Background: an optimization exercise with open tools, aiming at small area, a short achievable clock period and few clock cycles per item. Do not read the settings as production practice. At most, simulation tests tie the RTL to the original design; equivalence was not proved. Some runs may be left out. An edit can pass the tests and still lose a function that they never use. Function not checked in runs 2 to 7: the RTL went through the layout flow alone. No activity file was given, so power comes from the tool's default toggle rates.

<file path="config.mk">
export PLATFORM = sky130hd
export DESIGN_NAME = div_iter
export DESIGN_NICKNAME = div_iter
export VERILOG_FILES = /design/flow/design.v
export SDC_FILE = /design/flow/constraint.sdc
export NUM_CORES = 4
export LEC_CHECK = 0
export CAP_MARGIN = 20
export CORE_MARGIN = 2
export CORE_UTILIZATION = 40
export SLEW_MARGIN = 20
</file>
<file path="constraint.sdc">
create_clock -name core_clock -period 5.0 [get_ports {div_clk}]
set_input_delay 1.0000 -clock core_clock [delete_from_list [all_inputs] [get_ports {div_clk}]]
set_output_delay 1.0000 -clock core_clock [all_outputs]
set_load 0.01 [all_outputs]
</file>
<file path="design.v">
`timescale 1ns / 1ps
module div_iter (
  input div_clk,
  input resetn,
  input div,
  input div_signed,
  input [31:0] x,
  input [31:0] y,
  output [31:0]s,
  output [31:0] r,
  output reg complete
  );
  wire s_sign;
  wire r_sign;
  wire [31:0] x_abs;
  wire [31:0] y_abs;
  assign s_sign = div_signed ? (x[31] ^ y[31]) : 1'b0;
  assign r_sign = div_signed ? x[31] : 1'b0;
  assign x_abs  = div_signed ? (x[31] ? ~x + 32'd1 : x) : x;
  assign y_abs  = div_signed ? (y[31] ? ~y + 32'd1 : y) : y;
  wire [63:0] op_x_tmp;
  wire [32:0] op_x_high;
  wire        op_x_update;
  wire [32:0] sub_res;
  wire [31:0] r_tmp;
  wire [31:0] s_tmp1;
  reg  [63:0] op_x;
  reg  [32:0] op_y;
  reg  [5:0]  count;
  reg  [31:0] s_tmp;
  always @ ( posedge div_clk )
  begin
    if(!resetn)
    begin
      complete <= 1'b0;
      count    <= 6'd0;
      s_tmp    <= 32'd0;
    end
    else if(div&&!complete)
    begin
      if(count == 6'd0)
      begin
        op_x <= {32'd0,x_abs};
        op_y <= {1'b0,y_abs};
      end
      else if(op_x_update)
      begin
        op_x <= {sub_res,op_x_tmp[30:0]};
      end
      else if(!op_x_update)
        op_x <= op_x_tmp;
      count <= count == 6'd32 ? 6'd0 : count + 6'd1;
      complete <= count == 6'd32 ? 1'b1 : complete;
      s_tmp <= {s_tmp1[31:1],op_x_update};
    end
    else if(complete)
      complete <= 1'b0;
  end
assign s_tmp1 = (count == 6'd0) ? s_tmp : s_tmp << 1;
assign op_x_tmp = (count == 6'd0 || count == 6'd1) ? op_x : op_x << 1;
assign op_x_high = op_x_tmp[63:31];
assign sub_res = op_x_high + ~op_y + 1;
assign op_x_update = ~sub_res[32];
assign r_tmp = complete ? op_x[62:31] : 32'd0;
assign s = div_signed ? (s_sign ? ~s_tmp + 32'd1 : s_tmp) : s_tmp;
assign r = div_signed ? (r_sign ? ~r_tmp + 32'd1 : r_tmp) : r_tmp;
endmodule  
</file>
<file path="run.sh">
#!/bin/bash
# synth_recipe.tcl (not shown) runs the flow's synth.tcl, then flattens the netlist and writes it again
# the make line also repeats each setting of config.mk as NAME=value (left out here)
make -C /OpenROAD-flow-scripts/flow DESIGN_CONFIG=/design/flow/config.mk WORK_HOME=/design/flow/orfs CLKGATE_MAP_FILE= SYNTH_SCRIPT=/design/flow/synth_recipe.tcl finish
</file>
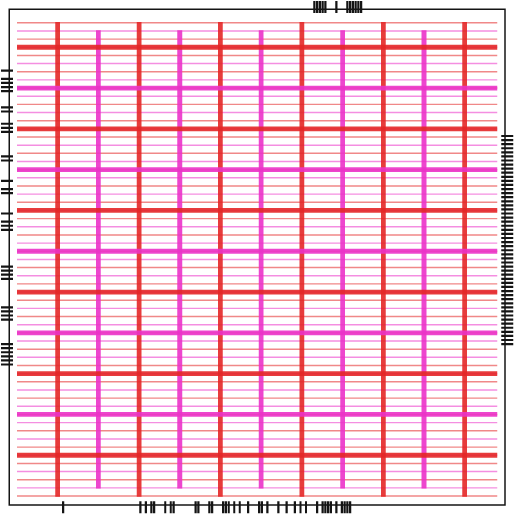
*PDN straps and rails, run 1*
Drawn at 3 px/um. Pins as bars on the die edge.
- VSS: red
- VDD: magenta
- signal pins: 133
- rows: 58
- met4 straps: 11
Die X: 165 um
die height: 165 um
core footprint: 0.0253 mm2

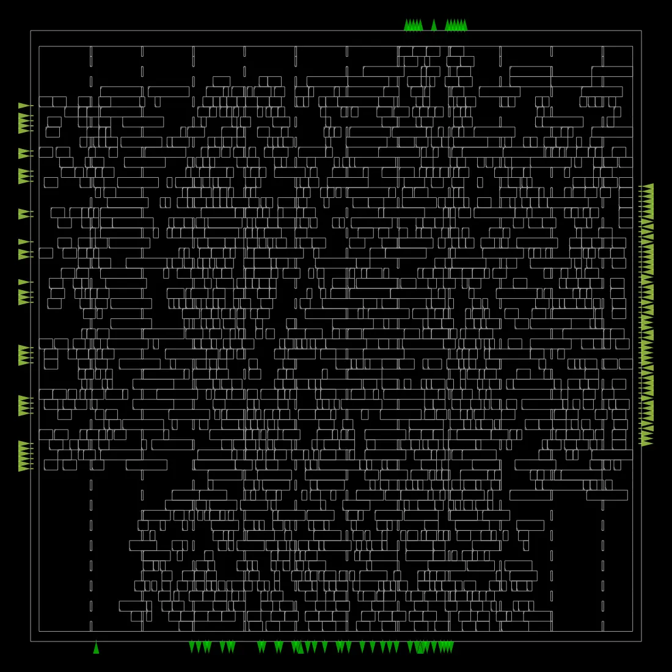
*Cell outlines without signal wires, run 1*
number of well taps: 330
Post-Layout Cell Count: 1694

==> results.tsv, run 1 <==
metric	value	unit
worst clock skew	0.0115	ns
setup ws final	0.373	ns
outcome	complete, no violations	
post-layout power	3870	uW
hold path start	s_tmp[31]	
worst reg2reg path depth	16	
combinational family with the most area after synthesis	simple AND/OR/NAND/NOR gates	
Final ANT Viol Nets	0	
complex-gate fraction of the synthesized area	0.186	
die footprint	0.0271	mm2
Crit. End Element	flip-flop	
WL met2	11800	um
clock buffers	21	
pin count of the biggest net entering global routing	58	
worst setup path end	op_x[60]	
Synth top area share	0.279	
#FFs+latches synth	135	
RSZ-0062 raised after global routing	no	
switching pwr	1320	uW
Syn Nets	1344	
wire length on met1	13700	um
initial antenna violation count	0	
Most flops, register	op_x	
max FFs per register	64	
Final Hold Slack	0.489	ns
WL/cell	16.2	um
hold crit path type	reg -> reg	
dpl cells	1661	
WP depth	16	
CP Buf/Inv Count	2	
Post-Syn Instances	1236	
Commonest cells post-synth	nand2_1 (173), nor2_1 (115), a21oi_1 (103)	
first-pass GRT wire length	44600	um
DRC viols	0	
ant diodes	0	
Place WS	0.218	ns
Comb power	1310	uW
H-tree Lvls	4	
Finished Cell Area	0.0126	mm2
area of the multi-input gates	0.00624	mm2
Fillers	2466	
grt total ovfl	0	
GR Util met1	0.304	
Yosys top cell by area	edfxtp_1	
crit start category	flip-flop	
Yosys Warn Count	1	
I/O pins	133	
Sequential cell area	0.00366	mm2
met2 Use GR	0.311	
multi-input combinational area share	0.494	
Post-Synth Simple-Gate Area	0.196	
EDFF count, synth	96	
postcts setup bufs	0	
Critical Path AT	4.80	ns
Synth Cell Area	0.0103	mm2
Non-Clock Inverter Count	55	
Top pwr grp	registers	
drt first pass iters	5	
most common cell after layout, fill and taps aside	nand2_1	
WS Path Type	reg -> reg	
dpl cell area	0.0120	mm2
busiest grt layer	met2	
maximum VDD drop	0.215	mV
Syn-to-layout area delta	22.3	%
commonest cells after routing, fill and taps aside	nand2_1 (173), clkdlybuf4s50_1 (132), nor2_1 (111), a21oi_1 (103), edfxtp_1 (96)	
Testbench counts for the RTL of run 1, summed over its fixed seeds: cycles 163,192, divs 4,800.
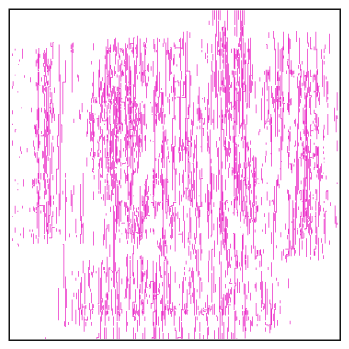
*The metal 2 layer, run 1*
Drawn at 2 px/um.
- share of all routed wire: 43%
- longest straight run: 67.7 um
- main direction: vertical
- wire length on this layer: 11800 um
Total Routed Length: 27500 um
Via Count: 9242

==> run 2, diff against run 1 <==
==> design.v (replaced) <==
`timescale 1ns / 1ps
module div_iter (
  input div_clk,
  input resetn,
  input div,
  input div_signed,
  input [31:0] x,
  input [31:0] y,
  output [31:0] s,
  output [31:0] r,
  output reg complete
  );
  localparam IDLE = 3'd0, ALIGN = 3'd1, ITER = 3'd2, FIX1 = 3'd3, FIX2 = 3'd4;
  reg [2:0]  st;
  reg [31:0] R;
  reg [31:0] Q;
  reg [32:0] D;      
  reg [5:0]  xl;
  reg [5:0]  yl;
  reg [4:0]  cnt;
  reg        xn;     
  reg        sn;     
  reg        yp;     
  reg        sp;     
  wire xneg = div_signed & x[31];
  wire yneg = div_signed & y[31];
  wire [31:0] x_c = xneg ? ~x : x;
  wire [31:0] y_c = yneg ? ~y : y;
  function [5:0] blen;
    input [31:0] v;
    integer i;
    begin
      blen = 6'd0;
      for (i = 0; i < 32; i = i + 1)
        if (v[i]) blen = i + 1;
    end
  endfunction
  wire [5:0] xl_in = blen(x_c);
  wire [5:0] yl_in = blen(y_c) | {5'd0, yneg & ~|y_c};
  wire [6:0] kdiff = {1'b0, xl} - {1'b0, yl};
  wire       q_zero = kdiff[6] & ~(xn & (&kdiff));    
  wire       k_neg = kdiff[6];
  wire       y_zero = (yl == 6'd0) & yp;
  wire [4:0] k = kdiff[4:0];
  wire [32:0] d1 = k[0] ? {D[31:0], yp}         : D;
  wire [32:0] d2 = k[1] ? {d1[30:0], {2{yp}}}   : d1;
  wire [32:0] d3 = k[2] ? {d2[28:0], {4{yp}}}   : d2;
  wire [32:0] d4 = k[3] ? {d3[24:0], {8{yp}}}   : d3;
  wire [32:0] d5 = k[4] ? {d4[16:0], {16{yp}}}  : d4;
  wire [33:0] t = {2'b00, R} + {1'b1, D} + {33'd0, yp};
  wire        qbit = ~t[33];
  wire        special = &t;
  wire [31:0] q_fix = (Q ^ {32{sn}}) + {31'd0, sn ^ sp};
  always @(posedge div_clk) begin
    if (!resetn) begin
      st       <= IDLE;
      complete <= 1'b0;
    end else begin
      complete <= 1'b0;
      case (st)
        IDLE: begin
          if (div) begin
            R  <= x_c;
            D  <= {1'b1, y ^ {32{~yneg}}};
            xl <= xl_in;
            yl <= yl_in;
            xn <= xneg;
            sn <= xneg ^ yneg;
            yp <= ~yneg;
            sp <= 1'b0;
            st <= ALIGN;
          end
        end
        ALIGN: begin
          Q   <= 32'd0;
          cnt <= k;
          if (y_zero) begin
            R        <= x;
            Q        <= sn ? 32'd1 : 32'hffffffff;
            complete <= 1'b1;
            st       <= IDLE;
          end else if (q_zero) begin
            R        <= x;
            complete <= 1'b1;
            st       <= IDLE;
          end else if (k_neg) begin
            st <= FIX1;
          end else begin
            D  <= d5;
            st <= ITER;
          end
        end
        ITER: begin
          if (qbit) R <= t[31:0];
          Q   <= {Q[30:0], qbit};
          cnt <= cnt - 5'd1;
          if (cnt != 5'd0)
            D <= {1'b1, D[32:1]};
          else if (xn)
            st <= FIX1;
          else if (sn)
            st <= FIX2;
          else begin
            complete <= 1'b1;
            st       <= IDLE;
          end
        end
        FIX1: begin
          R  <= special ? 32'd0 : ~R;
          sp <= special;
          if (special | sn)
            st <= FIX2;
          else begin
            complete <= 1'b1;
            st       <= IDLE;
          end
        end
        default: begin
          Q        <= q_fix;
          complete <= 1'b1;
          st       <= IDLE;
        end
      endcase
    end
  end
  assign s = Q;
  assign r = R;
endmodule
--- a/config.mk
+++ b/config.mk
@@ -8,4 +8,5 @@
 export CAP_MARGIN = 20
 export CORE_MARGIN = 2
 export CORE_UTILIZATION = 40
+export SETUP_SLACK_MARGIN = 2.5
 export SLEW_MARGIN = 20
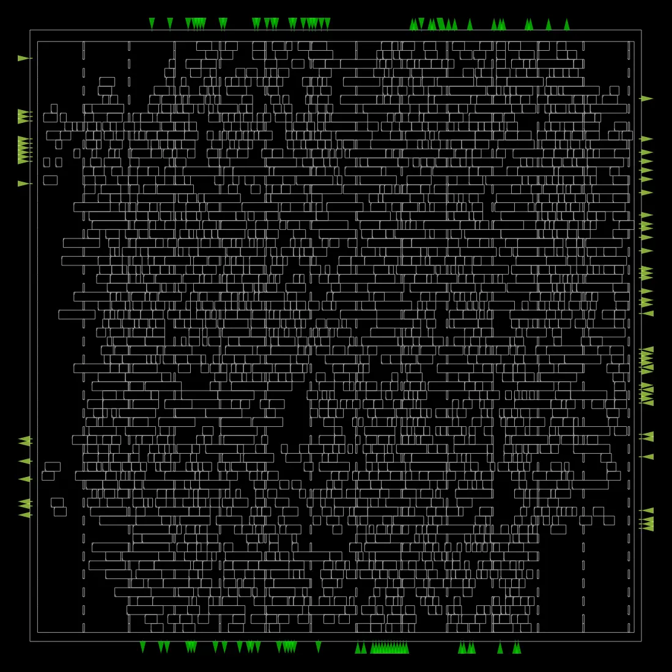
*Cell outlines without signal wires, run 2*
number of well taps: 442
utilization after layout: 0.574
Fillers: 2947

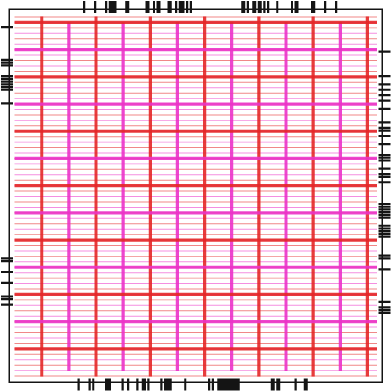
*PDN straps and rails, run 2*
Drawn at 2 px/um. Pins as bars on the die edge.
- VDD: magenta
- VSS: red
- met1 rails: 67
- signal pins: 133

==> results.tsv, run 2 <==
metric	value	unit
outcome	complete, no violations	
Max Slew Vio Count	0	
slowest cell on the critical path	or4_4	
Final ANT Viol Nets	0	
WS Path Type	reg -> reg	
H-tree Lvls	4	
area of the multi-input gates	0.0104	mm2
Setup crit start	yp	
hold crit path type	reg -> reg	
crit path time final	4.35	ns
Yosys Warn Count	1	
Hold Buf Count CTS	0	
grt total ovfl	0	
worst clock skew	0.0140	ns
maximum clock insertion buffer count	2	
Worst Tran Pin Value	1.05	ns
buffering overhead	0.177	
XOR/XNOR Fraction of Synth Area	0.0862	
GR Util met1	0.410	
Commonest cells post-synth	nand2_1 (170), nor2_1 (151), a21oi_1 (148)	
wire length on met3	4200	um
setup ws final	0.652	ns
CTS tree	built	
dpl cell area	0.0151	mm2
WP depth	18	
busiest grt layer	met2	
most common cell after layout, fill and taps aside	buf_4	
Sequential cell area	0.00362	mm2
post-synthesis mux area share	0.0533	
Iteration-0 DRC Markers	1447	
RR Endpoint	R[31]	
initial core utilization	0.406	
Synth Cell Area	0.0132	mm2
WL/cell	22.0	um
Comb power	3220	uW
routability cong.	0.965	
postcts setup bufs	120	
pin count of the biggest net entering global routing	40	
R2R Setup Slk	0.65	ns
Critical Path AT	4.52	ns
Port Buf Inserts	132	
Via Count	14335	
post-layout power	5990	uW
Top pwr grp	combinational cells	
Most flops, register	D	
via/cell ratio	6.14	
Clock buf/inv share	0.0315	
met2 Use GR	0.452	
commonest cells after routing, fill and taps aside	buf_4 (160), nand2_1 (142), nor2_1 (128), edfxtp_1 (118), a21oi_1 (110)	
crit path cell chain	fa_2, inv_2, fa_2, nor2b_4, o21ai_2, a21oi_2, o211ai_2, a21oi_2, o2111a_2, o31a_4, or2_4, xnor2_2, or4_4, nor4_4, buf_6, buf_6, buf_12, o31ai_1	
Hold Path Depth	1	
multi-input gates	1350	
sequential share of cell area	0.194	
complex-gate fraction of the synthesized area	0.283	
most used flip-flop cell after synthesis	edfxtp_1	
Clk pwr share	0.215	
core footprint	0.0325	mm2
FF-to-FF Start	yp	
EDFF count, synth	118	
die footprint	0.0345	mm2
CTS sink cnt	122	
worst setup path end	R[31]	
Place WS	0.683	ns
max FFs per register	33	
dpl cells	2111	
drt first pass iters	6	
Post-Layout Cell Count	2335	
cell-internal power	3470	uW
ant diodes	1	
vias in the first global route	13138	
fmax	0.230	GHz
Hold Path End	cnt[0]	
Final Hold Slack	0.652	ns
Die X	186	um
Setup violations, final	0	
crit path max fanout	9	
Final TNS setup	0	ns
count leader, synth	nand2_1	
top layer in use	met4	
clock buffers	18	
Critical Path Max Stage Delay	0.54	ns
Synth Area in Adders	0.0434	
Req. time, crit path	5.17	ns
Top delay family on crit path	compound AO/OA/AOI/OAI gates	
Rows	66	
hold path start	cnt[0]	
#FFs+latches synth	122	
switching pwr	2520	uW
Regs by FF count	D: 33 flops, Q: 32 flops, R: 32 flops	
combinational family with the most area after synthesis	compound AO/OA/AOI/OAI gates	
clk slew on worst S/H paths	0.07	ns
die height	186	um
RSZ-0062 raised after global routing	yes	
grt met3 use	0.0350	
Crit. End Element	flip-flop	
dominant class by area	multi-input gates	
Final #Nets	1991	
CP Buf/Inv Count	4	
Total Routed Length	51500	um
wire length on met1	22400	um
Avg Synthesized Cell Area	8.01	um2
Syn Nets	1761	
multi-input combinational area share	0.557	
Async SR Flop Fraction	0	
Net Sw Frac	0.420	
sequential group share of total power	0.248	
I/O pins	133	
Syn-to-layout area delta	41.4	%
DRC viols	0	
WL met2	23100	um
Clk power	1290	uW
Post-Syn Instances	1649	
crit start category	flip-flop	
Yosys top cell by area	edfxtp_1	
Finished Cell Area	0.0187	mm2
Synth top area share	0.268	
first-pass GRT wire length	76300	um
Post-Synth Simple-Gate Area	0.207	
top cells by area, synth	edfxtp_1 (27%), xnor2_1 (6.0%), a21oi_1 (5.6%)	
Seq group	1480	uW
worst skew pair latency	0.44	ns
dpl hpwl	33600	um
Tot GR Track Use	0.288	
worst reg2reg path depth	18	
initial antenna violation count	0	
Non-Clock Inverter Count	40	
maximum VDD drop	0.281	mV
==> run 3, diff against run 2 <==
--- a/config.mk
+++ b/config.mk
@@ -5,8 +5,8 @@
 export SDC_FILE = /design/flow/constraint.sdc
 export NUM_CORES = 4
 export LEC_CHECK = 0
+export ABC_CLOCK_PERIOD_IN_PS = 2500
 export CAP_MARGIN = 20
 export CORE_MARGIN = 2
 export CORE_UTILIZATION = 40
-export SETUP_SLACK_MARGIN = 2.5
 export SLEW_MARGIN = 20
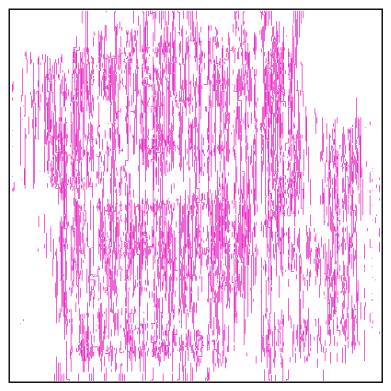
*The metal 2 layer, run 3*
Drawn at 2 px/um.
- share of all routed wire: 46%
- main direction: vertical
- wire length on this layer: 20.9 mm
- longest straight run: 86.7 um
- nets with wire on the layer: 1413
Total Routed Length: 45300 um
met2 Use GR: 0.416
Via Count: 13018

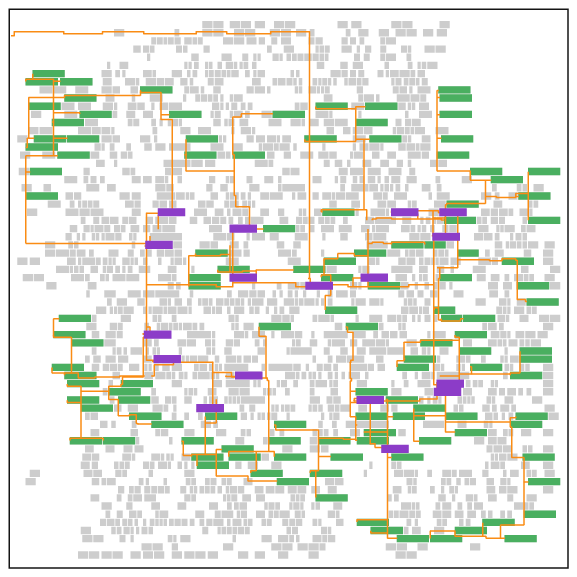
*Clock distribution, run 3*
Drawn at 3 px/um.
- clock drivers: purple (count 17)
- flip-flops: green (count 122)
- clock wires: orange (length 2190 um)
- flops lie: widely spread

==> results.tsv, run 3 <==
metric	value	unit
clk slew on worst S/H paths	0.06	ns
Yosys Warn Count	1	
hold crit path type	reg -> reg	
grt met3 use	0.0360	
Crit. End Element	flip-flop	
post-layout power	5230	uW
wire length on met3	2520	um
most common cell after layout, fill and taps aside	nand2_1	
Post-Synth Simple-Gate Area	0.207	
GR Util met1	0.360	
WL/cell	21.1	um
fmax	0.220	GHz
WL met2	20900	um
top layer in use	met4	
postcts setup bufs	0	
maximum clock insertion buffer count	2	
Syn Nets	1761	
Final TNS setup	0	ns
Top pwr grp	combinational cells	
crit path max fanout	35	
dpl cell area	0.0149	mm2
Worst Tran Pin Value	1.13	ns
Synth Cell Area	0.0132	mm2
die footprint	0.0345	mm2
Max Slew Vio Count	0	
CTS sink cnt	122	
switching pwr	2150	uW
complex-gate fraction of the synthesized area	0.283	
post-synthesis mux area share	0.0533	
core footprint	0.0325	mm2
utilization after layout	0.475	
busiest grt layer	met2	
Non-Clock Inverter Count	38	
commonest cells after routing, fill and taps aside	nand2_1 (170), nor2_1 (148), a21oi_1 (148), clkdlybuf4s50_1 (132), edfxtp_1 (118)	
CTS tree	built	
crit path time final	4.54	ns
ant diodes	0	
slowest cell on the critical path	or4_4	
Port Buf Inserts	132	
EDFF count, synth	118	
Tot GR Track Use	0.260	
multi-input combinational area share	0.579	
outcome	complete, no violations	
CP Buf/Inv Count	2	
WP depth	16	
dpl cells	2111	
Final #Nets	1800	
worst skew pair latency	0.44	ns
Synth top area share	0.268	
buffering overhead	0.103	
Clk power	1330	uW
Rows	66	
Die X	186	um
dominant class by area	multi-input gates	
Net Sw Frac	0.411	
crit start category	flip-flop	
Req. time, crit path	5.16	ns
Setup crit start	D[0]	
Post-Syn Instances	1649	
#FFs+latches synth	122	
I/O pins	133	
hold path start	cnt[0]	
routability cong.	0.931	
multi-input gates	1345	
sequential group share of total power	0.289	
vias in the first global route	11909	
R2R Setup Slk	0.46	ns
Hold Path Depth	1	
crit path cell chain	fa_1, inv_1, fa_1, nor2b_4, o21ai_2, a21oi_2, o211ai_2, a21oi_2, o2111a_2, o31a_4, or2_4, xnor2_1, or4_4, nor4_4, buf_12, o311ai_0	
Avg Synthesized Cell Area	8.01	um2
Final Hold Slack	0.625	ns
wire length on met1	20600	um
XOR/XNOR Fraction of Synth Area	0.0862	
Async SR Flop Fraction	0	
Clock buf/inv share	0.0395	
Critical Path AT	4.70	ns
Sequential cell area	0.00362	mm2
count leader, synth	nand2_1	
H-tree Lvls	4	
Seq group	1510	uW
die height	186	um
RR Endpoint	R[27]	
Yosys top cell by area	edfxtp_1	
DRC viols	0	
worst clock skew	0.0121	ns
sequential share of cell area	0.234	
Finished Cell Area	0.0155	mm2
cell-internal power	3080	uW
maximum VDD drop	0.250	mV
dpl hpwl	32700	um
Hold Buf Count CTS	0	
Commonest cells post-synth	nand2_1 (170), nor2_1 (151), a21oi_1 (148)	
number of well taps	442	
==> run 4, diff against run 3 <==
--- a/design.v
+++ b/design.v
@@ -47,10 +47,44 @@
   wire [32:0] d3 = k[2] ? {d2[28:0], {4{yp}}}   : d2;
   wire [32:0] d4 = k[3] ? {d3[24:0], {8{yp}}}   : d3;
   wire [32:0] d5 = k[4] ? {d4[16:0], {16{yp}}}  : d4;
-  wire [33:0] t = {2'b00, R} + {1'b1, D} + {33'd0, yp};
+  wire [34:0] pa = {1'b1, D, 1'b0} ^ {2'b00, R, 1'b0};
+  wire [34:0] ga = ({1'b1, D, 1'b0} & {2'b00, R, 1'b0}) | {34'd0, yp};
+  wire [34:0] gl [0:6];
+  wire [34:0] pl [0:6];
+  assign gl[0] = ga;
+  assign pl[0] = pa;
+  genvar l, i;
+  generate
+    for (l = 0; l < 6; l = l + 1) begin : lvl
+      for (i = 0; i < 35; i = i + 1) begin : b_
+        if ((i >> l) & 1) begin : comb
+          assign gl[l+1][i] = gl[l][i] | (pl[l][i] & gl[l][((i >> l) << l) - 1]);
+          assign pl[l+1][i] = pl[l][i] & pl[l][((i >> l) << l) - 1];
+        end else begin : pass
+          assign gl[l+1][i] = gl[l][i];
+          assign pl[l+1][i] = pl[l][i];
+        end
+      end
+    end
+  endgenerate
+  wire [33:0] t = pa[34:1] ^ gl[6][33:0];
   wire        qbit = ~t[33];
   wire        special = &t;
-  wire [31:0] q_fix = (Q ^ {32{sn}}) + {31'd0, sn ^ sp};
+  wire [31:0] qv = Q ^ {32{sn}};
+  wire [32:0] al [0:5];
+  assign al[0] = {qv, sn ^ sp};
+  generate
+    for (l = 0; l < 5; l = l + 1) begin : ilvl
+      for (i = 0; i < 33; i = i + 1) begin : ib_
+        if ((i >> l) & 1) begin : comb
+          assign al[l+1][i] = al[l][i] & al[l][((i >> l) << l) - 1];
+        end else begin : pass
+          assign al[l+1][i] = al[l][i];
+        end
+      end
+    end
+  endgenerate
+  wire [31:0] q_fix = qv ^ al[5][31:0];
   always @(posedge div_clk) begin
     if (!resetn) begin
       st       <= IDLE;
@@ -106,16 +140,11 @@
           end
         end
         FIX1: begin
-          R  <= special ? 32'd0 : ~R;
           sp <= special;
-          if (special | sn)
-            st <= FIX2;
-          else begin
-            complete <= 1'b1;
-            st       <= IDLE;
-          end
+          st <= FIX2;
         end
         default: begin
+          if (xn) R <= sp ? 32'd0 : ~R;
           Q        <= q_fix;
           complete <= 1'b1;
           st       <= IDLE;
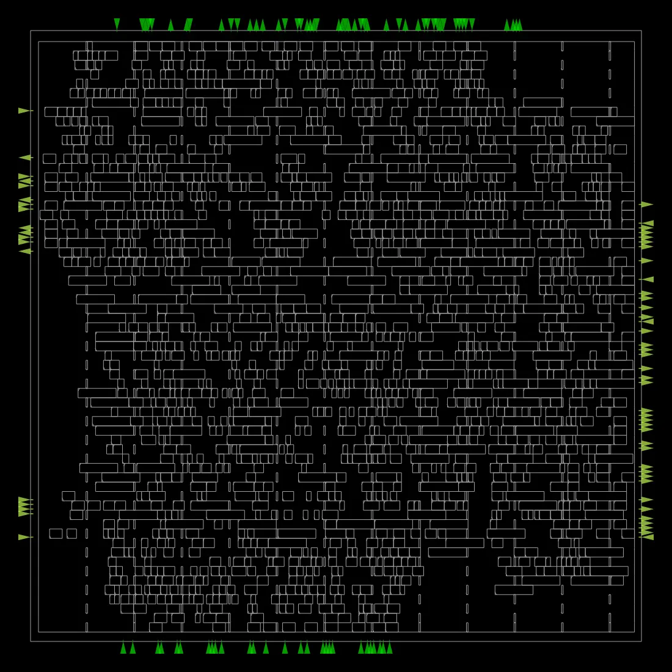
*Cell outlines without signal wires, run 4*
core footprint: 0.0296 mm2
utilization after layout: 0.485

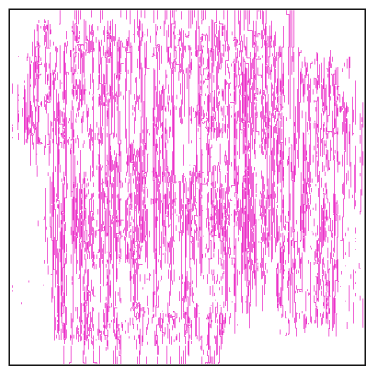
*The metal 2 layer, run 4*
Drawn at 2 px/um.
- nets with wire on the layer: 1331
- main direction: vertical
Total Routed Length: 42000 um
met2 Use GR: 0.440
Via Count: 11716

==> results.tsv, run 4 <==
metric	value	unit
multi-input combinational area share	0.549	
hold crit path type	reg -> reg	
CTS tree	built	
vias in the first global route	11008	
Crit. End Element	flip-flop	
Seq group	1470	uW
dpl hpwl	31000	um
outcome	complete, no violations	
Tot GR Track Use	0.266	
Port Buf Inserts	132	
GR Util met1	0.355	
Post-Layout Cell Count	1928	
crit path max fanout	4	
postcts setup bufs	0	
Rows	63	
Yosys top cell by area	edfxtp_1	
cell-internal power	2900	uW
I/O pins	133	
maximum clock insertion buffer count	2	
Yosys Warn Count	1	
via/cell ratio	6.08	
Fillers	2905	
combinational family with the most area after synthesis	compound AO/OA/AOI/OAI gates	
max FFs per register	33	
WP depth	20	
die height	177	um
Post-Syn Instances	1438	
RR Endpoint	sp	
post-layout power	4840	uW
switching pwr	1940	uW
Worst Tran Pin Value	1.03	ns
Hold Buf Count CTS	0	
worst skew pair latency	0.44	ns
sequential group share of total power	0.303	
clk slew on worst S/H paths	0.07	ns
buffering overhead	0.115	
Synth top area share	0.295	
wire length on met1	18300	um
top cells by area, synth	edfxtp_1 (30%), a21oi_1 (5.5%), xnor2_1 (5.0%)	
Req. time, crit path	5.25	ns
Synth Cell Area	0.0120	mm2
grt total ovfl	0	
Avg Synthesized Cell Area	8.35	um2
dpl cell area	0.0137	mm2
#FFs+latches synth	122	
drt first pass iters	5	
Die X	177	um
Final ANT Viol Nets	0	
Net Sw Frac	0.402	
slowest cell on the critical path	fa_1	
crit start category	flip-flop	
hold path start	Q[26]	
first-pass GRT wire length	64300	um
Final Hold Slack	0.634	ns
Syn Nets	1556	
Final #Nets	1643	
Comb power	2080	uW
Final TNS setup	0	ns
Crit path top cell by count	a21o_1	
Post-Synth Simple-Gate Area	0.194	
top layer in use	met4	
Regs by FF count	D: 33 flops, Q: 32 flops, R: 32 flops	
Setup violations, final	0	
Setup crit start	R[0]	
dominant class by area	multi-input gates	
Clk power	1290	uW
Iteration-0 DRC Markers	1095	
Commonest cells post-synth	nand2_1 (138), a21oi_1 (132), edfxtp_1 (118), o21ai_0 (118), nor2_1 (112)	
busiest grt layer	met2	
count leader, synth	nand2_1	
slew margin rel.	0.308	
ant diodes	0	
commonest cells after routing, fill and taps aside	nand2_1 (138), clkdlybuf4s50_1 (132), a21oi_1 (130), edfxtp_1 (118), o21ai_0 (118)	
Non-Clock Inverter Count	35	
area of the multi-input gates	0.00789	mm2
number of well taps	390	
WL/cell	21.8	um
H-tree Lvls	4	
wire length on met3	2080	um
Clk pwr share	0.267	
sequential share of cell area	0.252	
Clock buf/inv share	0.0411	
DRC viols	0	
FF-to-FF Start	R[0]	
routability cong.	0.943	
EDFF count, synth	118	
Critical Path Max Stage Delay	0.47	ns
Top delay family on crit path	simple AND/OR/NAND/NOR gates	
most common cell after layout, fill and taps aside	nand2_1	
Hold Path Depth	2	
CTS sink cnt	122	
most used flip-flop cell after synthesis	edfxtp_1	
CP Buf/Inv Count	0	
Syn-to-layout area delta	19.7	%
grt met3 use	0.0290	
Top pwr grp	combinational cells	
Most flops, register	D	
Sequential cell area	0.00362	mm2
initial core utilization	0.405	
Finished Cell Area	0.0144	mm2
dpl cells	1887	
WL met2	20100	um
pin count of the biggest net entering global routing	61	
crit path cell chain	fa_2, a21o_1, a21o_1, a21o_1, a21o_1, a21oi_2, o21ai_2, nand4_1, a21oi_1, a211o_1, and2_1, nor2_2, fa_1, nor4_2, nand3_1, nor4_2, nand4_1, nor4_1, nand4_1, nor4_2	
==> run 5, diff against run 4 <==
--- a/config.mk
+++ b/config.mk
@@ -9,4 +9,5 @@
 export CAP_MARGIN = 20
 export CORE_MARGIN = 2
 export CORE_UTILIZATION = 40
+export SETUP_SLACK_MARGIN = 2.2
 export SLEW_MARGIN = 20
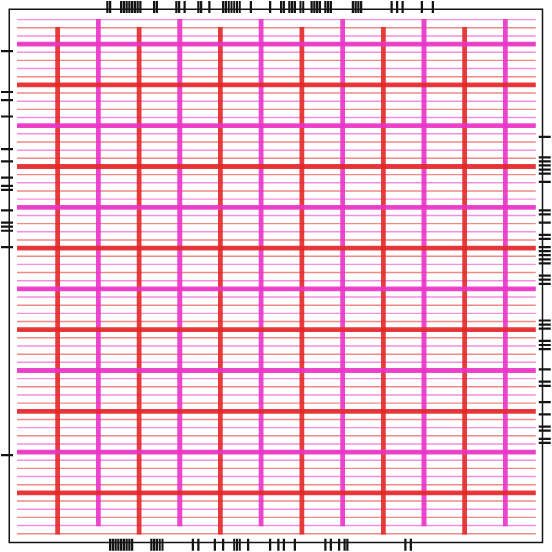
*PDN straps and rails, run 5*
Drawn at 3 px/um. Pins as bars on the die edge.
- VSS: red
- VDD: magenta
- rows: 63
- met4 straps: 12
- met1 rails: 64
- met5 straps: 12
- signal pins: 133

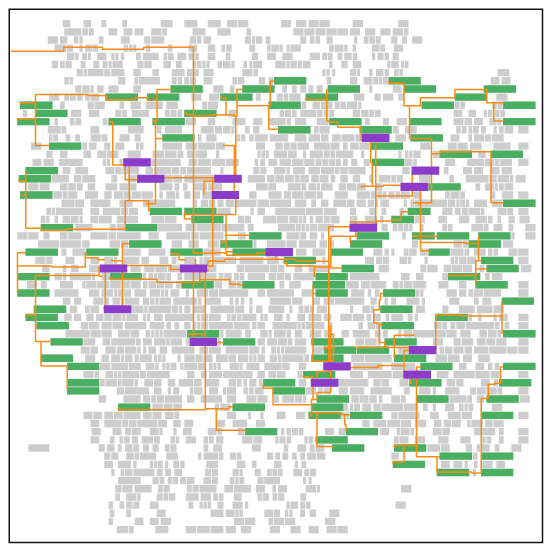
*Clock distribution, run 5*
Drawn at 3 px/um.
- clock wires: orange (length 2110 um)
- flip-flops: green (count 122)
- clock drivers: purple (count 17)
- routed clock nets: 18

==> results.tsv, run 5 <==
metric	value	unit
Final TNS setup	0	ns
maximum VDD drop	0.251	mV
Synth Area in Adders	0.0565	
sequential group share of total power	0.250	
hold path start	cnt[0]	
die footprint	0.0314	mm2
Avg Synthesized Cell Area	8.35	um2
buffering overhead	0.185	
complex-gate fraction of the synthesized area	0.256	
Finished Cell Area	0.0173	mm2
clock buffers	18	
worst clock skew	0.0109	ns
I/O pins	133	
Post-Layout Cell Count	2087	
grt met3 use	0.0391	
via/cell ratio	6.22	
register area share after synthesis	0.302	
Fillers	2560	
Rows	63	
Final #Nets	1802	
Via Count	12981	
area of the multi-input gates	0.00924	mm2
EDFF count, synth	118	
count leader, synth	nand2_1	
wire length on met3	3650	um
Top pwr grp	combinational cells	
Die X	177	um
most used flip-flop cell after synthesis	edfxtp_1	
Sequential cell area	0.00363	mm2
crit path cell chain	ha_1, a21o_1, a21o_1, a21o_1, a21o_1, a21oi_2, o21ai_4, nand4_1, a21oi_2, a211o_1, and2_4, nor2_4, fa_1, nor4_1, nand3_1, nor4_2, nand4_1, nor4_2, nand4_1, nor4_1	
WL met2	22300	um
hold crit path type	reg -> reg	
XOR/XNOR Fraction of Synth Area	0.0780	
Yosys top cell by area	edfxtp_1	
distinct cell type count after synthesis	85	
worst reg2reg path depth	20	
Port Buf Inserts	132	
drt first pass iters	6	
GR Util met1	0.378	
Worst Tran Pin Value	0.964	ns
crit path time final	4.58	ns
Setup violations, final	0	
worst setup path end	sp	
WP depth	20	
switching pwr	2370	uW
Hold Path Depth	1	
Top delay family on crit path	simple AND/OR/NAND/NOR gates	
Clk pwr share	0.227	
multi-input gates	1180	
dpl cell area	0.0138	mm2
crit start category	flip-flop	
slowest cell on the critical path	edfxtp_1	
#FFs+latches synth	122	
cell-internal power	3500	uW
initial core utilization	0.405	
Crit path top cell by count	a21o_1	
clk slew on worst S/H paths	0.06	ns
Total Routed Length	47800	um
outcome	complete, no violations	
Place WS	0.205	ns
number of well taps	390	
maximum clock insertion buffer count	2	
Async SR Flop Fraction	0	
Clock buf/inv share	0.0353	
Syn Nets	1556	
Hold Path End	cnt[0]	
busiest grt layer	met2	
dpl cells	1886	
wire length on met1	19200	um
crit path max fanout	4	
most common cell after layout, fill and taps aside	nand2_1	
Non-Clock Inverter Count	35	
CTS sink cnt	122	
DRC viols	0	
worst skew pair latency	0.44	ns
top layer in use	met4	
CTS tree	built	
dominant class by area	multi-input gates	
ant diodes	0	
post-layout power	5870	uW
Commonest cells post-synth	nand2_1 (138), a21oi_1 (132), edfxtp_1 (118), o21ai_0 (118), nor2_1 (112)	
Synth Cell Area	0.0120	mm2
first-pass GRT wire length	69300	um
top cells by area, synth	edfxtp_1 (30%), a21oi_1 (5.5%), xnor2_1 (5.0%)	
Logic pwr share	0.523	
Tot GR Track Use	0.286	
Req. time, crit path	5.25	ns
initial antenna violation count	0	
Hold Buf Count CTS	0	
R2R Setup Slk	0.42	ns
Clk power	1330	uW
combinational family with the most area after synthesis	compound AO/OA/AOI/OAI gates	
Most flops, register	D	
dpl hpwl	30300	um
CP Buf/Inv Count	0	
grt total ovfl	0	
sequential share of cell area	0.209	
RSZ-0062 raised after global routing	yes	
post-synthesis mux area share	0.0656	
Final Hold Slack	0.626	ns
met2 Use GR	0.456	
Iteration-0 DRC Markers	1350	
routability cong.	0.974	
H-tree Lvls	4	
Final ANT Viol Nets	0	
Seq group	1470	uW
pin count of the biggest net entering global routing	65	
fmax	0.218	GHz
core footprint	0.0296	mm2
Synth top area share	0.295	
multi-input combinational area share	0.533	
setup ws final	0.420	ns
Regs by FF count	D: 33 flops, Q: 32 flops, R: 32 flops	
Post-Synth Simple-Gate Area	0.194	
==> run 6, diff against run 5 <==
--- a/config.mk
+++ b/config.mk
@@ -5,9 +5,8 @@
 export SDC_FILE = /design/flow/constraint.sdc
 export NUM_CORES = 4
 export LEC_CHECK = 0
-export ABC_CLOCK_PERIOD_IN_PS = 2500
+export ABC_CLOCK_PERIOD_IN_PS = 1500
 export CAP_MARGIN = 20
 export CORE_MARGIN = 2
 export CORE_UTILIZATION = 40
-export SETUP_SLACK_MARGIN = 2.2
 export SLEW_MARGIN = 20
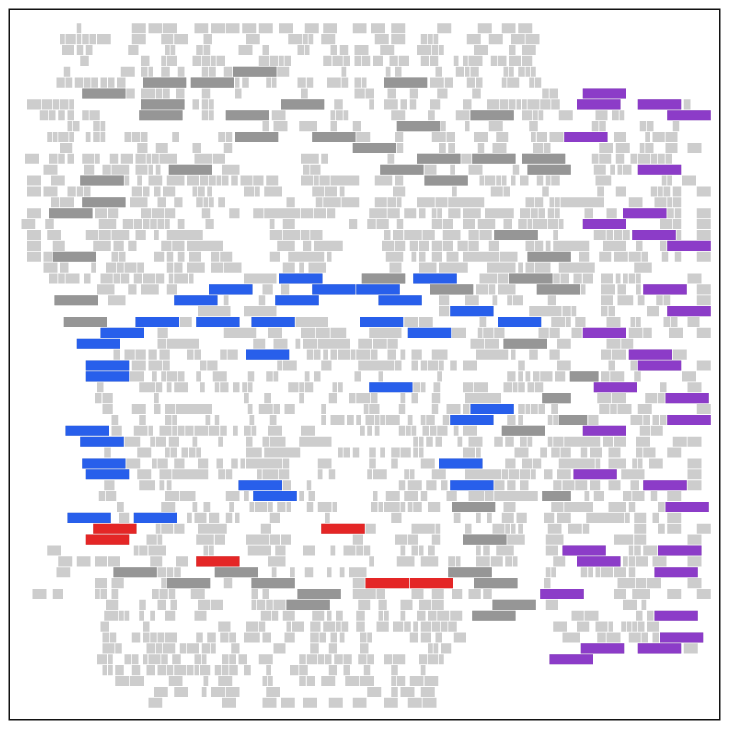
*Sequential cells colored by netlist name, run 6*
Drawn at 4 px/um. Other sequential cells in the stronger gray, the rest of the logic in the fainter gray.
- `Q`: purple (flops 32; where a vertical strip on the right)
- `xl`: red (flops 6)
- `D`: blue (flops 33)
- not colored: 51
sequential share of cell area: 0.252
Sequential cell area: 0.00362 mm2

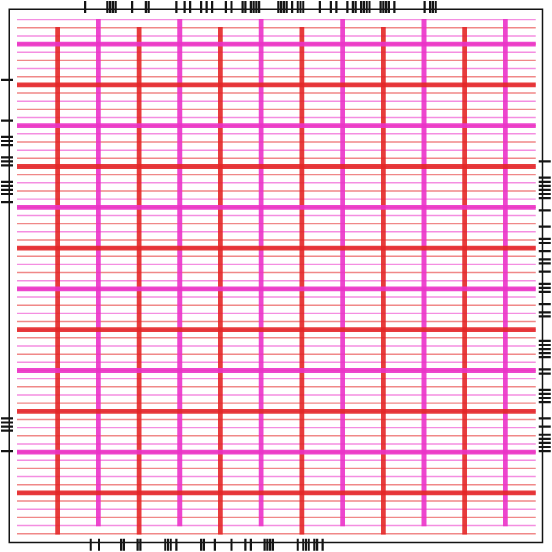
*PDN straps and rails, run 6*
Drawn at 3 px/um. Pins as bars on the die edge.
- VSS: red
- VDD: magenta
- signal pins: 133
- met1 rails: 64
- rows: 63
Die X: 177 um
maximum VDD drop: 0.245 mV
die height: 177 um

==> results.tsv, run 6 <==
metric	value	unit
Yosys top cell by area	edfxtp_1	
ant diodes	0	
R2R Setup Slk	0.29	ns
dpl cell area	0.0137	mm2
Final TNS setup	0	ns
XOR/XNOR Fraction of Synth Area	0.0780	
number of well taps	390	
Avg Synthesized Cell Area	8.35	um2
Iteration-0 DRC Markers	1095	
Total Routed Length	42000	um
max FFs per register	33	
Final Hold Slack	0.634	ns
die footprint	0.0314	mm2
most common cell after layout, fill and taps aside	nand2_1	
#FFs+latches synth	122	
Seq group	1470	uW
complex-gate fraction of the synthesized area	0.256	
Via Count	11716	
WL/cell	21.8	um
post-layout power	4840	uW
crit path cell chain	fa_2, a21o_1, a21o_1, a21o_1, a21o_1, a21oi_2, o21ai_2, nand4_1, a21oi_1, a211o_1, and2_1, nor2_2, fa_1, nor4_2, nand3_1, nor4_2, nand4_1, nor4_1, nand4_1, nor4_2	
Fillers	2905	
outcome	complete, no violations	
utilization after layout	0.485	
Post-Syn Instances	1438	
Crit. End Element	flip-flop	
dominant class by area	multi-input gates	
Final #Nets	1643	
Post-Layout Cell Count	1928	
drt first pass iters	5	
combinational family with the most area after synthesis	compound AO/OA/AOI/OAI gates	
Synth top area share	0.295	
Syn Nets	1556	
multi-input gates	1173	
crit start category	flip-flop	
Clock buf/inv share	0.0411	
Net Sw Frac	0.402	
maximum clock insertion buffer count	2	
CP Buf/Inv Count	0	
Hold Buf Count CTS	0	
Port Buf Inserts	132	
Syn-to-layout area delta	19.7	%
Hold Path Depth	2	
slew margin rel.	0.308	
GR Util met1	0.355	
hold path start	Q[26]	
Worst Tran Pin Value	1.03	ns
Yosys Warn Count	1	
post-synthesis mux area share	0.0656	
worst reg2reg path depth	20	
core footprint	0.0296	mm2
Hold Path End	Q[27]	
count leader, synth	nand2_1	
routability cong.	0.943	
Tot GR Track Use	0.266	
vias in the first global route	11008	
Logic pwr share	0.430	
clock buffers	18	
wire length on met3	2080	um
Setup violations, final	0	
area of the multi-input gates	0.00789	mm2
Comb power	2080	uW
Async SR Flop Fraction	0	
Critical Path AT	4.96	ns
grt total ovfl	0	
FF-to-FF Start	R[0]	
sequential group share of total power	0.303	
Rows	63	
initial antenna violation count	0	
top layer in use	met4	
Finished Cell Area	0.0144	mm2
Regs by FF count	D: 33 flops, Q: 32 flops, R: 32 flops	
slowest cell on the critical path	fa_1	
EDFF count, synth	118	
Top delay family on crit path	simple AND/OR/NAND/NOR gates	
buffering overhead	0.115	
worst skew pair latency	0.44	ns
Setup crit start	R[0]	
Critical Path Max Stage Delay	0.47	ns
postcts setup bufs	0	
Place WS	0.109	ns
Synth Area in Adders	0.0565	
H-tree Lvls	4	
worst setup path end	sp	
clk slew on worst S/H paths	0.07	ns
Clk pwr share	0.267	
register area share after synthesis	0.302	
WL met2	20100	um
grt met3 use	0.0290	
Non-Clock Inverter Count	35	
distinct cell type count after synthesis	85	
top cells by area, synth	edfxtp_1 (30%), a21oi_1 (5.5%), xnor2_1 (5.0%)	
met2 Use GR	0.440	
Clk power	1290	uW
Most flops, register	D	
pin count of the biggest net entering global routing	61	
setup ws final	0.285	ns
WS Path Type	reg -> reg	
Top pwr grp	combinational cells	
Post-Synth Simple-Gate Area	0.194	
initial core utilization	0.405	
I/O pins	133	
via/cell ratio	6.08	
crit path time final	4.71	ns
Max Slew Vio Count	0	
dpl hpwl	31000	um
RR Endpoint	sp	
crit path max fanout	4	
==> run 7, diff against run 6 <==
--- a/config.mk
+++ b/config.mk
@@ -5,7 +5,7 @@
 export SDC_FILE = /design/flow/constraint.sdc
 export NUM_CORES = 4
 export LEC_CHECK = 0
-export ABC_CLOCK_PERIOD_IN_PS = 1500
+export ABC_CLOCK_PERIOD_IN_PS = 1000
 export CAP_MARGIN = 20
 export CORE_MARGIN = 2
 export CORE_UTILIZATION = 40
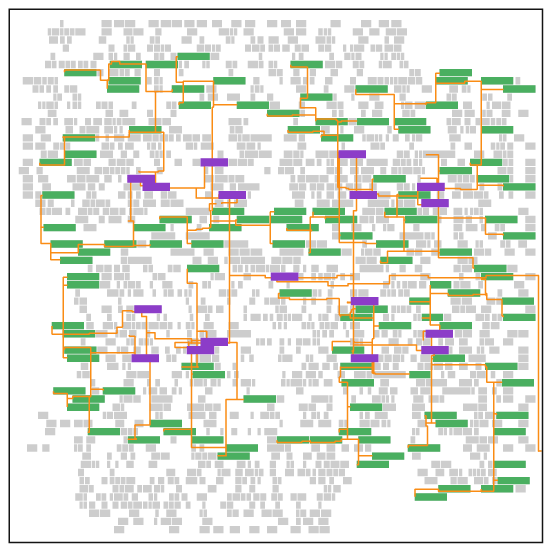
*Clock distribution, run 7*
Drawn at 3 px/um.
- clock drivers: purple (count 17)
- flip-flops: green (count 122)
- clock wires: orange (length 2220 um)
- routed clock nets: 18
- flops lie: widely spread
Clk power: 1290 uW
worst clock skew: 0.0129 ns
Clk pwr share: 0.267
worst skew pair latency: 0.44 ns

==> results.tsv, run 7 <==
metric	value	unit
commonest cells after routing, fill and taps aside	nand2_1 (138), clkdlybuf4s50_1 (132), a21oi_1 (130), edfxtp_1 (118), o21ai_0 (118)	
CTS sink cnt	122	
most used flip-flop cell after synthesis	edfxtp_1	
R2R Setup Slk	0.29	ns
Worst Tran Pin Value	1.03	ns
Final TNS setup	0	ns
Post-Syn Instances	1438	
Hold Buf Count CTS	0	
core footprint	0.0296	mm2
Max Slew Vio Count	0	
Net Sw Frac	0.402	
hold path start	Q[26]	
Logic pwr share	0.430	
slowest cell on the critical path	fa_1	
buffering overhead	0.115	
register area share after synthesis	0.302	
WP depth	20	
sequential group share of total power	0.303	
Synth Cell Area	0.0120	mm2
cell-internal power	2900	uW
first-pass GRT wire length	64300	um
drt first pass iters	5	
area of the multi-input gates	0.00789	mm2
Commonest cells post-synth	nand2_1 (138), a21oi_1 (132), edfxtp_1 (118), o21ai_0 (118), nor2_1 (112)	
vias in the first global route	11008	
count leader, synth	nand2_1	
Fillers	2905	
Syn Nets	1556	
Syn-to-layout area delta	19.7	%
Finished Cell Area	0.0144	mm2
dominant class by area	multi-input gates	
die height	177	um
WS Path Type	reg -> reg	
Hold Path End	Q[27]	
CTS tree	built	
crit path cell chain	fa_2, a21o_1, a21o_1, a21o_1, a21o_1, a21oi_2, o21ai_2, nand4_1, a21oi_1, a211o_1, and2_1, nor2_2, fa_1, nor4_2, nand3_1, nor4_2, nand4_1, nor4_1, nand4_1, nor4_2	
Rows	63	
maximum VDD drop	0.245	mV
Top delay family on crit path	simple AND/OR/NAND/NOR gates	
setup ws final	0.285	ns
Critical Path Max Stage Delay	0.47	ns
H-tree Lvls	4	
pin count of the biggest net entering global routing	61	
distinct cell type count after synthesis	85	
Avg Synthesized Cell Area	8.35	um2
Sequential cell area	0.00362	mm2
most common cell after layout, fill and taps aside	nand2_1	
I/O pins	133	
grt met3 use	0.0290	
CP Buf/Inv Count	0	
Regs by FF count	D: 33 flops, Q: 32 flops, R: 32 flops	
Seq group	1470	uW
maximum clock insertion buffer count	2	
Top pwr grp	combinational cells	
crit path max fanout	4	
Yosys top cell by area	edfxtp_1	
XOR/XNOR Fraction of Synth Area	0.0780	
ant diodes	0	
Via Count	11716	
met2 Use GR	0.440	
Post-Layout Cell Count	1928	
WL met2	20100	um
outcome	complete, no violations	
top cells by area, synth	edfxtp_1 (30%), a21oi_1 (5.5%), xnor2_1 (5.0%)	
PD cells	337	mW/mm2
Final Hold Slack	0.634	ns
complex-gate fraction of the synthesized area	0.256	
max FFs per register	33	
#FFs+latches synth	122	
Crit. End Element	flip-flop	
GR Util met1	0.355	
Die X	177	um
Hold Path Depth	2	
die footprint	0.0314	mm2
sequential share of cell area	0.252	
wire length on met3	2080	um
worst reg2reg path depth	20	
Total Routed Length	42000	um
Async SR Flop Fraction	0	
Yosys Warn Count	1	
FF-to-FF Start	R[0]	
WL/cell	21.8	um
Setup violations, final	0	
wire length on met1	18300	um
Crit path top cell by count	a21o_1	
Final #Nets	1643	
busiest grt layer	met2	
number of well taps	390	
Comb power	2080	uW
hold crit path type	reg -> reg	
Iteration-0 DRC Markers	1095	
Place WS	0.109	ns
clock buffers	18	
Req. time, crit path	5.25	ns
fmax	0.212	GHz
multi-input gates	1173	
Most flops, register	D	
postcts setup bufs	0	
Setup crit start	R[0]	
post-layout power	4840	uW
worst setup path end	sp	
Non-Clock Inverter Count	35	
via/cell ratio	6.08	
RR Endpoint	sp	
Synth Area in Adders	0.0565	
top layer in use	met4	
Post-Synth Simple-Gate Area	0.194	
DRC viols	0	
Port Buf Inserts	132	
crit path time final	4.71	ns
combinational family with the most area after synthesis	compound AO/OA/AOI/OAI gates	
initial antenna violation count	0	
Final ANT Viol Nets	0	
post-synthesis mux area share	0.0656	
clk slew on worst S/H paths	0.07	ns
Synth top area share	0.295	
dpl cells	1887	
crit start category	flip-flop	
utilization after layout	0.485	
==> run 8, diff against run 7 <==
==> design.v (replaced) <==
`timescale 1ns / 1ps
module div_iter (
  input div_clk,
  input resetn,
  input div,
  input div_signed,
  input [31:0] x,
  input [31:0] y,
  output [31:0] s,
  output [31:0] r,
  output reg complete
  );
  localparam IDLE = 2'd0, ALIGN = 2'd1, ITER = 2'd2, FIX = 2'd3;
  reg [1:0]  st;
  reg [31:0] R;
  reg [31:0] Q;
  reg [32:0] D;
  reg [5:0]  xl;
  reg [5:0]  yl;
  reg [4:0]  cnt;
  wire xneg = div_signed & x[31];
  wire yneg = div_signed & y[31];
  wire sneg = xneg ^ yneg;
  wire [31:0] x_abs = xneg ? (~x + 32'd1) : x;
  wire [31:0] y_abs = yneg ? (~y + 32'd1) : y;
  wire [31:0] x_c   = xneg ? ~x : x;
  wire [31:0] y_c   = yneg ? ~y : y;
  function [5:0] blen;
    input [31:0] v;
    integer i;
    begin
      blen = 6'd0;
      for (i = 0; i < 32; i = i + 1)
        if (v[i]) blen = i + 1;
    end
  endfunction
  wire [5:0] xl_in = blen(x_c) + {5'd0, xneg};
  wire [5:0] yl_in = blen(y_c) | {5'd0, yneg & ~|y_c};
  wire [6:0] kdiff = {1'b0, xl} - {1'b0, yl};
  wire       q_zero = kdiff[6];
  wire       y_zero = (yl == 6'd0) & ~yneg;
  wire [4:0] k = kdiff[4:0];
  wire [33:0] t = {2'b00, R} - {1'b0, D};
  wire        qbit = ~t[33];
  wire [31:0] r_neg = ~R + 32'd1;
  wire [31:0] q_neg = ~Q + 32'd1;
  always @(posedge div_clk) begin
    if (!resetn) begin
      st       <= IDLE;
      complete <= 1'b0;
    end else begin
      complete <= 1'b0;
      case (st)
        IDLE: begin
          if (div) begin
            R  <= x_abs;
            D  <= {1'b0, y_abs};
            xl <= xl_in;
            yl <= yl_in;
            st <= ALIGN;
          end
        end
        ALIGN: begin
          Q   <= 32'd0;
          cnt <= k;
          if (y_zero) begin
            R        <= x;
            Q        <= sneg ? 32'd1 : 32'hffffffff;
            complete <= 1'b1;
            st       <= IDLE;
          end else if (q_zero) begin
            R        <= x;
            complete <= 1'b1;
            st       <= IDLE;
          end else begin
            D  <= D << k;
            st <= ITER;
          end
        end
        ITER: begin
          if (qbit) R <= t[31:0];
          Q   <= {Q[30:0], qbit};
          D   <= D >> 1;
          cnt <= cnt - 5'd1;
          if (cnt == 5'd0) begin
            if (xneg | sneg) st <= FIX;
            else begin
              complete <= 1'b1;
              st       <= IDLE;
            end
          end
        end
        FIX: begin
          if (xneg) R <= r_neg;
          if (sneg) Q <= q_neg;
          complete <= 1'b1;
          st       <= IDLE;
        end
      endcase
    end
  end
  assign s = Q;
  assign r = R;
endmodule
--- a/config.mk
+++ b/config.mk
@@ -5,7 +5,6 @@
 export SDC_FILE = /design/flow/constraint.sdc
 export NUM_CORES = 4
 export LEC_CHECK = 0
-export ABC_CLOCK_PERIOD_IN_PS = 1000
 export CAP_MARGIN = 20
 export CORE_MARGIN = 2
 export CORE_UTILIZATION = 40
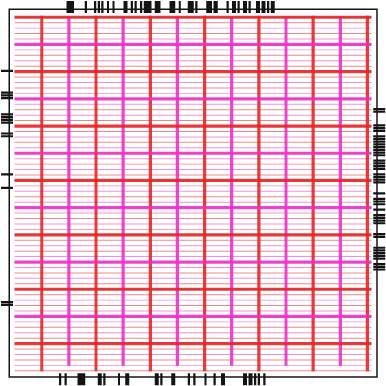
*PDN straps and rails, run 8*
Drawn at 2 px/um. Pins as bars on the die edge.
- VSS: red
- VDD: magenta
- met5 straps: 13
- met1 rails: 66
- signal pins: 133
- met4 straps: 13
- rows: 65
maximum VDD drop: 0.297 mV
Die X: 183 um
die height: 183 um
core footprint: 0.0316 mm2

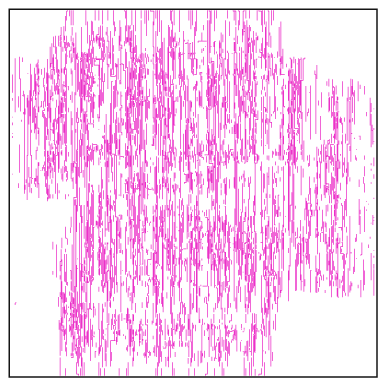
*The metal 2 layer, run 8*
Drawn at 2 px/um.
- share of all routed wire: 48%
- longest straight run: 64.6 um
- wire length on this layer: 19500 um
- main direction: vertical
- nets with wire on the layer: 1506
Via Count: 12771
met2 Use GR: 0.403
Total Routed Length: 40500 um

==> results.tsv, run 8 <==
metric	value	unit
sequential group share of total power	0.280	
worst skew pair latency	0.44	ns
Hold Path End	st[0]	
Lkg Pwr	0.00556	uW
GR Util met1	0.322	
max FFs per register	33	
Max Slew Vio Count	0	
worst setup path end	R[24]	
post-synthesis mux area share	0.0523	
wire length on met1	18200	um
vias in the first global route	11896	
top cells by area, synth	edfxtp_1 (27%), xnor2_1 (6.7%), a21oi_1 (5.7%)	
Comb power	2680	uW
setup ws final	0.864	ns
CTS buffer count	17	
sequential cell count	117	
XOR/XNOR Fraction of Synth Area	0.0962	
Setup crit start	R[0]	
Async SR Flop Fraction	0	
crit path time final	4.14	ns
Final ANT Viol Nets	0	
register area share after synthesis	0.271	
R2R Setup Slk	0.86	ns
hold path start	st[0]	
ant diodes	0	
Top pwr grp	combinational cells	
most used flip-flop cell after synthesis	edfxtp_1	
dpl cell area	0.0145	mm2
WL/cell	19.4	um
Synth top area share	0.267	
grt total ovfl	0	
combinational family with the most area after synthesis	compound AO/OA/AOI/OAI gates	
area of the multi-input gates	0.00862	mm2
wire length on met3	2060	um
Final TNS setup	0	ns
Avg Synthesized Cell Area	7.90	um2
Syn Nets	1745	
sequential share of cell area	0.231	
Post-Syn Instances	1625	
buffering overhead	0.103	
Net Sw Frac	0.418	
utilization after layout	0.478	
die footprint	0.0335	mm2
hold crit path type	reg -> reg	
WL met2	19500	um
Regs by FF count	D: 33 flops, Q: 32 flops, R: 32 flops	
clock buffers	21	
worst clock skew	0.0171	ns
routability cong.	0.931	
CTS sink cnt	117	
complex-gate fraction of the synthesized area	0.266	
Syn-to-layout area delta	17.5	%
Top delay family on crit path	compound AO/OA/AOI/OAI gates	
number of well taps	402	
Post-Layout Cell Count	2091	
pin count of the biggest net entering global routing	88	
count leader, synth	nand2_1	
Clk power	1280	uW
distinct cell type count after synthesis	73	
slew margin rel.	0.352	
DRC viols	0	
drt first pass iters	6	
Yosys top cell by area	edfxtp_1	
final hold vios	0	
first-pass GRT wire length	64100	um
via/cell ratio	6.11	
commonest cells after routing, fill and taps aside	nand2_1 (161), a21oi_1 (145), nor2_1 (139), clkdlybuf4s50_1 (132), o21ai_0 (118)	
Post-Synth Simple-Gate Area	0.198	
layout cell share with drive strength beyond 1	0.0628	
Setup violations, final	0	
WP depth	15	
Logic pwr share	0.487	
FF-to-FF Start	R[0]	
most common cell after layout, fill and taps aside	nand2_1	
Clock buf/inv share	0.0393	
Worst Tran Pin Value	0.971	ns
outcome	complete, no violations	
WS Path Type	reg -> reg	
grt met3 use	0.0318	
Req. time, crit path	5.28	ns
Critical Path AT	4.42	ns
H-tree Lvls	4	
Fillers	3122	
final period utilization	0.827	
Seq group	1540	uW
Clk pwr share	0.233	
Iteration-0 DRC Markers	1035	
clock root cell	clkbuf_16	
RSZ-0062 raised after global routing	no	
Place WS	0.703	ns
RR Endpoint	R[24]	
Commonest cells post-synth	nand2_1 (161), a21oi_1 (146), nor2_1 (140)	
Most flops, register	D	
multi-input combinational area share	0.572	
Sequential cell area	0.00348	mm2
crit start category	flip-flop	
EDFF count, synth	114	
initial core utilization	0.407	
Port Buf Inserts	132	
crit path max fanout	5	
Final #Nets	1796	
I/O pins	133	
Max Cap Violations	0	
Non-Clock Inverter Count	89	
maximum clock insertion buffer count	2	
initial antenna violation count	0	
top layer in use	met4	
Synth Cell Area	0.0128	mm2
Crit path top cell by count	o21ai_0	
dpl cells	2059	
busiest grt layer	met2	
cell-internal power	3210	uW
#FFs+latches synth	117	
multi-input gates	1289	
slowest cell on the critical path	a2111oi_0	
post_cts resized	0	
CP Buf/Inv Count	2	
post-layout power	5500	uW
Synth Area in Adders	0.0519	
crit path cell chain	inv_1, ha_1, inv_1, fa_1, a21o_1, a21oi_1, o21ai_0, a21oi_1, o21ai_0, a221oi_1, o21ai_0, a2111oi_0, a41o_1, o21ai_0, a22oi_1	
Hold Buf Count CTS	0	
Critical Path Max Stage Delay	0.47	ns
Buffers excl. clock	162	
PD cells	365	mW/mm2
postcts setup bufs	0	
Finished Cell Area	0.0151	mm2
Final Hold Slack	0.609	ns
Yosys Warn Count	1	
Rows	65	
clk slew on worst S/H paths	0.07	ns
dpl hpwl	30100	um
Hold Path Depth	1	
Crit. End Element	flip-flop	
switching pwr	2300	uW
CTS tree	built	
dominant class by area	multi-input gates	
worst reg2reg path depth	15	
Tot GR Track Use	0.238	
fmax	0.242	GHz
Testbench counts for the RTL of run 8, summed over its fixed seeds: cycles 40,093, divs 4,800.
==> run 9, diff against run 8 <==
==> design.v (replaced) <==
`timescale 1ns / 1ps
module div_iter (
  input div_clk,
  input resetn,
  input div,
  input div_signed,
  input [31:0] x,
  input [31:0] y,
  output [31:0] s,
  output [31:0] r,
  output reg complete
  );
  localparam IDLE = 3'd0, ALIGN = 3'd1, ITER = 3'd2, FIX1 = 3'd3, FIX2 = 3'd4;
  genvar l, i;
  reg [2:0]  st;
  reg [31:0] R;
  reg [31:0] Q;
  reg [32:0] D;      
  reg [5:0]  cnt;    
  reg        xn;     
  reg        sn;     
  reg        yp;     
  reg        yz;     
  reg        sp;     
  wire xneg = div_signed & x[31];
  wire yneg = div_signed & y[31];
  wire [31:0] x_c = x ^ {32{xneg}};
  wire [31:0] y_c = y ^ {32{yneg}};
  function [5:0] blen;
    input [31:0] v;
    integer j;
    begin
      blen = 6'd0;
      for (j = 0; j < 32; j = j + 1)
        if (v[j]) blen = j + 1;
    end
  endfunction
  wire [5:0] xl = blen(x_c);
  wire [5:0] yl = blen(y_c) | {5'd0, yneg & ~|y_c};
  wire [6:0] kdiff = {1'b0, xl} - {1'b0, yl};
  wire [6:0] kq    = {1'b0, xl} + {6'd0, xneg} - {1'b0, yl};
  wire [4:0]  k  = cnt[4:0] & {5{~cnt[5]}};
  wire        yf = ~yneg;
  wire [32:0] d0 = {1'b1, y ^ {32{yf}}};
  wire [32:0] d1 = k[0] ? {d0[31:0], yf}        : d0;
  wire [32:0] d2 = k[1] ? {d1[30:0], {2{yf}}}   : d1;
  wire [32:0] d3 = k[2] ? {d2[28:0], {4{yf}}}   : d2;
  wire [32:0] d4 = k[3] ? {d3[24:0], {8{yf}}}   : d3;
  wire [32:0] d5 = k[4] ? {d4[16:0], {16{yf}}}  : d4;
  wire [34:0] pa = {1'b1, D, 1'b0} ^ {2'b00, R, 1'b0};
  wire [34:0] ga = ({1'b1, D, 1'b0} & {2'b00, R, 1'b0}) | {34'd0, yp};
  wire [34:0] gl [0:6];
  wire [34:0] pl [0:6];
  assign gl[0] = ga;
  assign pl[0] = pa;
  generate
    for (l = 0; l < 6; l = l + 1) begin : lvl
      for (i = 0; i < 35; i = i + 1) begin : b_
        if ((i >> l) & 1) begin : comb
          assign gl[l+1][i] = gl[l][i] | (pl[l][i] & gl[l][((i >> l) << l) - 1]);
          assign pl[l+1][i] = pl[l][i] & pl[l][((i >> l) << l) - 1];
        end else begin : pass
          assign gl[l+1][i] = gl[l][i];
          assign pl[l+1][i] = pl[l][i];
        end
      end
    end
  endgenerate
  wire [33:0] t = pa[34:1] ^ gl[6][33:0];
  wire        qbit = ~t[33];
  wire        special = &t;
  wire [31:0] qv = Q ^ {32{sn}};
  wire [32:0] al [0:5];
  assign al[0] = {qv, sn ^ sp};
  generate
    for (l = 0; l < 5; l = l + 1) begin : ilvl
      for (i = 0; i < 33; i = i + 1) begin : ib_
        if ((i >> l) & 1) begin : comb
          assign al[l+1][i] = al[l][i] & al[l][((i >> l) << l) - 1];
        end else begin : pass
          assign al[l+1][i] = al[l][i];
        end
      end
    end
  endgenerate
  wire [31:0] q_fix = qv ^ al[5][31:0];
  always @(posedge div_clk) begin
    if (!resetn) begin
      st       <= IDLE;
      complete <= 1'b0;
    end else begin
      complete <= 1'b0;
      case (st)
        IDLE: begin
          if (div) begin
            R   <= x;
            Q   <= 32'd0;
            cnt <= kdiff[5:0];
            xn  <= xneg;
            sn  <= xneg ^ yneg;
            yp  <= ~yneg;
            yz  <= ~|y;
            sp  <= 1'b0;
            if (kq[6]) begin
              complete <= 1'b1;
              st       <= IDLE;
            end else
              st <= ALIGN;
          end
        end
        ALIGN: begin
          R <= x_c;
          D <= d5;
          if (yz) begin
            Q <= 32'hffffffff;
            if (sn)
              st <= FIX2;
            else begin
              complete <= 1'b1;
              st       <= IDLE;
            end
          end else if (cnt[5])
            st <= FIX1;
          else
            st <= ITER;
        end
        ITER: begin
          if (qbit) R <= t[31:0];
          Q   <= {Q[30:0], qbit};
          cnt <= cnt - 6'd1;
          if (cnt != 6'd0)
            D <= {1'b1, D[32:1]};
          else if (xn)
            st <= FIX1;
          else if (sn)
            st <= FIX2;
          else begin
            complete <= 1'b1;
            st       <= IDLE;
          end
        end
        FIX1: begin
          sp <= special;
          st <= FIX2;
        end
        default: begin
          if (xn) R <= sp ? 32'd0 : ~R;
          Q        <= q_fix;
          complete <= 1'b1;
          st       <= IDLE;
        end
      endcase
    end
  end
  assign s = Q;
  assign r = R;
endmodule
--- a/config.mk
+++ b/config.mk
@@ -8,4 +8,5 @@
 export CAP_MARGIN = 20
 export CORE_MARGIN = 2
 export CORE_UTILIZATION = 40
+export SETUP_SLACK_MARGIN = 1.5
 export SLEW_MARGIN = 20
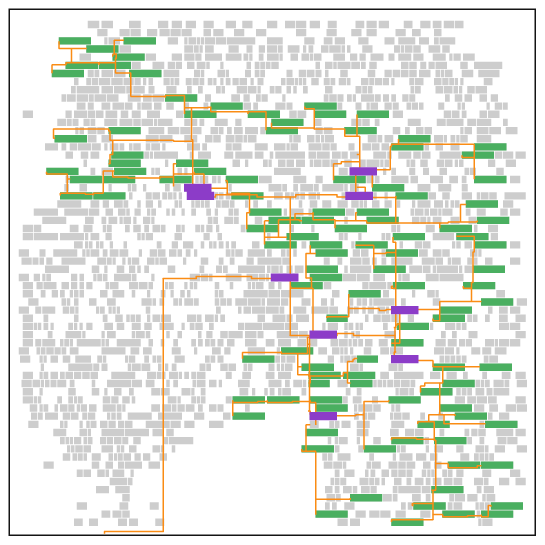
*Clock distribution, run 9*
Drawn at 3 px/um.
- clock wires: orange (length 1610 um)
- flip-flops: green (count 112)
- clock drivers: purple (count 9)
- routed clock nets: 10
Clk pwr share: 0.170
worst skew pair latency: 0.37 ns
Clk power: 706 uW

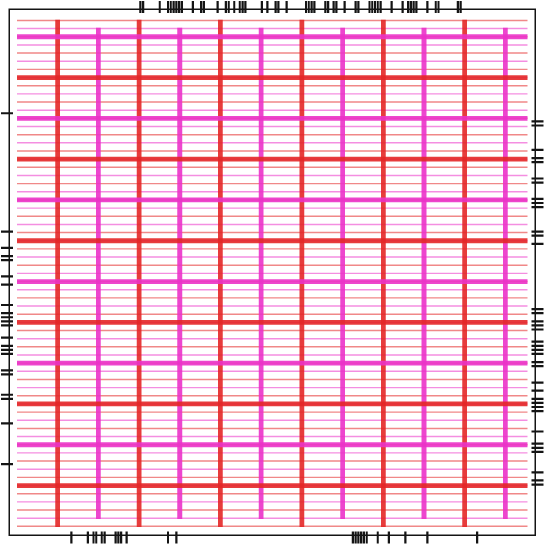
*PDN straps and rails, run 9*
Drawn at 3 px/um. Pins as bars on the die edge.
- VSS: red
- VDD: magenta
- signal pins: 133
- met5 straps: 12
- rows: 62
- met1 rails: 63
- met4 straps: 12

==> results.tsv, run 9 <==
metric	value	unit
count leader, synth	a21oi_1	
Die X	175	um
crit path time final	5.11	ns
sequential share of cell area	0.213	
failing layout criteria	negative setup slack	
slew margin rel.	0.346	
clk slew on worst S/H paths	0.08	ns
first-pass GRT wire length	59500	um
hold path start	D[4]	
routability cong.	0.908	
via/cell ratio	5.74	
top layer in use	met5	
Sequential cell area	0.00332	mm2
WP depth	22	
multi-input gates	1188	
sequential cell count	112	
sequential group share of total power	0.318	
Hold Buf Count CTS	0	
utilization after layout	0.545	
Synth Cell Area	0.0117	mm2
EDFF count, synth	108	
dpl cell area	0.0144	mm2
fmax	0.196	GHz
Final Hold Slack	0.588	ns
maximum VDD drop	0.229	mV
WL/cell	18.3	um
outcome	failed layout checks	
Regs by FF count	D: 33 flops, Q: 32 flops, R: 32 flops	
Most flops, register	D	
Synth Area in Adders	0.0686	
CTS tree	built	
die footprint	0.0306	mm2
slowest cell on the critical path	fa_2	
Critical Path AT	5.32	ns
Post-Syn Instances	1451	
buffering overhead	0.201	
grt met3 use	0.0274	
most used flip-flop cell after synthesis	edfxtp_1	
Hold Path Depth	2	
FF-to-FF Start	D[0]	
Setup violations, final	1	
complex-gate fraction of the synthesized area	0.245	
most common cell after layout, fill and taps aside	a21oi_1	
crit path max fanout	2	
GR Util met1	0.337	
Max Cap Violations	0	
Final ANT Viol Nets	0	
final period utilization	1.02	
Critical Path Max Stage Delay	0.50	ns
Via Count	11955	
max FFs per register	33	
layout cell share with drive strength beyond 1	0.213	
post-layout power	4140	uW
Port Buf Inserts	132	
Clock buf/inv share	0.0175	
RSZ-0062 raised after global routing	yes	
vias in the first global route	11110	
Synth top area share	0.278	
Avg Synthesized Cell Area	8.05	um2
clock buffers	10	
Finished Cell Area	0.0156	mm2
XOR/XNOR Fraction of Synth Area	0.0953	
Non-Clock Inverter Count	35	
H-tree Lvls	3	
#FFs+latches synth	112	
Tot GR Track Use	0.241	
Total Routed Length	38100	um
Max Slew Vio Count	0	
combinational family with the most area after synthesis	compound AO/OA/AOI/OAI gates	
Worst Tran Pin Value	0.979	ns
ant diodes	0	
post-synthesis mux area share	0.0576	
Final #Nets	1820	
setup ws final	-0.109	ns
PD cells	265	mW/mm2
RR Endpoint	sp	
dpl cells	2020	
initial antenna violation count	1	
worst reg2reg path depth	22	
WS Path Type	reg -> reg	
CTS buffer count	9	
Seq group	1310	uW
I/O pins	133	
distinct cell type count after synthesis	75	
hold crit path type	reg -> reg	
worst setup path end	sp	
final hold vios	0	
WL met2	17900	um
CTS sink cnt	112	
die height	175	um
grt total ovfl	0	
Buffers excl. clock	348	
met2 Use GR	0.394	
cell-internal power	2530	uW
Hold Path End	D[3]	
R2R Setup Slk	-0.11	ns
Logic pwr share	0.512	
Final TNS setup	-0.109	ns
multi-input combinational area share	0.529	
Async SR Flop Fraction	0	
Net Sw Frac	0.390	
dpl hpwl	27700	um
Rows	62	
Post-Layout Cell Count	2083	
Top delay family on crit path	compound AO/OA/AOI/OAI gates	
Setup crit start	D[0]	
busiest grt layer	met2	
Place WS	-0.846	ns
CP Buf/Inv Count	1	
Commonest cells post-synth	a21oi_1 (192), nand2_1 (158), nor2_1 (142)	
crit start category	flip-flop	
wire length on met3	1970	um
maximum clock insertion buffer count	2	
Req. time, crit path	5.21	ns
DRC viols	0	
Testbench counts for the RTL of run 9, summed over its fixed seeds: cycles 37,988, divs 4,800.
==> run 10, diff against run 9 <==
==> flow/run.sh (new file) <==
#!/bin/bash
# The standard layout, with the synthesis left to map adders as plain
# logic (no half/full adder cells), so that abc sees whole carry paths.
set -euo pipefail
bash standard.sh ADDER_MAP_FILE= finish > standard.log 2>&1
==> standard.sh (new file) <==
#!/bin/bash
# synth_recipe.tcl (not shown) runs the flow's synth.tcl, then flattens the netlist and writes it again
# the make line also repeats each setting of config.mk as NAME=value (left out here)
make -C /OpenROAD-flow-scripts/flow DESIGN_CONFIG=/design/flow/config.mk WORK_HOME=/design/flow/orfs CLKGATE_MAP_FILE= SYNTH_SCRIPT=/design/flow/synth_recipe.tcl "${@:-finish}"
removed: run.sh
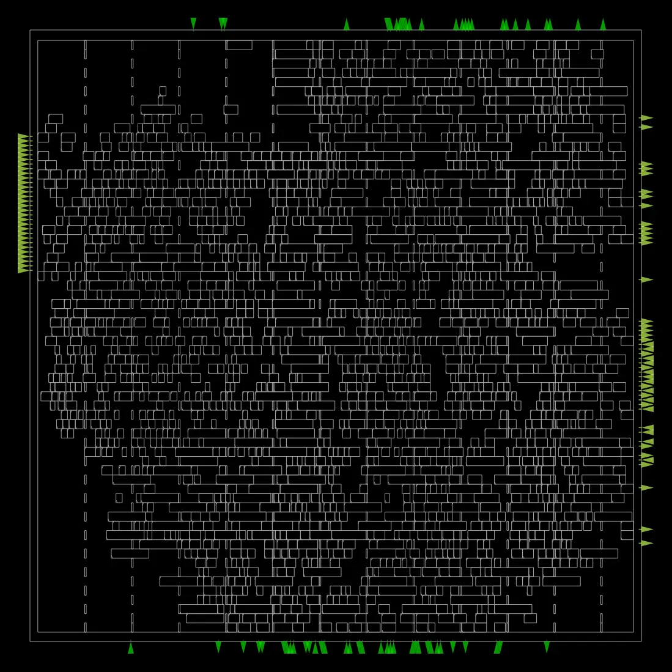
*Cell outlines without signal wires, run 10*
Post-Layout Cell Count: 2178
utilization after layout: 0.512
sequential cell count: 112
sequential share of cell area: 0.213

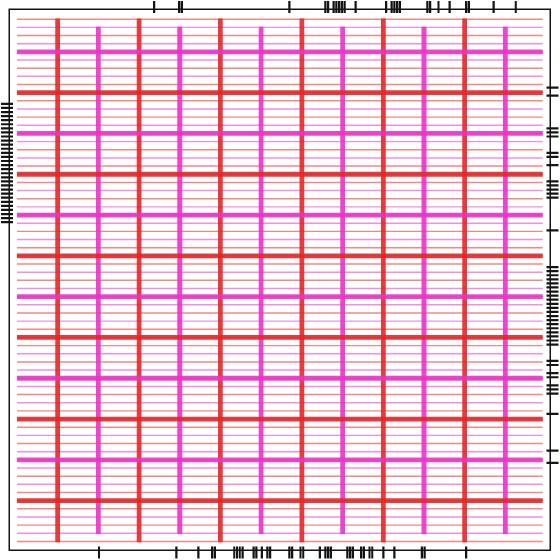
*PDN straps and rails, run 10*
Drawn at 3 px/um. Pins as bars on the die edge.
- VSS: red
- VDD: magenta
- rows: 64
- signal pins: 133
- met4 straps: 12
- met1 rails: 65
- met5 straps: 12

==> results.tsv, run 10 <==
metric	value	unit
outcome	complete, no violations	
Rows	64	
Critical Path Max Stage Delay	0.53	ns
Commonest cells post-synth	a21oi_1 (227), nor2_1 (190), nand2_1 (145)	
ant diodes	0	
CTS tree	built	
Hold Path End	st[2]	
Setup violations, final	0	
cell-internal power	2330	uW
switching pwr	1590	uW
layout cell share with drive strength beyond 1	0.163	
sequential group share of total power	0.340	
slowest cell on the critical path	or4_4	
post-synthesis mux area share	0.0441	
register area share after synthesis	0.269	
Non-Clock Inverter Count	31	
XOR/XNOR Fraction of Synth Area	0.103	
dpl cell area	0.0140	mm2
Port Buf Inserts	132	
post_cts resized	179	
dpl cells	2084	
Die X	180	um
initial core utilization	0.406	
crit path time final	3.90	ns
Critical Path AT	4.08	ns
maximum VDD drop	0.177	mV
Yosys Warn Count	1	
worst clock skew	0.0239	ns
dpl hpwl	30200	um
busiest grt layer	met2	
Regs by FF count	D: 33 flops, Q: 32 flops, R: 32 flops	
drt first pass iters	5	
Syn-to-layout area delta	26.1	%
WL met2	19100	um
multi-input combinational area share	0.586	
met2 Use GR	0.399	
Req. time, crit path	5.19	ns
distinct cell type count after synthesis	84	
FF-to-FF Start	R[0]	
#FFs+latches synth	112	
die footprint	0.0324	mm2
Avg Synthesized Cell Area	7.45	um2
hold path start	xn	
most common cell after layout, fill and taps aside	a21oi_1	
slew margin rel.	0.432	
Total Routed Length	42400	um
Max Slew Vio Count	0	
Max Cap Violations	0	
Clk power	762	uW
count leader, synth	a21oi_1	
Buffers excl. clock	247	
Async SR Flop Fraction	0	
Net Sw Frac	0.405	
worst skew pair latency	0.38	ns
Comb power	1830	uW
Via Count	13339	
CTS buffer count	9	
first-pass GRT wire length	66800	um
H-tree Lvls	3	
Post-Synth Simple-Gate Area	0.223	
post-layout power	3920	uW
die height	180	um
WS Path Type	reg -> reg	
Final #Nets	1845	
clk slew on worst S/H paths	0.09	ns
complex-gate fraction of the synthesized area	0.296	
grt total ovfl	0	
top cells by area, synth	edfxtp_1 (26%), a21oi_1 (9.2%), xnor2_1 (6.8%)	
crit path cell chain	maj3_2, o211a_4, o2111a_2, o311ai_4, a21oi_4, or3_4, a21o_1, xnor2_2, or4_4, nor4_4, nand4bb_1, nor4_2	
RSZ-0062 raised after global routing	yes	
buffering overhead	0.142	
crit start category	flip-flop	
combinational family with the most area after synthesis	compound AO/OA/AOI/OAI gates	
grt met3 use	0.0253	
Final TNS setup	0	ns
setup ws final	1.10	ns
via/cell ratio	6.12	
Yosys top cell by area	edfxtp_1	
Iteration-0 DRC Markers	1372	
commonest cells after routing, fill and taps aside	a21oi_1 (214), nor2_1 (179), nand2_1 (142), o21ai_0 (121), edfxtp_1 (108)	
initial antenna violation count	0	
wire length on met3	3020	um
Logic pwr share	0.466	
wire length on met1	19500	um
Final Hold Slack	0.673	ns
Crit. End Element	flip-flop	
clock buffers	9	
crit path max fanout	4	
Post-Syn Instances	1660	
Clk pwr share	0.194	
Synth Cell Area	0.0124	mm2
routability cong.	0.930	
Lkg Pwr	0.00553	uW
worst setup path end	sp	
Hold Path Depth	3	
multi-input gates	1376	
PD cells	251	mW/mm2
max FFs per register	33	
worst reg2reg path depth	12	
Fillers	2964	
Hold Buf Count CTS	0	
Finished Cell Area	0.0156	mm2
Syn Nets	1728	
Final ANT Viol Nets	0	
top layer in use	met4	
R2R Setup Slk	1.10	ns
Place WS	0.302	ns
final hold vios	0	
RR Endpoint	sp	
Top delay family on crit path	simple AND/OR/NAND/NOR gates	
Synth Area in Adders	0.00991	
Worst Tran Pin Value	0.852	ns
EDFF count, synth	108	
Clock buf/inv share	0.0191	
final period utilization	0.780	
most used flip-flop cell after synthesis	edfxtp_1	
Sequential cell area	0.00332	mm2
DRC viols	0	
number of well taps	396	
Top pwr grp	combinational cells	
core footprint	0.0305	mm2
GR Util met1	0.369	
Seq group	1340	uW
fmax	0.257	GHz
WP depth	12	
Most flops, register	D	
clock root cell	clkbuf_16	
postcts setup bufs	56	
maximum clock insertion buffer count	2	
Setup crit start	R[0]	
area of the multi-input gates	0.00915	mm2
WL/cell	19.4	um
hold crit path type	reg -> reg	
CP Buf/Inv Count	0	
pin count of the biggest net entering global routing	48	
Synth top area share	0.262	
dominant class by area	multi-input gates	
I/O pins	133	
vias in the first global route	12111	
Tot GR Track Use	0.252	
CTS sink cnt	112	
==> run 11, diff against run 10 <==
--- a/design.v
+++ b/design.v
@@ -68,7 +68,7 @@
   endgenerate
   wire [33:0] t = pa[34:1] ^ gl[6][33:0];
   wire        qbit = ~t[33];
-  wire        special = &t;
+  wire        special = &(pa[34:1] ^ ga[33:0]);
   wire [31:0] qv = Q ^ {32{sn}};
   wire [32:0] al [0:5];
   assign al[0] = {qv, sn ^ sp};
--- a/config.mk
+++ b/config.mk
@@ -7,6 +7,6 @@
 export LEC_CHECK = 0
 export CAP_MARGIN = 20
 export CORE_MARGIN = 2
-export CORE_UTILIZATION = 40
+export CORE_UTILIZATION = 60
 export SETUP_SLACK_MARGIN = 1.5
 export SLEW_MARGIN = 20
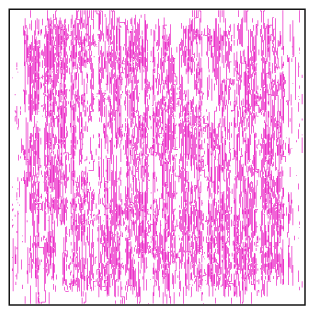
*The metal 2 layer, run 11*
Drawn at 2 px/um.
- main direction: vertical
- nets with wire on the layer: 1549
- share of all routed wire: 45%
- longest straight run: 42.2 um

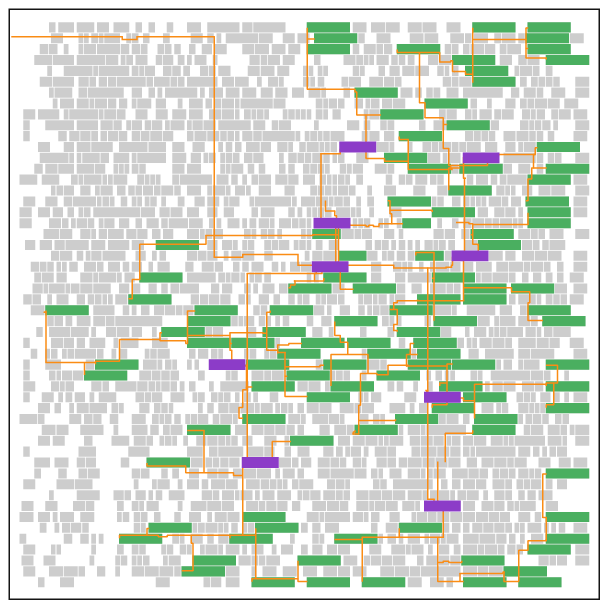
*Clock distribution, run 11*
Drawn at 4 px/um.
- clock wires: orange (length 1550 um)
- clock drivers: purple (count 9)
- flip-flops: green (count 112)
- routed clock nets: 10
Clk power: 714 uW
Clk pwr share: 0.178
worst clock skew: 0.0117 ns

==> results.tsv, run 11 <==
metric	value	unit
outcome	complete, no violations	
first-pass GRT wire length	64900	um
final period utilization	0.740	
layout cell share with drive strength beyond 1	0.167	
register area share after synthesis	0.270	
Most flops, register	D	
GR Util met1	0.529	
RSZ-0062 raised after global routing	yes	
die height	147	um
met2 Use GR	0.577	
Req. time, crit path	5.13	ns
sequential group share of total power	0.343	
core footprint	0.0202	mm2
crit start category	flip-flop	
Yosys top cell by area	edfxtp_1	
Place WS	0.391	ns
Hold Buf Count CTS	0	
Final Hold Slack	0.692	ns
most common cell after layout, fill and taps aside	a21oi_1	
initial core utilization	0.609	
dpl cell area	0.0137	mm2
area of the multi-input gates	0.00885	mm2
Final TNS setup	0	ns
H-tree Lvls	3	
distinct cell type count after synthesis	86	
maximum clock insertion buffer count	2	
RR Endpoint	R[31]	
Commonest cells post-synth	a21oi_1 (232), nor2_1 (202), nand2_1 (133)	
complex-gate fraction of the synthesized area	0.300	
Async SR Flop Fraction	0	
final hold vios	0	
Max Cap Violations	0	
slowest cell on the critical path	edfxtp_1	
Post-Layout Cell Count	2024	
utilization after layout	0.754	
PD cells	264	mW/mm2
Crit path top cell by count	maj3_2	
Post-Syn Instances	1642	
crit path max fanout	8	
wire length on met1	17100	um
max FFs per register	33	
post-synthesis mux area share	0.0376	
post-layout power	4020	uW
CP Buf/Inv Count	2	
crit path time final	3.70	ns
vias in the first global route	11985	
Syn Nets	1710	
initial antenna violation count	0	
grt total ovfl	0	
Max Slew Vio Count	0	
grt met3 use	0.0581	
Synth Cell Area	0.0123	mm2
Hold Path Depth	1	
top layer in use	met4	
XOR/XNOR Fraction of Synth Area	0.115	
Seq group	1380	uW
Worst Tran Pin Value	1.19	ns
crit path cell chain	maj3_2, maj3_2, o211a_4, a211o_4, and4_4, or3_4, o2bb2ai_4, a2111oi_4, o31ai_2, a21oi_2, nor2_4, buf_12, buf_16	
combinational family with the most area after synthesis	compound AO/OA/AOI/OAI gates	
Setup violations, final	0	
wire length on met3	5210	um
top cells by area, synth	edfxtp_1 (26%), a21oi_1 (9.4%), xnor2_1 (7.7%)	
pin count of the biggest net entering global routing	45	
Critical Path AT	3.83	ns
count leader, synth	a21oi_1	
Top pwr grp	combinational cells	
Iteration-0 DRC Markers	1825	
Final ANT Viol Nets	0	
dominant class by area	multi-input gates	
Testbench counts for the RTL of run 11, summed over its fixed seeds: cycles 37,988, divs 4,800.
==> run 12, diff against run 11 <==
--- a/design.v
+++ b/design.v
@@ -49,41 +49,18 @@
   wire [32:0] d5 = k[4] ? {d4[16:0], {16{yf}}}  : d4;
   wire [34:0] pa = {1'b1, D, 1'b0} ^ {2'b00, R, 1'b0};
   wire [34:0] ga = ({1'b1, D, 1'b0} & {2'b00, R, 1'b0}) | {34'd0, yp};
-  wire [34:0] gl [0:6];
-  wire [34:0] pl [0:6];
-  assign gl[0] = ga;
-  assign pl[0] = pa;
-  generate
-    for (l = 0; l < 6; l = l + 1) begin : lvl
-      for (i = 0; i < 35; i = i + 1) begin : b_
-        if ((i >> l) & 1) begin : comb
-          assign gl[l+1][i] = gl[l][i] | (pl[l][i] & gl[l][((i >> l) << l) - 1]);
-          assign pl[l+1][i] = pl[l][i] & pl[l][((i >> l) << l) - 1];
-        end else begin : pass
-          assign gl[l+1][i] = gl[l][i];
-          assign pl[l+1][i] = pl[l][i];
-        end
-      end
-    end
-  endgenerate
-  wire [33:0] t = pa[34:1] ^ gl[6][33:0];
+  wire [33:0] t = {2'b00, R} + {1'b1, D} + {33'd0, yp};
   wire        qbit = ~t[33];
   wire        special = &(pa[34:1] ^ ga[33:0]);
   wire [31:0] qv = Q ^ {32{sn}};
-  wire [32:0] al [0:5];
-  assign al[0] = {qv, sn ^ sp};
+  wire [32:0] qc;
+  assign qc[0] = sn ^ sp;
   generate
-    for (l = 0; l < 5; l = l + 1) begin : ilvl
-      for (i = 0; i < 33; i = i + 1) begin : ib_
-        if ((i >> l) & 1) begin : comb
-          assign al[l+1][i] = al[l][i] & al[l][((i >> l) << l) - 1];
-        end else begin : pass
-          assign al[l+1][i] = al[l][i];
-        end
-      end
+    for (i = 0; i < 32; i = i + 1) begin : inc_
+      assign qc[i+1] = qc[i] & qv[i];
     end
   endgenerate
-  wire [31:0] q_fix = qv ^ al[5][31:0];
+  wire [31:0] q_fix = qv ^ qc[31:0];
   always @(posedge div_clk) begin
     if (!resetn) begin
       st       <= IDLE;
==> flow/run.sh (replaced) <==
#!/bin/bash
# The standard layout with two changes to how it is made:
# - synthesis maps adders as plain logic (no half/full adder cells), so that
#   abc sees and balances whole carry paths;
# - every port still gets a buffer, but the smallest plain buffer (buf_1)
#   rather than the delay buffer the resizer picks by default.
set -euo pipefail
bash standard.sh ADDER_MAP_FILE= "BUFFER_PORTS_ARGS=-buffer_cell sky130_fd_sc_hd__buf_1" finish > standard.log 2>&1
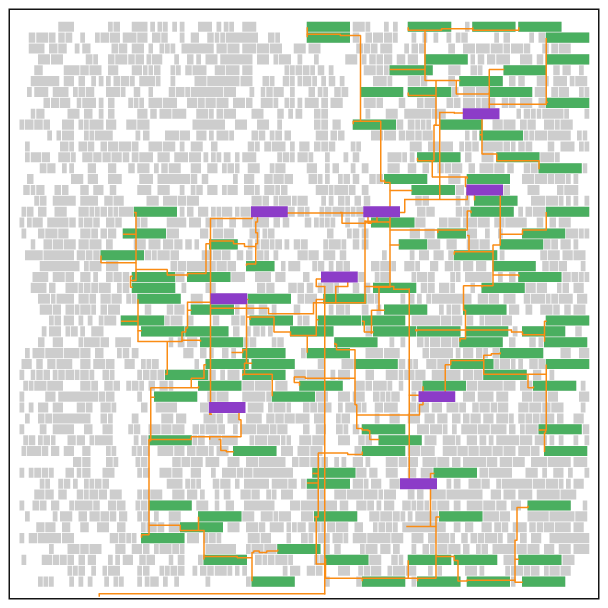
*Clock distribution, run 12*
Drawn at 4 px/um.
- clock wires: orange (length 1650 um)
- clock drivers: purple (count 9)
- flip-flops: green (count 112)
- routed clock nets: 10
worst clock skew: 0.0115 ns
Clk power: 782 uW

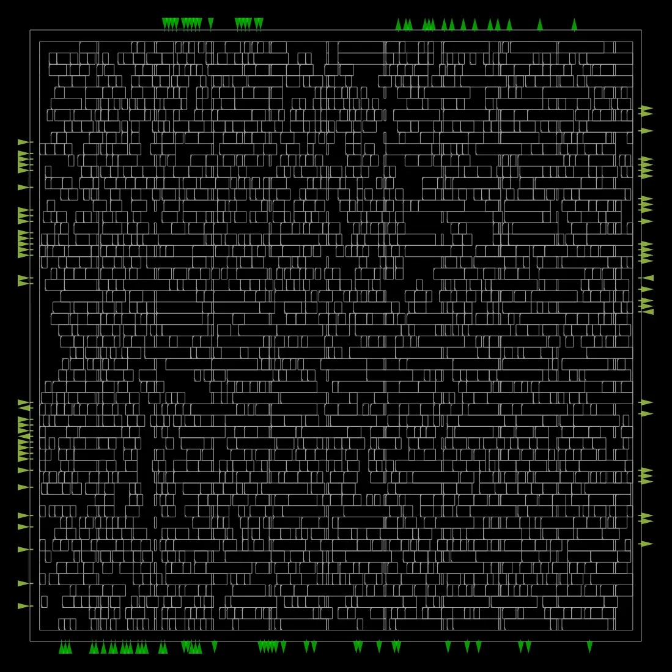
*Cell outlines without signal wires, run 12*
number of well taps: 270
Fillers: 1682

==> results.tsv, run 12 <==
metric	value	unit
Clock buf/inv share	0.0210	
Logic pwr share	0.467	
Synth Area in Adders	0.0171	
Final Hold Slack	0.675	ns
XOR/XNOR Fraction of Synth Area	0.120	
Critical Path AT	3.67	ns
R2R Setup Slk	1.41	ns
slowest cell on the critical path	edfxtp_1	
dominant class by area	multi-input gates	
Top pwr grp	combinational cells	
post-layout power	4000	uW
hold crit path type	reg -> reg	
Clk pwr share	0.195	
Regs by FF count	D: 33 flops, Q: 32 flops, R: 32 flops	
most used flip-flop cell after synthesis	edfxtp_1	
Final ANT Viol Nets	0	
dpl hpwl	27600	um
Req. time, crit path	5.08	ns
Final #Nets	1834	
clk slew on worst S/H paths	0.08	ns
WP depth	15	
Top delay family on crit path	compound AO/OA/AOI/OAI gates	
Post-Layout Cell Count	2041	
setup ws final	1.41	ns
WL/cell	19.6	um
sequential share of cell area	0.229	
Place WS	0.569	ns
worst setup path end	R[16]	
dpl cell area	0.0129	mm2
Finished Cell Area	0.0145	mm2
RR Endpoint	R[16]	
Hold Buf Count CTS	0	
initial core utilization	0.608	
routability cong.	0.992	
crit path max fanout	16	
switching pwr	1650	uW
Sequential cell area	0.00332	mm2
busiest grt layer	met2	
fmax	0.279	GHz
#FFs+latches synth	112	
Post-Syn Instances	1629	
clock root cell	clkbuf_16	
Yosys Warn Count	1	
buffering overhead	0.114	
crit path time final	3.59	ns
distinct cell type count after synthesis	83	
multi-input gates	1345	
Total Routed Length	40100	um
Crit path top cell by count	a21oi_4	
area of the multi-input gates	0.00876	mm2
first-pass GRT wire length	62100	um
Die X	147	um
PD cells	276	mW/mm2
RSZ-0062 raised after global routing	yes	
H-tree Lvls	3	
grt met3 use	0.0506	
WS Path Type	reg -> reg	
combinational family with the most area after synthesis	compound AO/OA/AOI/OAI gates	
post_cts resized	35	
CTS tree	built	
Crit. End Element	flip-flop	
drt first pass iters	5	
worst skew pair latency	0.37	ns
complex-gate fraction of the synthesized area	0.278	
Commonest cells post-synth	a21oi_1 (209), nor2_1 (187), nand2_1 (159)	
Syn Nets	1697	
register area share after synthesis	0.271	
grt total ovfl	0	
Port Buf Inserts	132	
met2 Use GR	0.562	
Max Cap Violations	0	
Net Sw Frac	0.412	
I/O pins	133	
Seq group	1350	uW
Max Slew Vio Count	0	
outcome	complete, no violations	
count leader, synth	a21oi_1	
crit path cell chain	buf_4, xnor2_2, nor3_2, o21ai_4, a21oi_4, a21o_1, o2111ai_1, and4_4, nor3b_4, a211oi_2, o21a_2, a211oi_4, o21ai_2, a21oi_4, buf_12	
Async SR Flop Fraction	0	
ant diodes	0	
Worst Tran Pin Value	1.02	ns
top cells by area, synth	edfxtp_1 (26%), a21oi_1 (8.5%), xnor2_1 (8.2%)	
top layer in use	met5	
initial antenna violation count	1	
Yosys top cell by area	edfxtp_1	
wire length on met1	17100	um
final hold vios	0	
Buffers excl. clock	266	
max FFs per register	33	
maximum clock insertion buffer count	2	
Syn-to-layout area delta	18.1	%
Synth Cell Area	0.0123	mm2
Setup crit start	D[4]	
maximum VDD drop	0.164	mV
Setup violations, final	0	
FF-to-FF Start	D[4]	
Avg Synthesized Cell Area	7.53	um2
crit start category	flip-flop	
most common cell after layout, fill and taps aside	a21oi_1	
Iteration-0 DRC Markers	1335	
clock buffers	9	
multi-input combinational area share	0.604	
vias in the first global route	11590	
Synth top area share	0.264	
Testbench counts for the RTL of run 12, summed over its fixed seeds: cycles 37,988, divs 4,800.
==> run 13, diff against run 12 <==
--- a/design.v
+++ b/design.v
@@ -16,7 +16,7 @@
   reg [31:0] R;
   reg [31:0] Q;
   reg [32:0] D;      
-  reg [5:0]  cnt;    
+  reg [4:0]  cnt;    
   reg        xn;     
   reg        sn;     
   reg        yp;     
@@ -39,7 +39,7 @@
   wire [5:0] yl = blen(y_c) | {5'd0, yneg & ~|y_c};
   wire [6:0] kdiff = {1'b0, xl} - {1'b0, yl};
   wire [6:0] kq    = {1'b0, xl} + {6'd0, xneg} - {1'b0, yl};
-  wire [4:0]  k  = cnt[4:0] & {5{~cnt[5]}};
+  wire [4:0]  k  = cnt;
   wire        yf = ~yneg;
   wire [32:0] d0 = {1'b1, y ^ {32{yf}}};
   wire [32:0] d1 = k[0] ? {d0[31:0], yf}        : d0;
@@ -72,7 +72,7 @@
           if (div) begin
             R   <= x;
             Q   <= 32'd0;
-            cnt <= kdiff[5:0];
+            cnt <= kdiff[4:0] & {5{~kdiff[6]}};
             xn  <= xneg;
             sn  <= xneg ^ yneg;
             yp  <= ~yneg;
@@ -96,16 +96,14 @@
               complete <= 1'b1;
               st       <= IDLE;
             end
-          end else if (cnt[5])
-            st <= FIX1;
-          else
+          end else
             st <= ITER;
         end
         ITER: begin
           if (qbit) R <= t[31:0];
           Q   <= {Q[30:0], qbit};
-          cnt <= cnt - 6'd1;
-          if (cnt != 6'd0)
+          cnt <= cnt - 5'd1;
+          if (cnt != 5'd0)
             D <= {1'b1, D[32:1]};
           else if (xn)
             st <= FIX1;
==> flow/run.sh (replaced) <==
#!/bin/bash
# The standard layout with these changes to how it is made:
# - synthesis maps adders as plain logic (no half/full adder cells), so that
#   abc sees and balances whole carry paths;
# - abc maps with flow/abc.script (see flow/synth.tcl): the logic is
#   balanced for depth and then mapped with the delay-oriented mapper;
# - every port still gets a buffer, but the smallest plain buffer (buf_1)
#   rather than the delay buffer the resizer picks by default.
# Everything else, including the registers, is the standard synthesis and
# layout.
set -euo pipefail
here=$(pwd)
bash standard.sh ADDER_MAP_FILE= "BUFFER_PORTS_ARGS=-buffer_cell sky130_fd_sc_hd__buf_1" SYNTH_SCRIPT="$here/flow/synth.tcl" finish > standard.log 2>&1
==> flow/abc.script (new file) <==
strash
&get -n
&st
&dch
&nf
&st
&syn2
&if -g -K 6
&synch2
&nf
&st
&syn2
&if -g -K 6
&synch2
&put
dch -f
map
buffer -c
topo
upsize -c
dnsize -c
==> flow/synth.tcl (new file) <==
proc synth {args} { yosys synth -nofsm -noshare {*}$args }
# Technology mapping with our own abc script (flow/abc.script beside this
# file): balance the logic, then the delay-oriented classic mapper.
set ::my_abc_script [file join [file dirname [file normalize [info script]]] abc.script]
proc abc {args} {
  set i [lsearch -exact $args -script]
  if { $i >= 0 } { set args [lreplace $args $i [expr {$i + 1}] -script $::my_abc_script] }
  yosys abc {*}$args
}
source $::env(SCRIPTS_DIR)/synth.tcl
# left out here: clear keep_hierarchy, flatten, clean up, hide names made inside functions, write 1_2_yosys.v
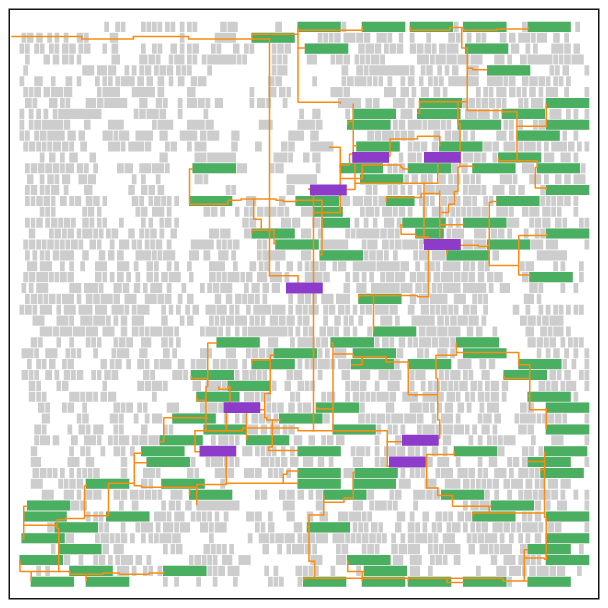
*Clock distribution, run 13*
Drawn at 4 px/um.
- flip-flops: green (count 111)
- clock wires: orange (length 1590 um)
- clock drivers: purple (count 9)
- flops lie: widely spread
- routed clock nets: 10
Clk power: 821 uW
worst skew pair latency: 0.38 ns

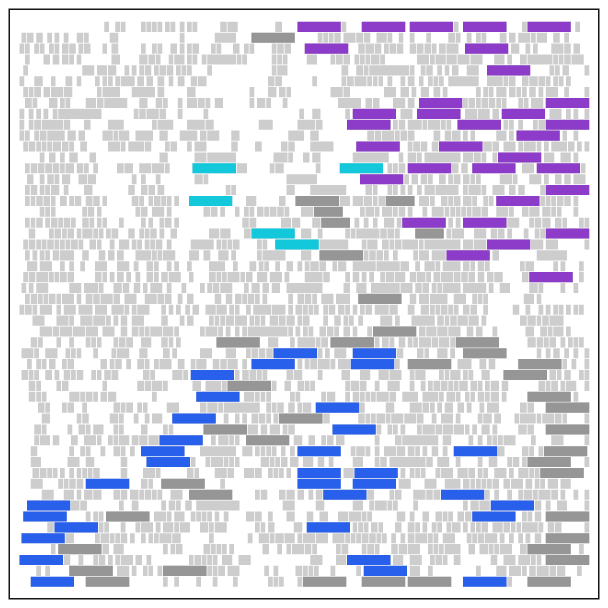
*Sequential cells colored by netlist name, run 13*
Drawn at 4 px/um. Other sequential cells in the stronger gray, the rest of the logic in the fainter gray.
- `cnt`: cyan (flops 5)
- `Q`: purple (flops 32; where upper right)
- `D`: blue (flops 33)

==> results.tsv, run 13 <==
metric	value	unit
outcome	complete, no violations	
dpl hpwl	34000	um
Clock buf/inv share	0.0249	
crit path max fanout	9	
Max Cap Violations	0	
postcts setup bufs	1	
Finished Cell Area	0.0135	mm2
WL met2	19900	um
Logic pwr share	0.435	
pin count of the biggest net entering global routing	75	
wire length on met3	5890	um
Post-Layout Cell Count	2215	
PD cells	278	mW/mm2
crit path cell chain	clkbuf_4, buf_8, and2_4, buf_4, nor3_2, a22oi_1, a21oi_1, a21oi_1, o22ai_2, nand2_1, nand3b_1, nand2_1, nand2_2, nand3_2, a31oi_4, o32ai_2	
switching pwr	1660	uW
Buffers excl. clock	157	
vias in the first global route	12833	
CTS tree	built	
count leader, synth	nand2_1	
worst clock skew	0.0233	ns
worst reg2reg path depth	8	
Lkg Pwr	0.00549	uW
final hold vios	0	
dpl cell area	0.0129	mm2
sequential share of cell area	0.244	
worst setup path end	cnt[1]	
buffering overhead	0.0527	
core footprint	0.0202	mm2
Port Buf Inserts	132	
max FFs per register	33	
cell-internal power	2080	uW
Total Routed Length	44700	um
DRC viols	0	
combinational family with the most area after synthesis	compound AO/OA/AOI/OAI gates	
dpl cells	2190	
Final ANT Viol Nets	0	
I/O pins	133	
grt total ovfl	0	
Crit. End Element	flip-flop	
commonest cells after routing, fill and taps aside	nand2_1 (350), inv_1 (236), o21ai_0 (198), nor2_1 (193), a21oi_1 (141)	
#FFs+latches synth	111	
wire length on met1	17100	um
H-tree Lvls	3	
CTS buffer count	9	
WS Path Type	in -> reg	
Via Count	14350	
Hold Path End	D[6]	
Setup crit start	div_signed	
crit start category	input port	
Syn Nets	1911	
Post-Syn Instances	1843	
first-pass GRT wire length	68300	um
Post-Synth Simple-Gate Area	0.260	
hold crit path type	reg -> reg	
Clk pwr share	0.219	
top cells by area, synth	edfxtp_1 (26%), nand2_1 (11%), o21ai_0 (8.2%)	
area of the multi-input gates	0.00786	mm2
CTS sink cnt	111	
Final #Nets	2008	
RSZ-0062 raised after global routing	yes	
Max Slew Vio Count	0	
WP depth	16	
clock root cell	clkbuf_16	
met2 Use GR	0.623	
setup ws final	1.57	ns
Setup violations, final	0	
register area share after synthesis	0.268	
Hold Buf Count CTS	0	
CP Buf/Inv Count	3	
Net Sw Frac	0.444	
Async SR Flop Fraction	0	
Synth Area in Adders	0	
Critical Path Max Stage Delay	0.27	ns
crit path time final	3.43	ns
die footprint	0.0216	mm2
Top delay family on crit path	compound AO/OA/AOI/OAI gates	
Yosys top cell by area	edfxtp_1	
Syn-to-layout area delta	9.80	%
hold path start	D[7]	
Critical Path AT	3.51	ns
Final Hold Slack	0.648	ns
Fillers	1856	
slew margin rel.	0.257	
layout cell share with drive strength beyond 1	0.0694	
most used flip-flop cell after synthesis	edfxtp_1	
post_cts resized	6	
Top pwr grp	combinational cells	
slowest cell on the critical path	a31oi_4	
Place WS	0.796	ns
post-synthesis mux area share	0.00245	
die height	147	um
Commonest cells post-synth	nand2_1 (350), inv_1 (237), o21ai_0 (200)	
Hold Path Depth	2	
Worst Tran Pin Value	1.11	ns
Final TNS setup	0	ns
Avg Synthesized Cell Area	6.66	um2
Sequential cell area	0.00329	mm2
final period utilization	0.686	
fmax	0.291	GHz
RR Endpoint	R[22]	
Die X	147	um
XOR/XNOR Fraction of Synth Area	0.0542	
most common cell after layout, fill and taps aside	nand2_1	
drt first pass iters	8	
top layer in use	met4	
via/cell ratio	6.48	
Regs by FF count	D: 33 flops, Q: 32 flops, R: 32 flops	
Comb power	1630	uW
Most flops, register	D	
Synth Cell Area	0.0123	mm2
busiest grt layer	met2	
clock buffers	9	
Tot GR Track Use	0.398	
sequential group share of total power	0.346	
Yosys Warn Count	1	
Iteration-0 DRC Markers	1807	
distinct cell type count after synthesis	87	
maximum VDD drop	0.167	mV
utilization after layout	0.668	
FF-to-FF Start	st[1]	
GR Util met1	0.532	
Seq group	1290	uW
Synth top area share	0.262	
number of well taps	270	
Non-Clock Inverter Count	244	
multi-input gates	1417	
R2R Setup Slk	1.68	ns
complex-gate fraction of the synthesized area	0.310	
sequential cell count	111	
multi-input combinational area share	0.583	
Rows	52	
grt met3 use	0.107	
WL/cell	20.2	um
initial antenna violation count	0	
maximum clock insertion buffer count	2	
initial core utilization	0.608	
clk slew on worst S/H paths	0.10	ns
dominant class by area	multi-input gates	
routability cong.	1.03	
ant diodes	0	
EDFF count, synth	107	
post-layout power	3740	uW
Req. time, crit path	5.08	ns
Testbench counts for the RTL of run 13, summed over its fixed seeds: cycles 38,018, divs 4,800.
==> run 14, diff against run 13 <==
--- a/config.mk
+++ b/config.mk
@@ -8,5 +8,5 @@
 export CAP_MARGIN = 20
 export CORE_MARGIN = 2
 export CORE_UTILIZATION = 60
-export SETUP_SLACK_MARGIN = 1.5
+export SETUP_SLACK_MARGIN = 2.0
 export SLEW_MARGIN = 20
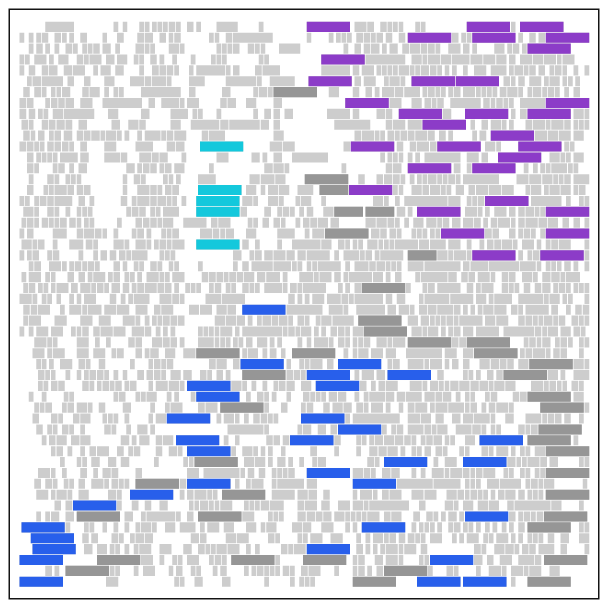
*Sequential cells colored by netlist name, run 14*
Drawn at 4 px/um. Other sequential cells in the stronger gray, the rest of the logic in the fainter gray.
- `cnt`: cyan (flops 5)
- `Q`: purple (flops 32; where upper right)
- `D`: blue (flops 33)
utilization after layout: 0.724
sequential share of cell area: 0.225
Seq group: 1290 uW

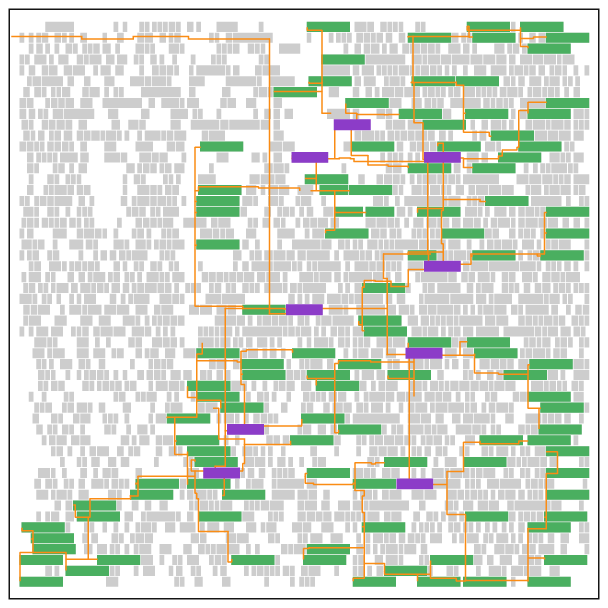
*Clock distribution, run 14*
Drawn at 4 px/um.
- clock wires: orange (length 1590 um)
- clock drivers: purple (count 9)
- flip-flops: green (count 111)
- routed clock nets: 10
Clk pwr share: 0.201
worst clock skew: 0.0201 ns

==> results.tsv, run 14 <==
metric	value	unit
Lkg Pwr	0.00598	uW
core footprint	0.0202	mm2
R2R Setup Slk	2.02	ns
drt first pass iters	8	
vias in the first global route	13101	
postcts setup bufs	29	
Setup crit start	sn	
Hold Path Depth	2	
Clock buf/inv share	0.0208	
first-pass GRT wire length	70200	um
hold crit path type	reg -> reg	
WP depth	14	
worst setup path end	Q[29]	
Hold Buf Count CTS	0	
sequential group share of total power	0.334	
Syn-to-layout area delta	19.0	%
number of well taps	270	
Port Buf Inserts	132	
most used flip-flop cell after synthesis	edfxtp_1	
#FFs+latches synth	111	
clk slew on worst S/H paths	0.10	ns
FF-to-FF Start	sn	
pin count of the biggest net entering global routing	52	
RSZ-0062 raised after global routing	yes	
Commonest cells post-synth	nand2_1 (350), inv_1 (237), o21ai_0 (200)	
distinct cell type count after synthesis	87	
Total Routed Length	46900	um
Setup violations, final	0	
ant diodes	0	
top layer in use	met4	
post_cts resized	67	
Most flops, register	D	
maximum clock insertion buffer count	2	
Sequential cell area	0.00329	mm2
Synth Cell Area	0.0123	mm2
count leader, synth	nand2_1	
dominant class by area	multi-input gates	
grt total ovfl	0	
I/O pins	133	
register area share after synthesis	0.268	
CTS tree	built	
complex-gate fraction of the synthesized area	0.310	
max FFs per register	33	
outcome	complete, no violations	
Max Cap Violations	0	
Max Slew Vio Count	0	
Post-Layout Cell Count	2286	
multi-input gates	1417	
Finished Cell Area	0.0146	mm2
slew margin rel.	0.260	
post-synthesis mux area share	0.00245	
Top delay family on crit path	compound AO/OA/AOI/OAI gates	
PD cells	266	mW/mm2
XOR/XNOR Fraction of Synth Area	0.0542	
top cells by area, synth	edfxtp_1 (26%), nand2_1 (11%), o21ai_0 (8.2%)	
Worst Tran Pin Value	1.11	ns
sequential cell count	111	
fmax	0.335	GHz
Iteration-0 DRC Markers	2042	
cell-internal power	2130	uW
==> run 15, diff against run 14 <==
--- a/flow/abc.script
+++ b/flow/abc.script
@@ -15,6 +15,9 @@
 &put
 dch -f
 map
+strash
+dch -f
+map
 buffer -c
 topo
 upsize -c
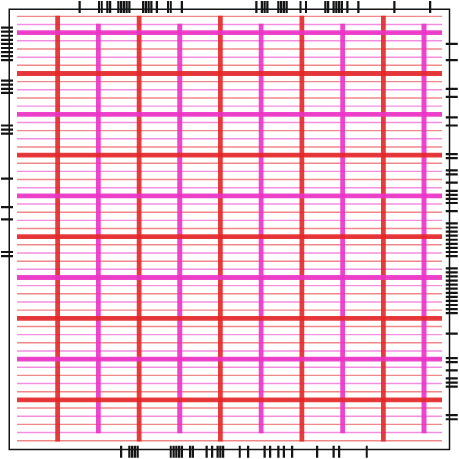
*PDN straps and rails, run 15*
Drawn at 3 px/um. Pins as bars on the die edge.
- VDD: magenta
- VSS: red
- met4 straps: 10
- met5 straps: 10
- signal pins: 133
- rows: 52

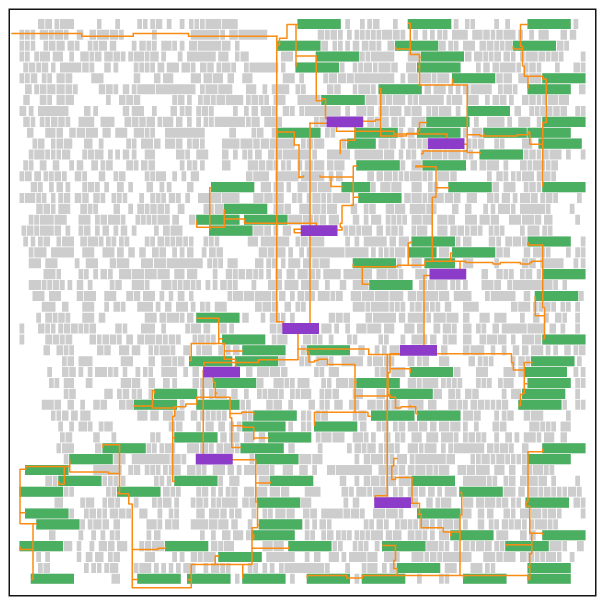
*Clock distribution, run 15*
Drawn at 4 px/um.
- clock drivers: purple (count 9)
- flip-flops: green (count 111)
- clock wires: orange (length 1580 um)
- flops lie: widely spread
- routed clock nets: 10

==> results.tsv, run 15 <==
metric	value	unit
die footprint	0.0214	mm2
Hold Buf Count CTS	0	
sequential cell count	111	
WS Path Type	in -> reg	
Total Routed Length	46800	um
setup ws final	1.95	ns
top cells by area, synth	edfxtp_1 (26%), nand2_1 (11%), o21ai_0 (9.6%)	
Rows	52	
maximum VDD drop	0.179	mV
utilization after layout	0.722	
Worst Tran Pin Value	1.11	ns
busiest grt layer	met2	
initial core utilization	0.606	
Comb power	1710	uW
outcome	complete, no violations	
grt met3 use	0.100	
Syn Nets	1926	
Final ANT Viol Nets	0	
post-layout power	3750	uW
Req. time, crit path	5.08	ns
Seq group	1280	uW
Async SR Flop Fraction	0	
Sequential cell area	0.00329	mm2
multi-input gates	1436	
Top delay family on crit path	compound AO/OA/AOI/OAI gates	
routability cong.	1.01	
hold crit path type	reg -> reg	
sequential share of cell area	0.228	
Final Hold Slack	0.617	ns
dominant class by area	multi-input gates	
worst skew pair latency	0.38	ns
switching pwr	1670	uW
FF-to-FF Start	R[17]	
Critical Path AT	3.13	ns
vias in the first global route	12705	
dpl cell area	0.0128	mm2
dpl hpwl	33200	um
commonest cells after routing, fill and taps aside	nand2_1 (347), inv_1 (221), o21ai_0 (220), nor2_1 (198), a21oi_1 (120)	
worst reg2reg path depth	14	
Post-Layout Cell Count	2302	
Via Count	15110	
Die X	146	um
Clk power	764	uW
Lkg Pwr	0.00591	uW
Post-Synth Simple-Gate Area	0.266	
clock root cell	clkbuf_16	
I/O pins	133	
EDFF count, synth	107	
initial antenna violation count	3	
number of well taps	270	
WP depth	13	
complex-gate fraction of the synthesized area	0.319	
worst setup path end	cnt[1]	
Post-Syn Instances	1858	
Net Sw Frac	0.445	
crit path max fanout	5	
CTS sink cnt	111	
CTS buffer count	9	
buffering overhead	0.0996	
Max Cap Violations	0	
WL/cell	20.3	um
pin count of the biggest net entering global routing	54	
Yosys Warn Count	1	
met2 Use GR	0.609	
combinational family with the most area after synthesis	compound AO/OA/AOI/OAI gates	
Syn-to-layout area delta	19.0	%
Max Slew Vio Count	0	
via/cell ratio	6.56	
layout cell share with drive strength beyond 1	0.134	
ant diodes	1	
multi-input combinational area share	0.564	
Logic pwr share	0.455	
cell-internal power	2080	uW
top layer in use	met5	
die height	146	um
slew margin rel.	0.259	
Commonest cells post-synth	nand2_1 (357), o21ai_0 (232), inv_1 (230)	
wire length on met1	17600	um
crit start category	input port	
crit path time final	3.05	ns

## Gallery

The metal 2 layer.
Drawn at 2 px/um.
Plate I
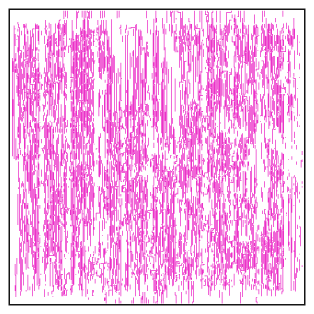
Plate II
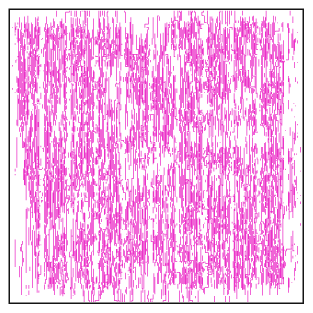
Plate III
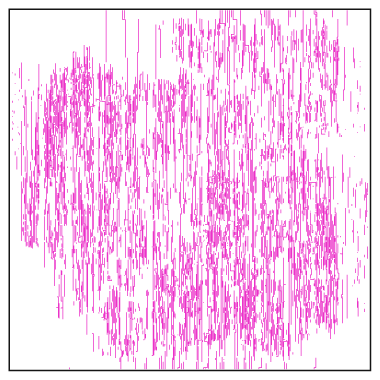
Plate IV
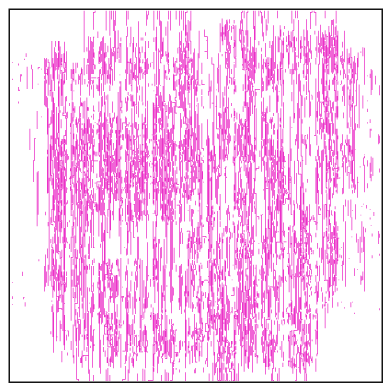
Plate V
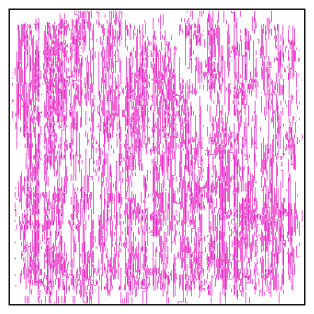
Plate VI
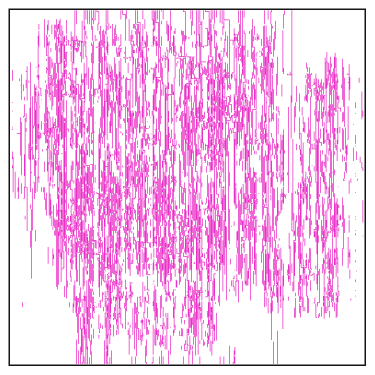
Plate III comes from run 10.
Plate V comes from run 12.
Plate II comes from run 15.
Plate I comes from run 13.
Plate VI comes from run 5.
Plate IV comes from run 2.


==> screenshots <==
PDN straps and rails.
shot_01.png
Drawn at 3 px/um. Pins as bars on the die edge.
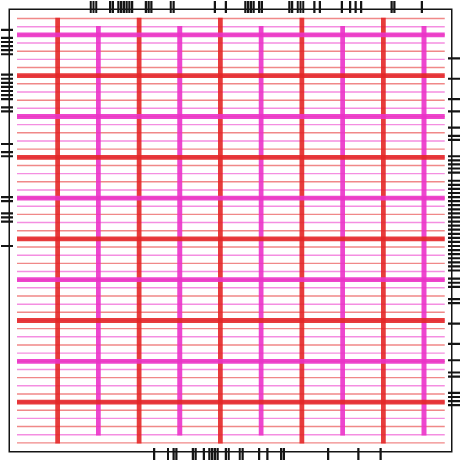
shot_02.png
Drawn at 3 px/um. Pins as bars on the die edge.
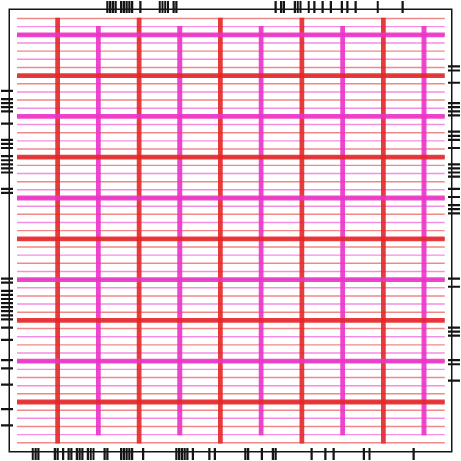
shot_03.png
Drawn at 2 px/um. Pins as bars on the die edge.
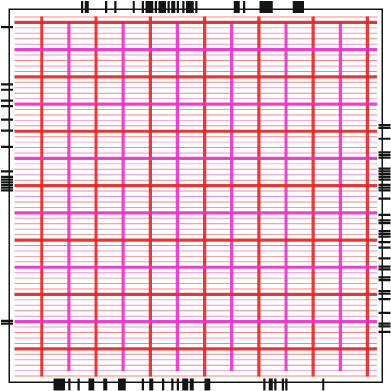
shot_01.png -> run 14
shot_03.png -> run 3
shot_02.png -> run 12
- largest die: shot_03.png

Key to shot_03.png:
- VDD: magenta
- VSS: red
- met5 straps: 13
- rows: 66
- signal pins: 133
- met4 straps: 13

## what the ideal ports hide
How much do the figures lean on ideal ports? The routed layouts below were timed once more, with nothing changed but the port constraints.
Step 1 assumes that a clkbuf_16 drives the clock port and a buf_2 every other input.
Step 2, shift: input delay + t, output delay - t, t = (earliest + latest rising clock arrival at the registers) / 2. This alone moves slack from input paths to output paths.
a / b / c = ideal / step 1 / step 2; a / b = the first two.
run	shift t [ns]	setup slack, ns	latest minus earliest clock arrival (ns)
run 1	0.461	0.373 / 0.359 / 0.373	0.012 / 0.012
run 2	0.484	0.652 / 0.652 / 0.652	0.014 / 0.014
run 3	0.485	0.459 / 0.459 / 0.459	0.015 / 0.014
run 4	0.477	0.285 / 0.285 / 0.285	0.013 / 0.013
run 5	0.483	0.420 / 0.420 / 0.420	0.012 / 0.011
run 6	0.477	0.285 / 0.285 / 0.285	0.013 / 0.013
run 7	0.477	0.285 / 0.285 / 0.285	0.013 / 0.013
run 8	0.483	0.864 / 0.864 / 0.543	0.017 / 0.017
run 9	0.406	-0.109 / -0.109 / -0.206	0.018 / 0.018
run 10	0.412	1.102 / 1.102 / 0.895	0.024 / 0.024
run 11	0.411	1.299 / 1.299 / 1.040	0.014 / 0.014
run 12	0.412	1.413 / 1.413 / 1.085	0.012 / 0.011
run 13	0.413	1.569 / 1.598 / 1.185	0.024 / 0.024
run 14	0.420	2.018 / 2.009 / 1.588	0.023 / 0.023
run 15	0.420	1.953 / 1.974 / 1.554	0.022 / 0.022
The setup slack of run 14, which loses most, moves by -0.009 ns with the drivers and by -0.430 ns with both steps.
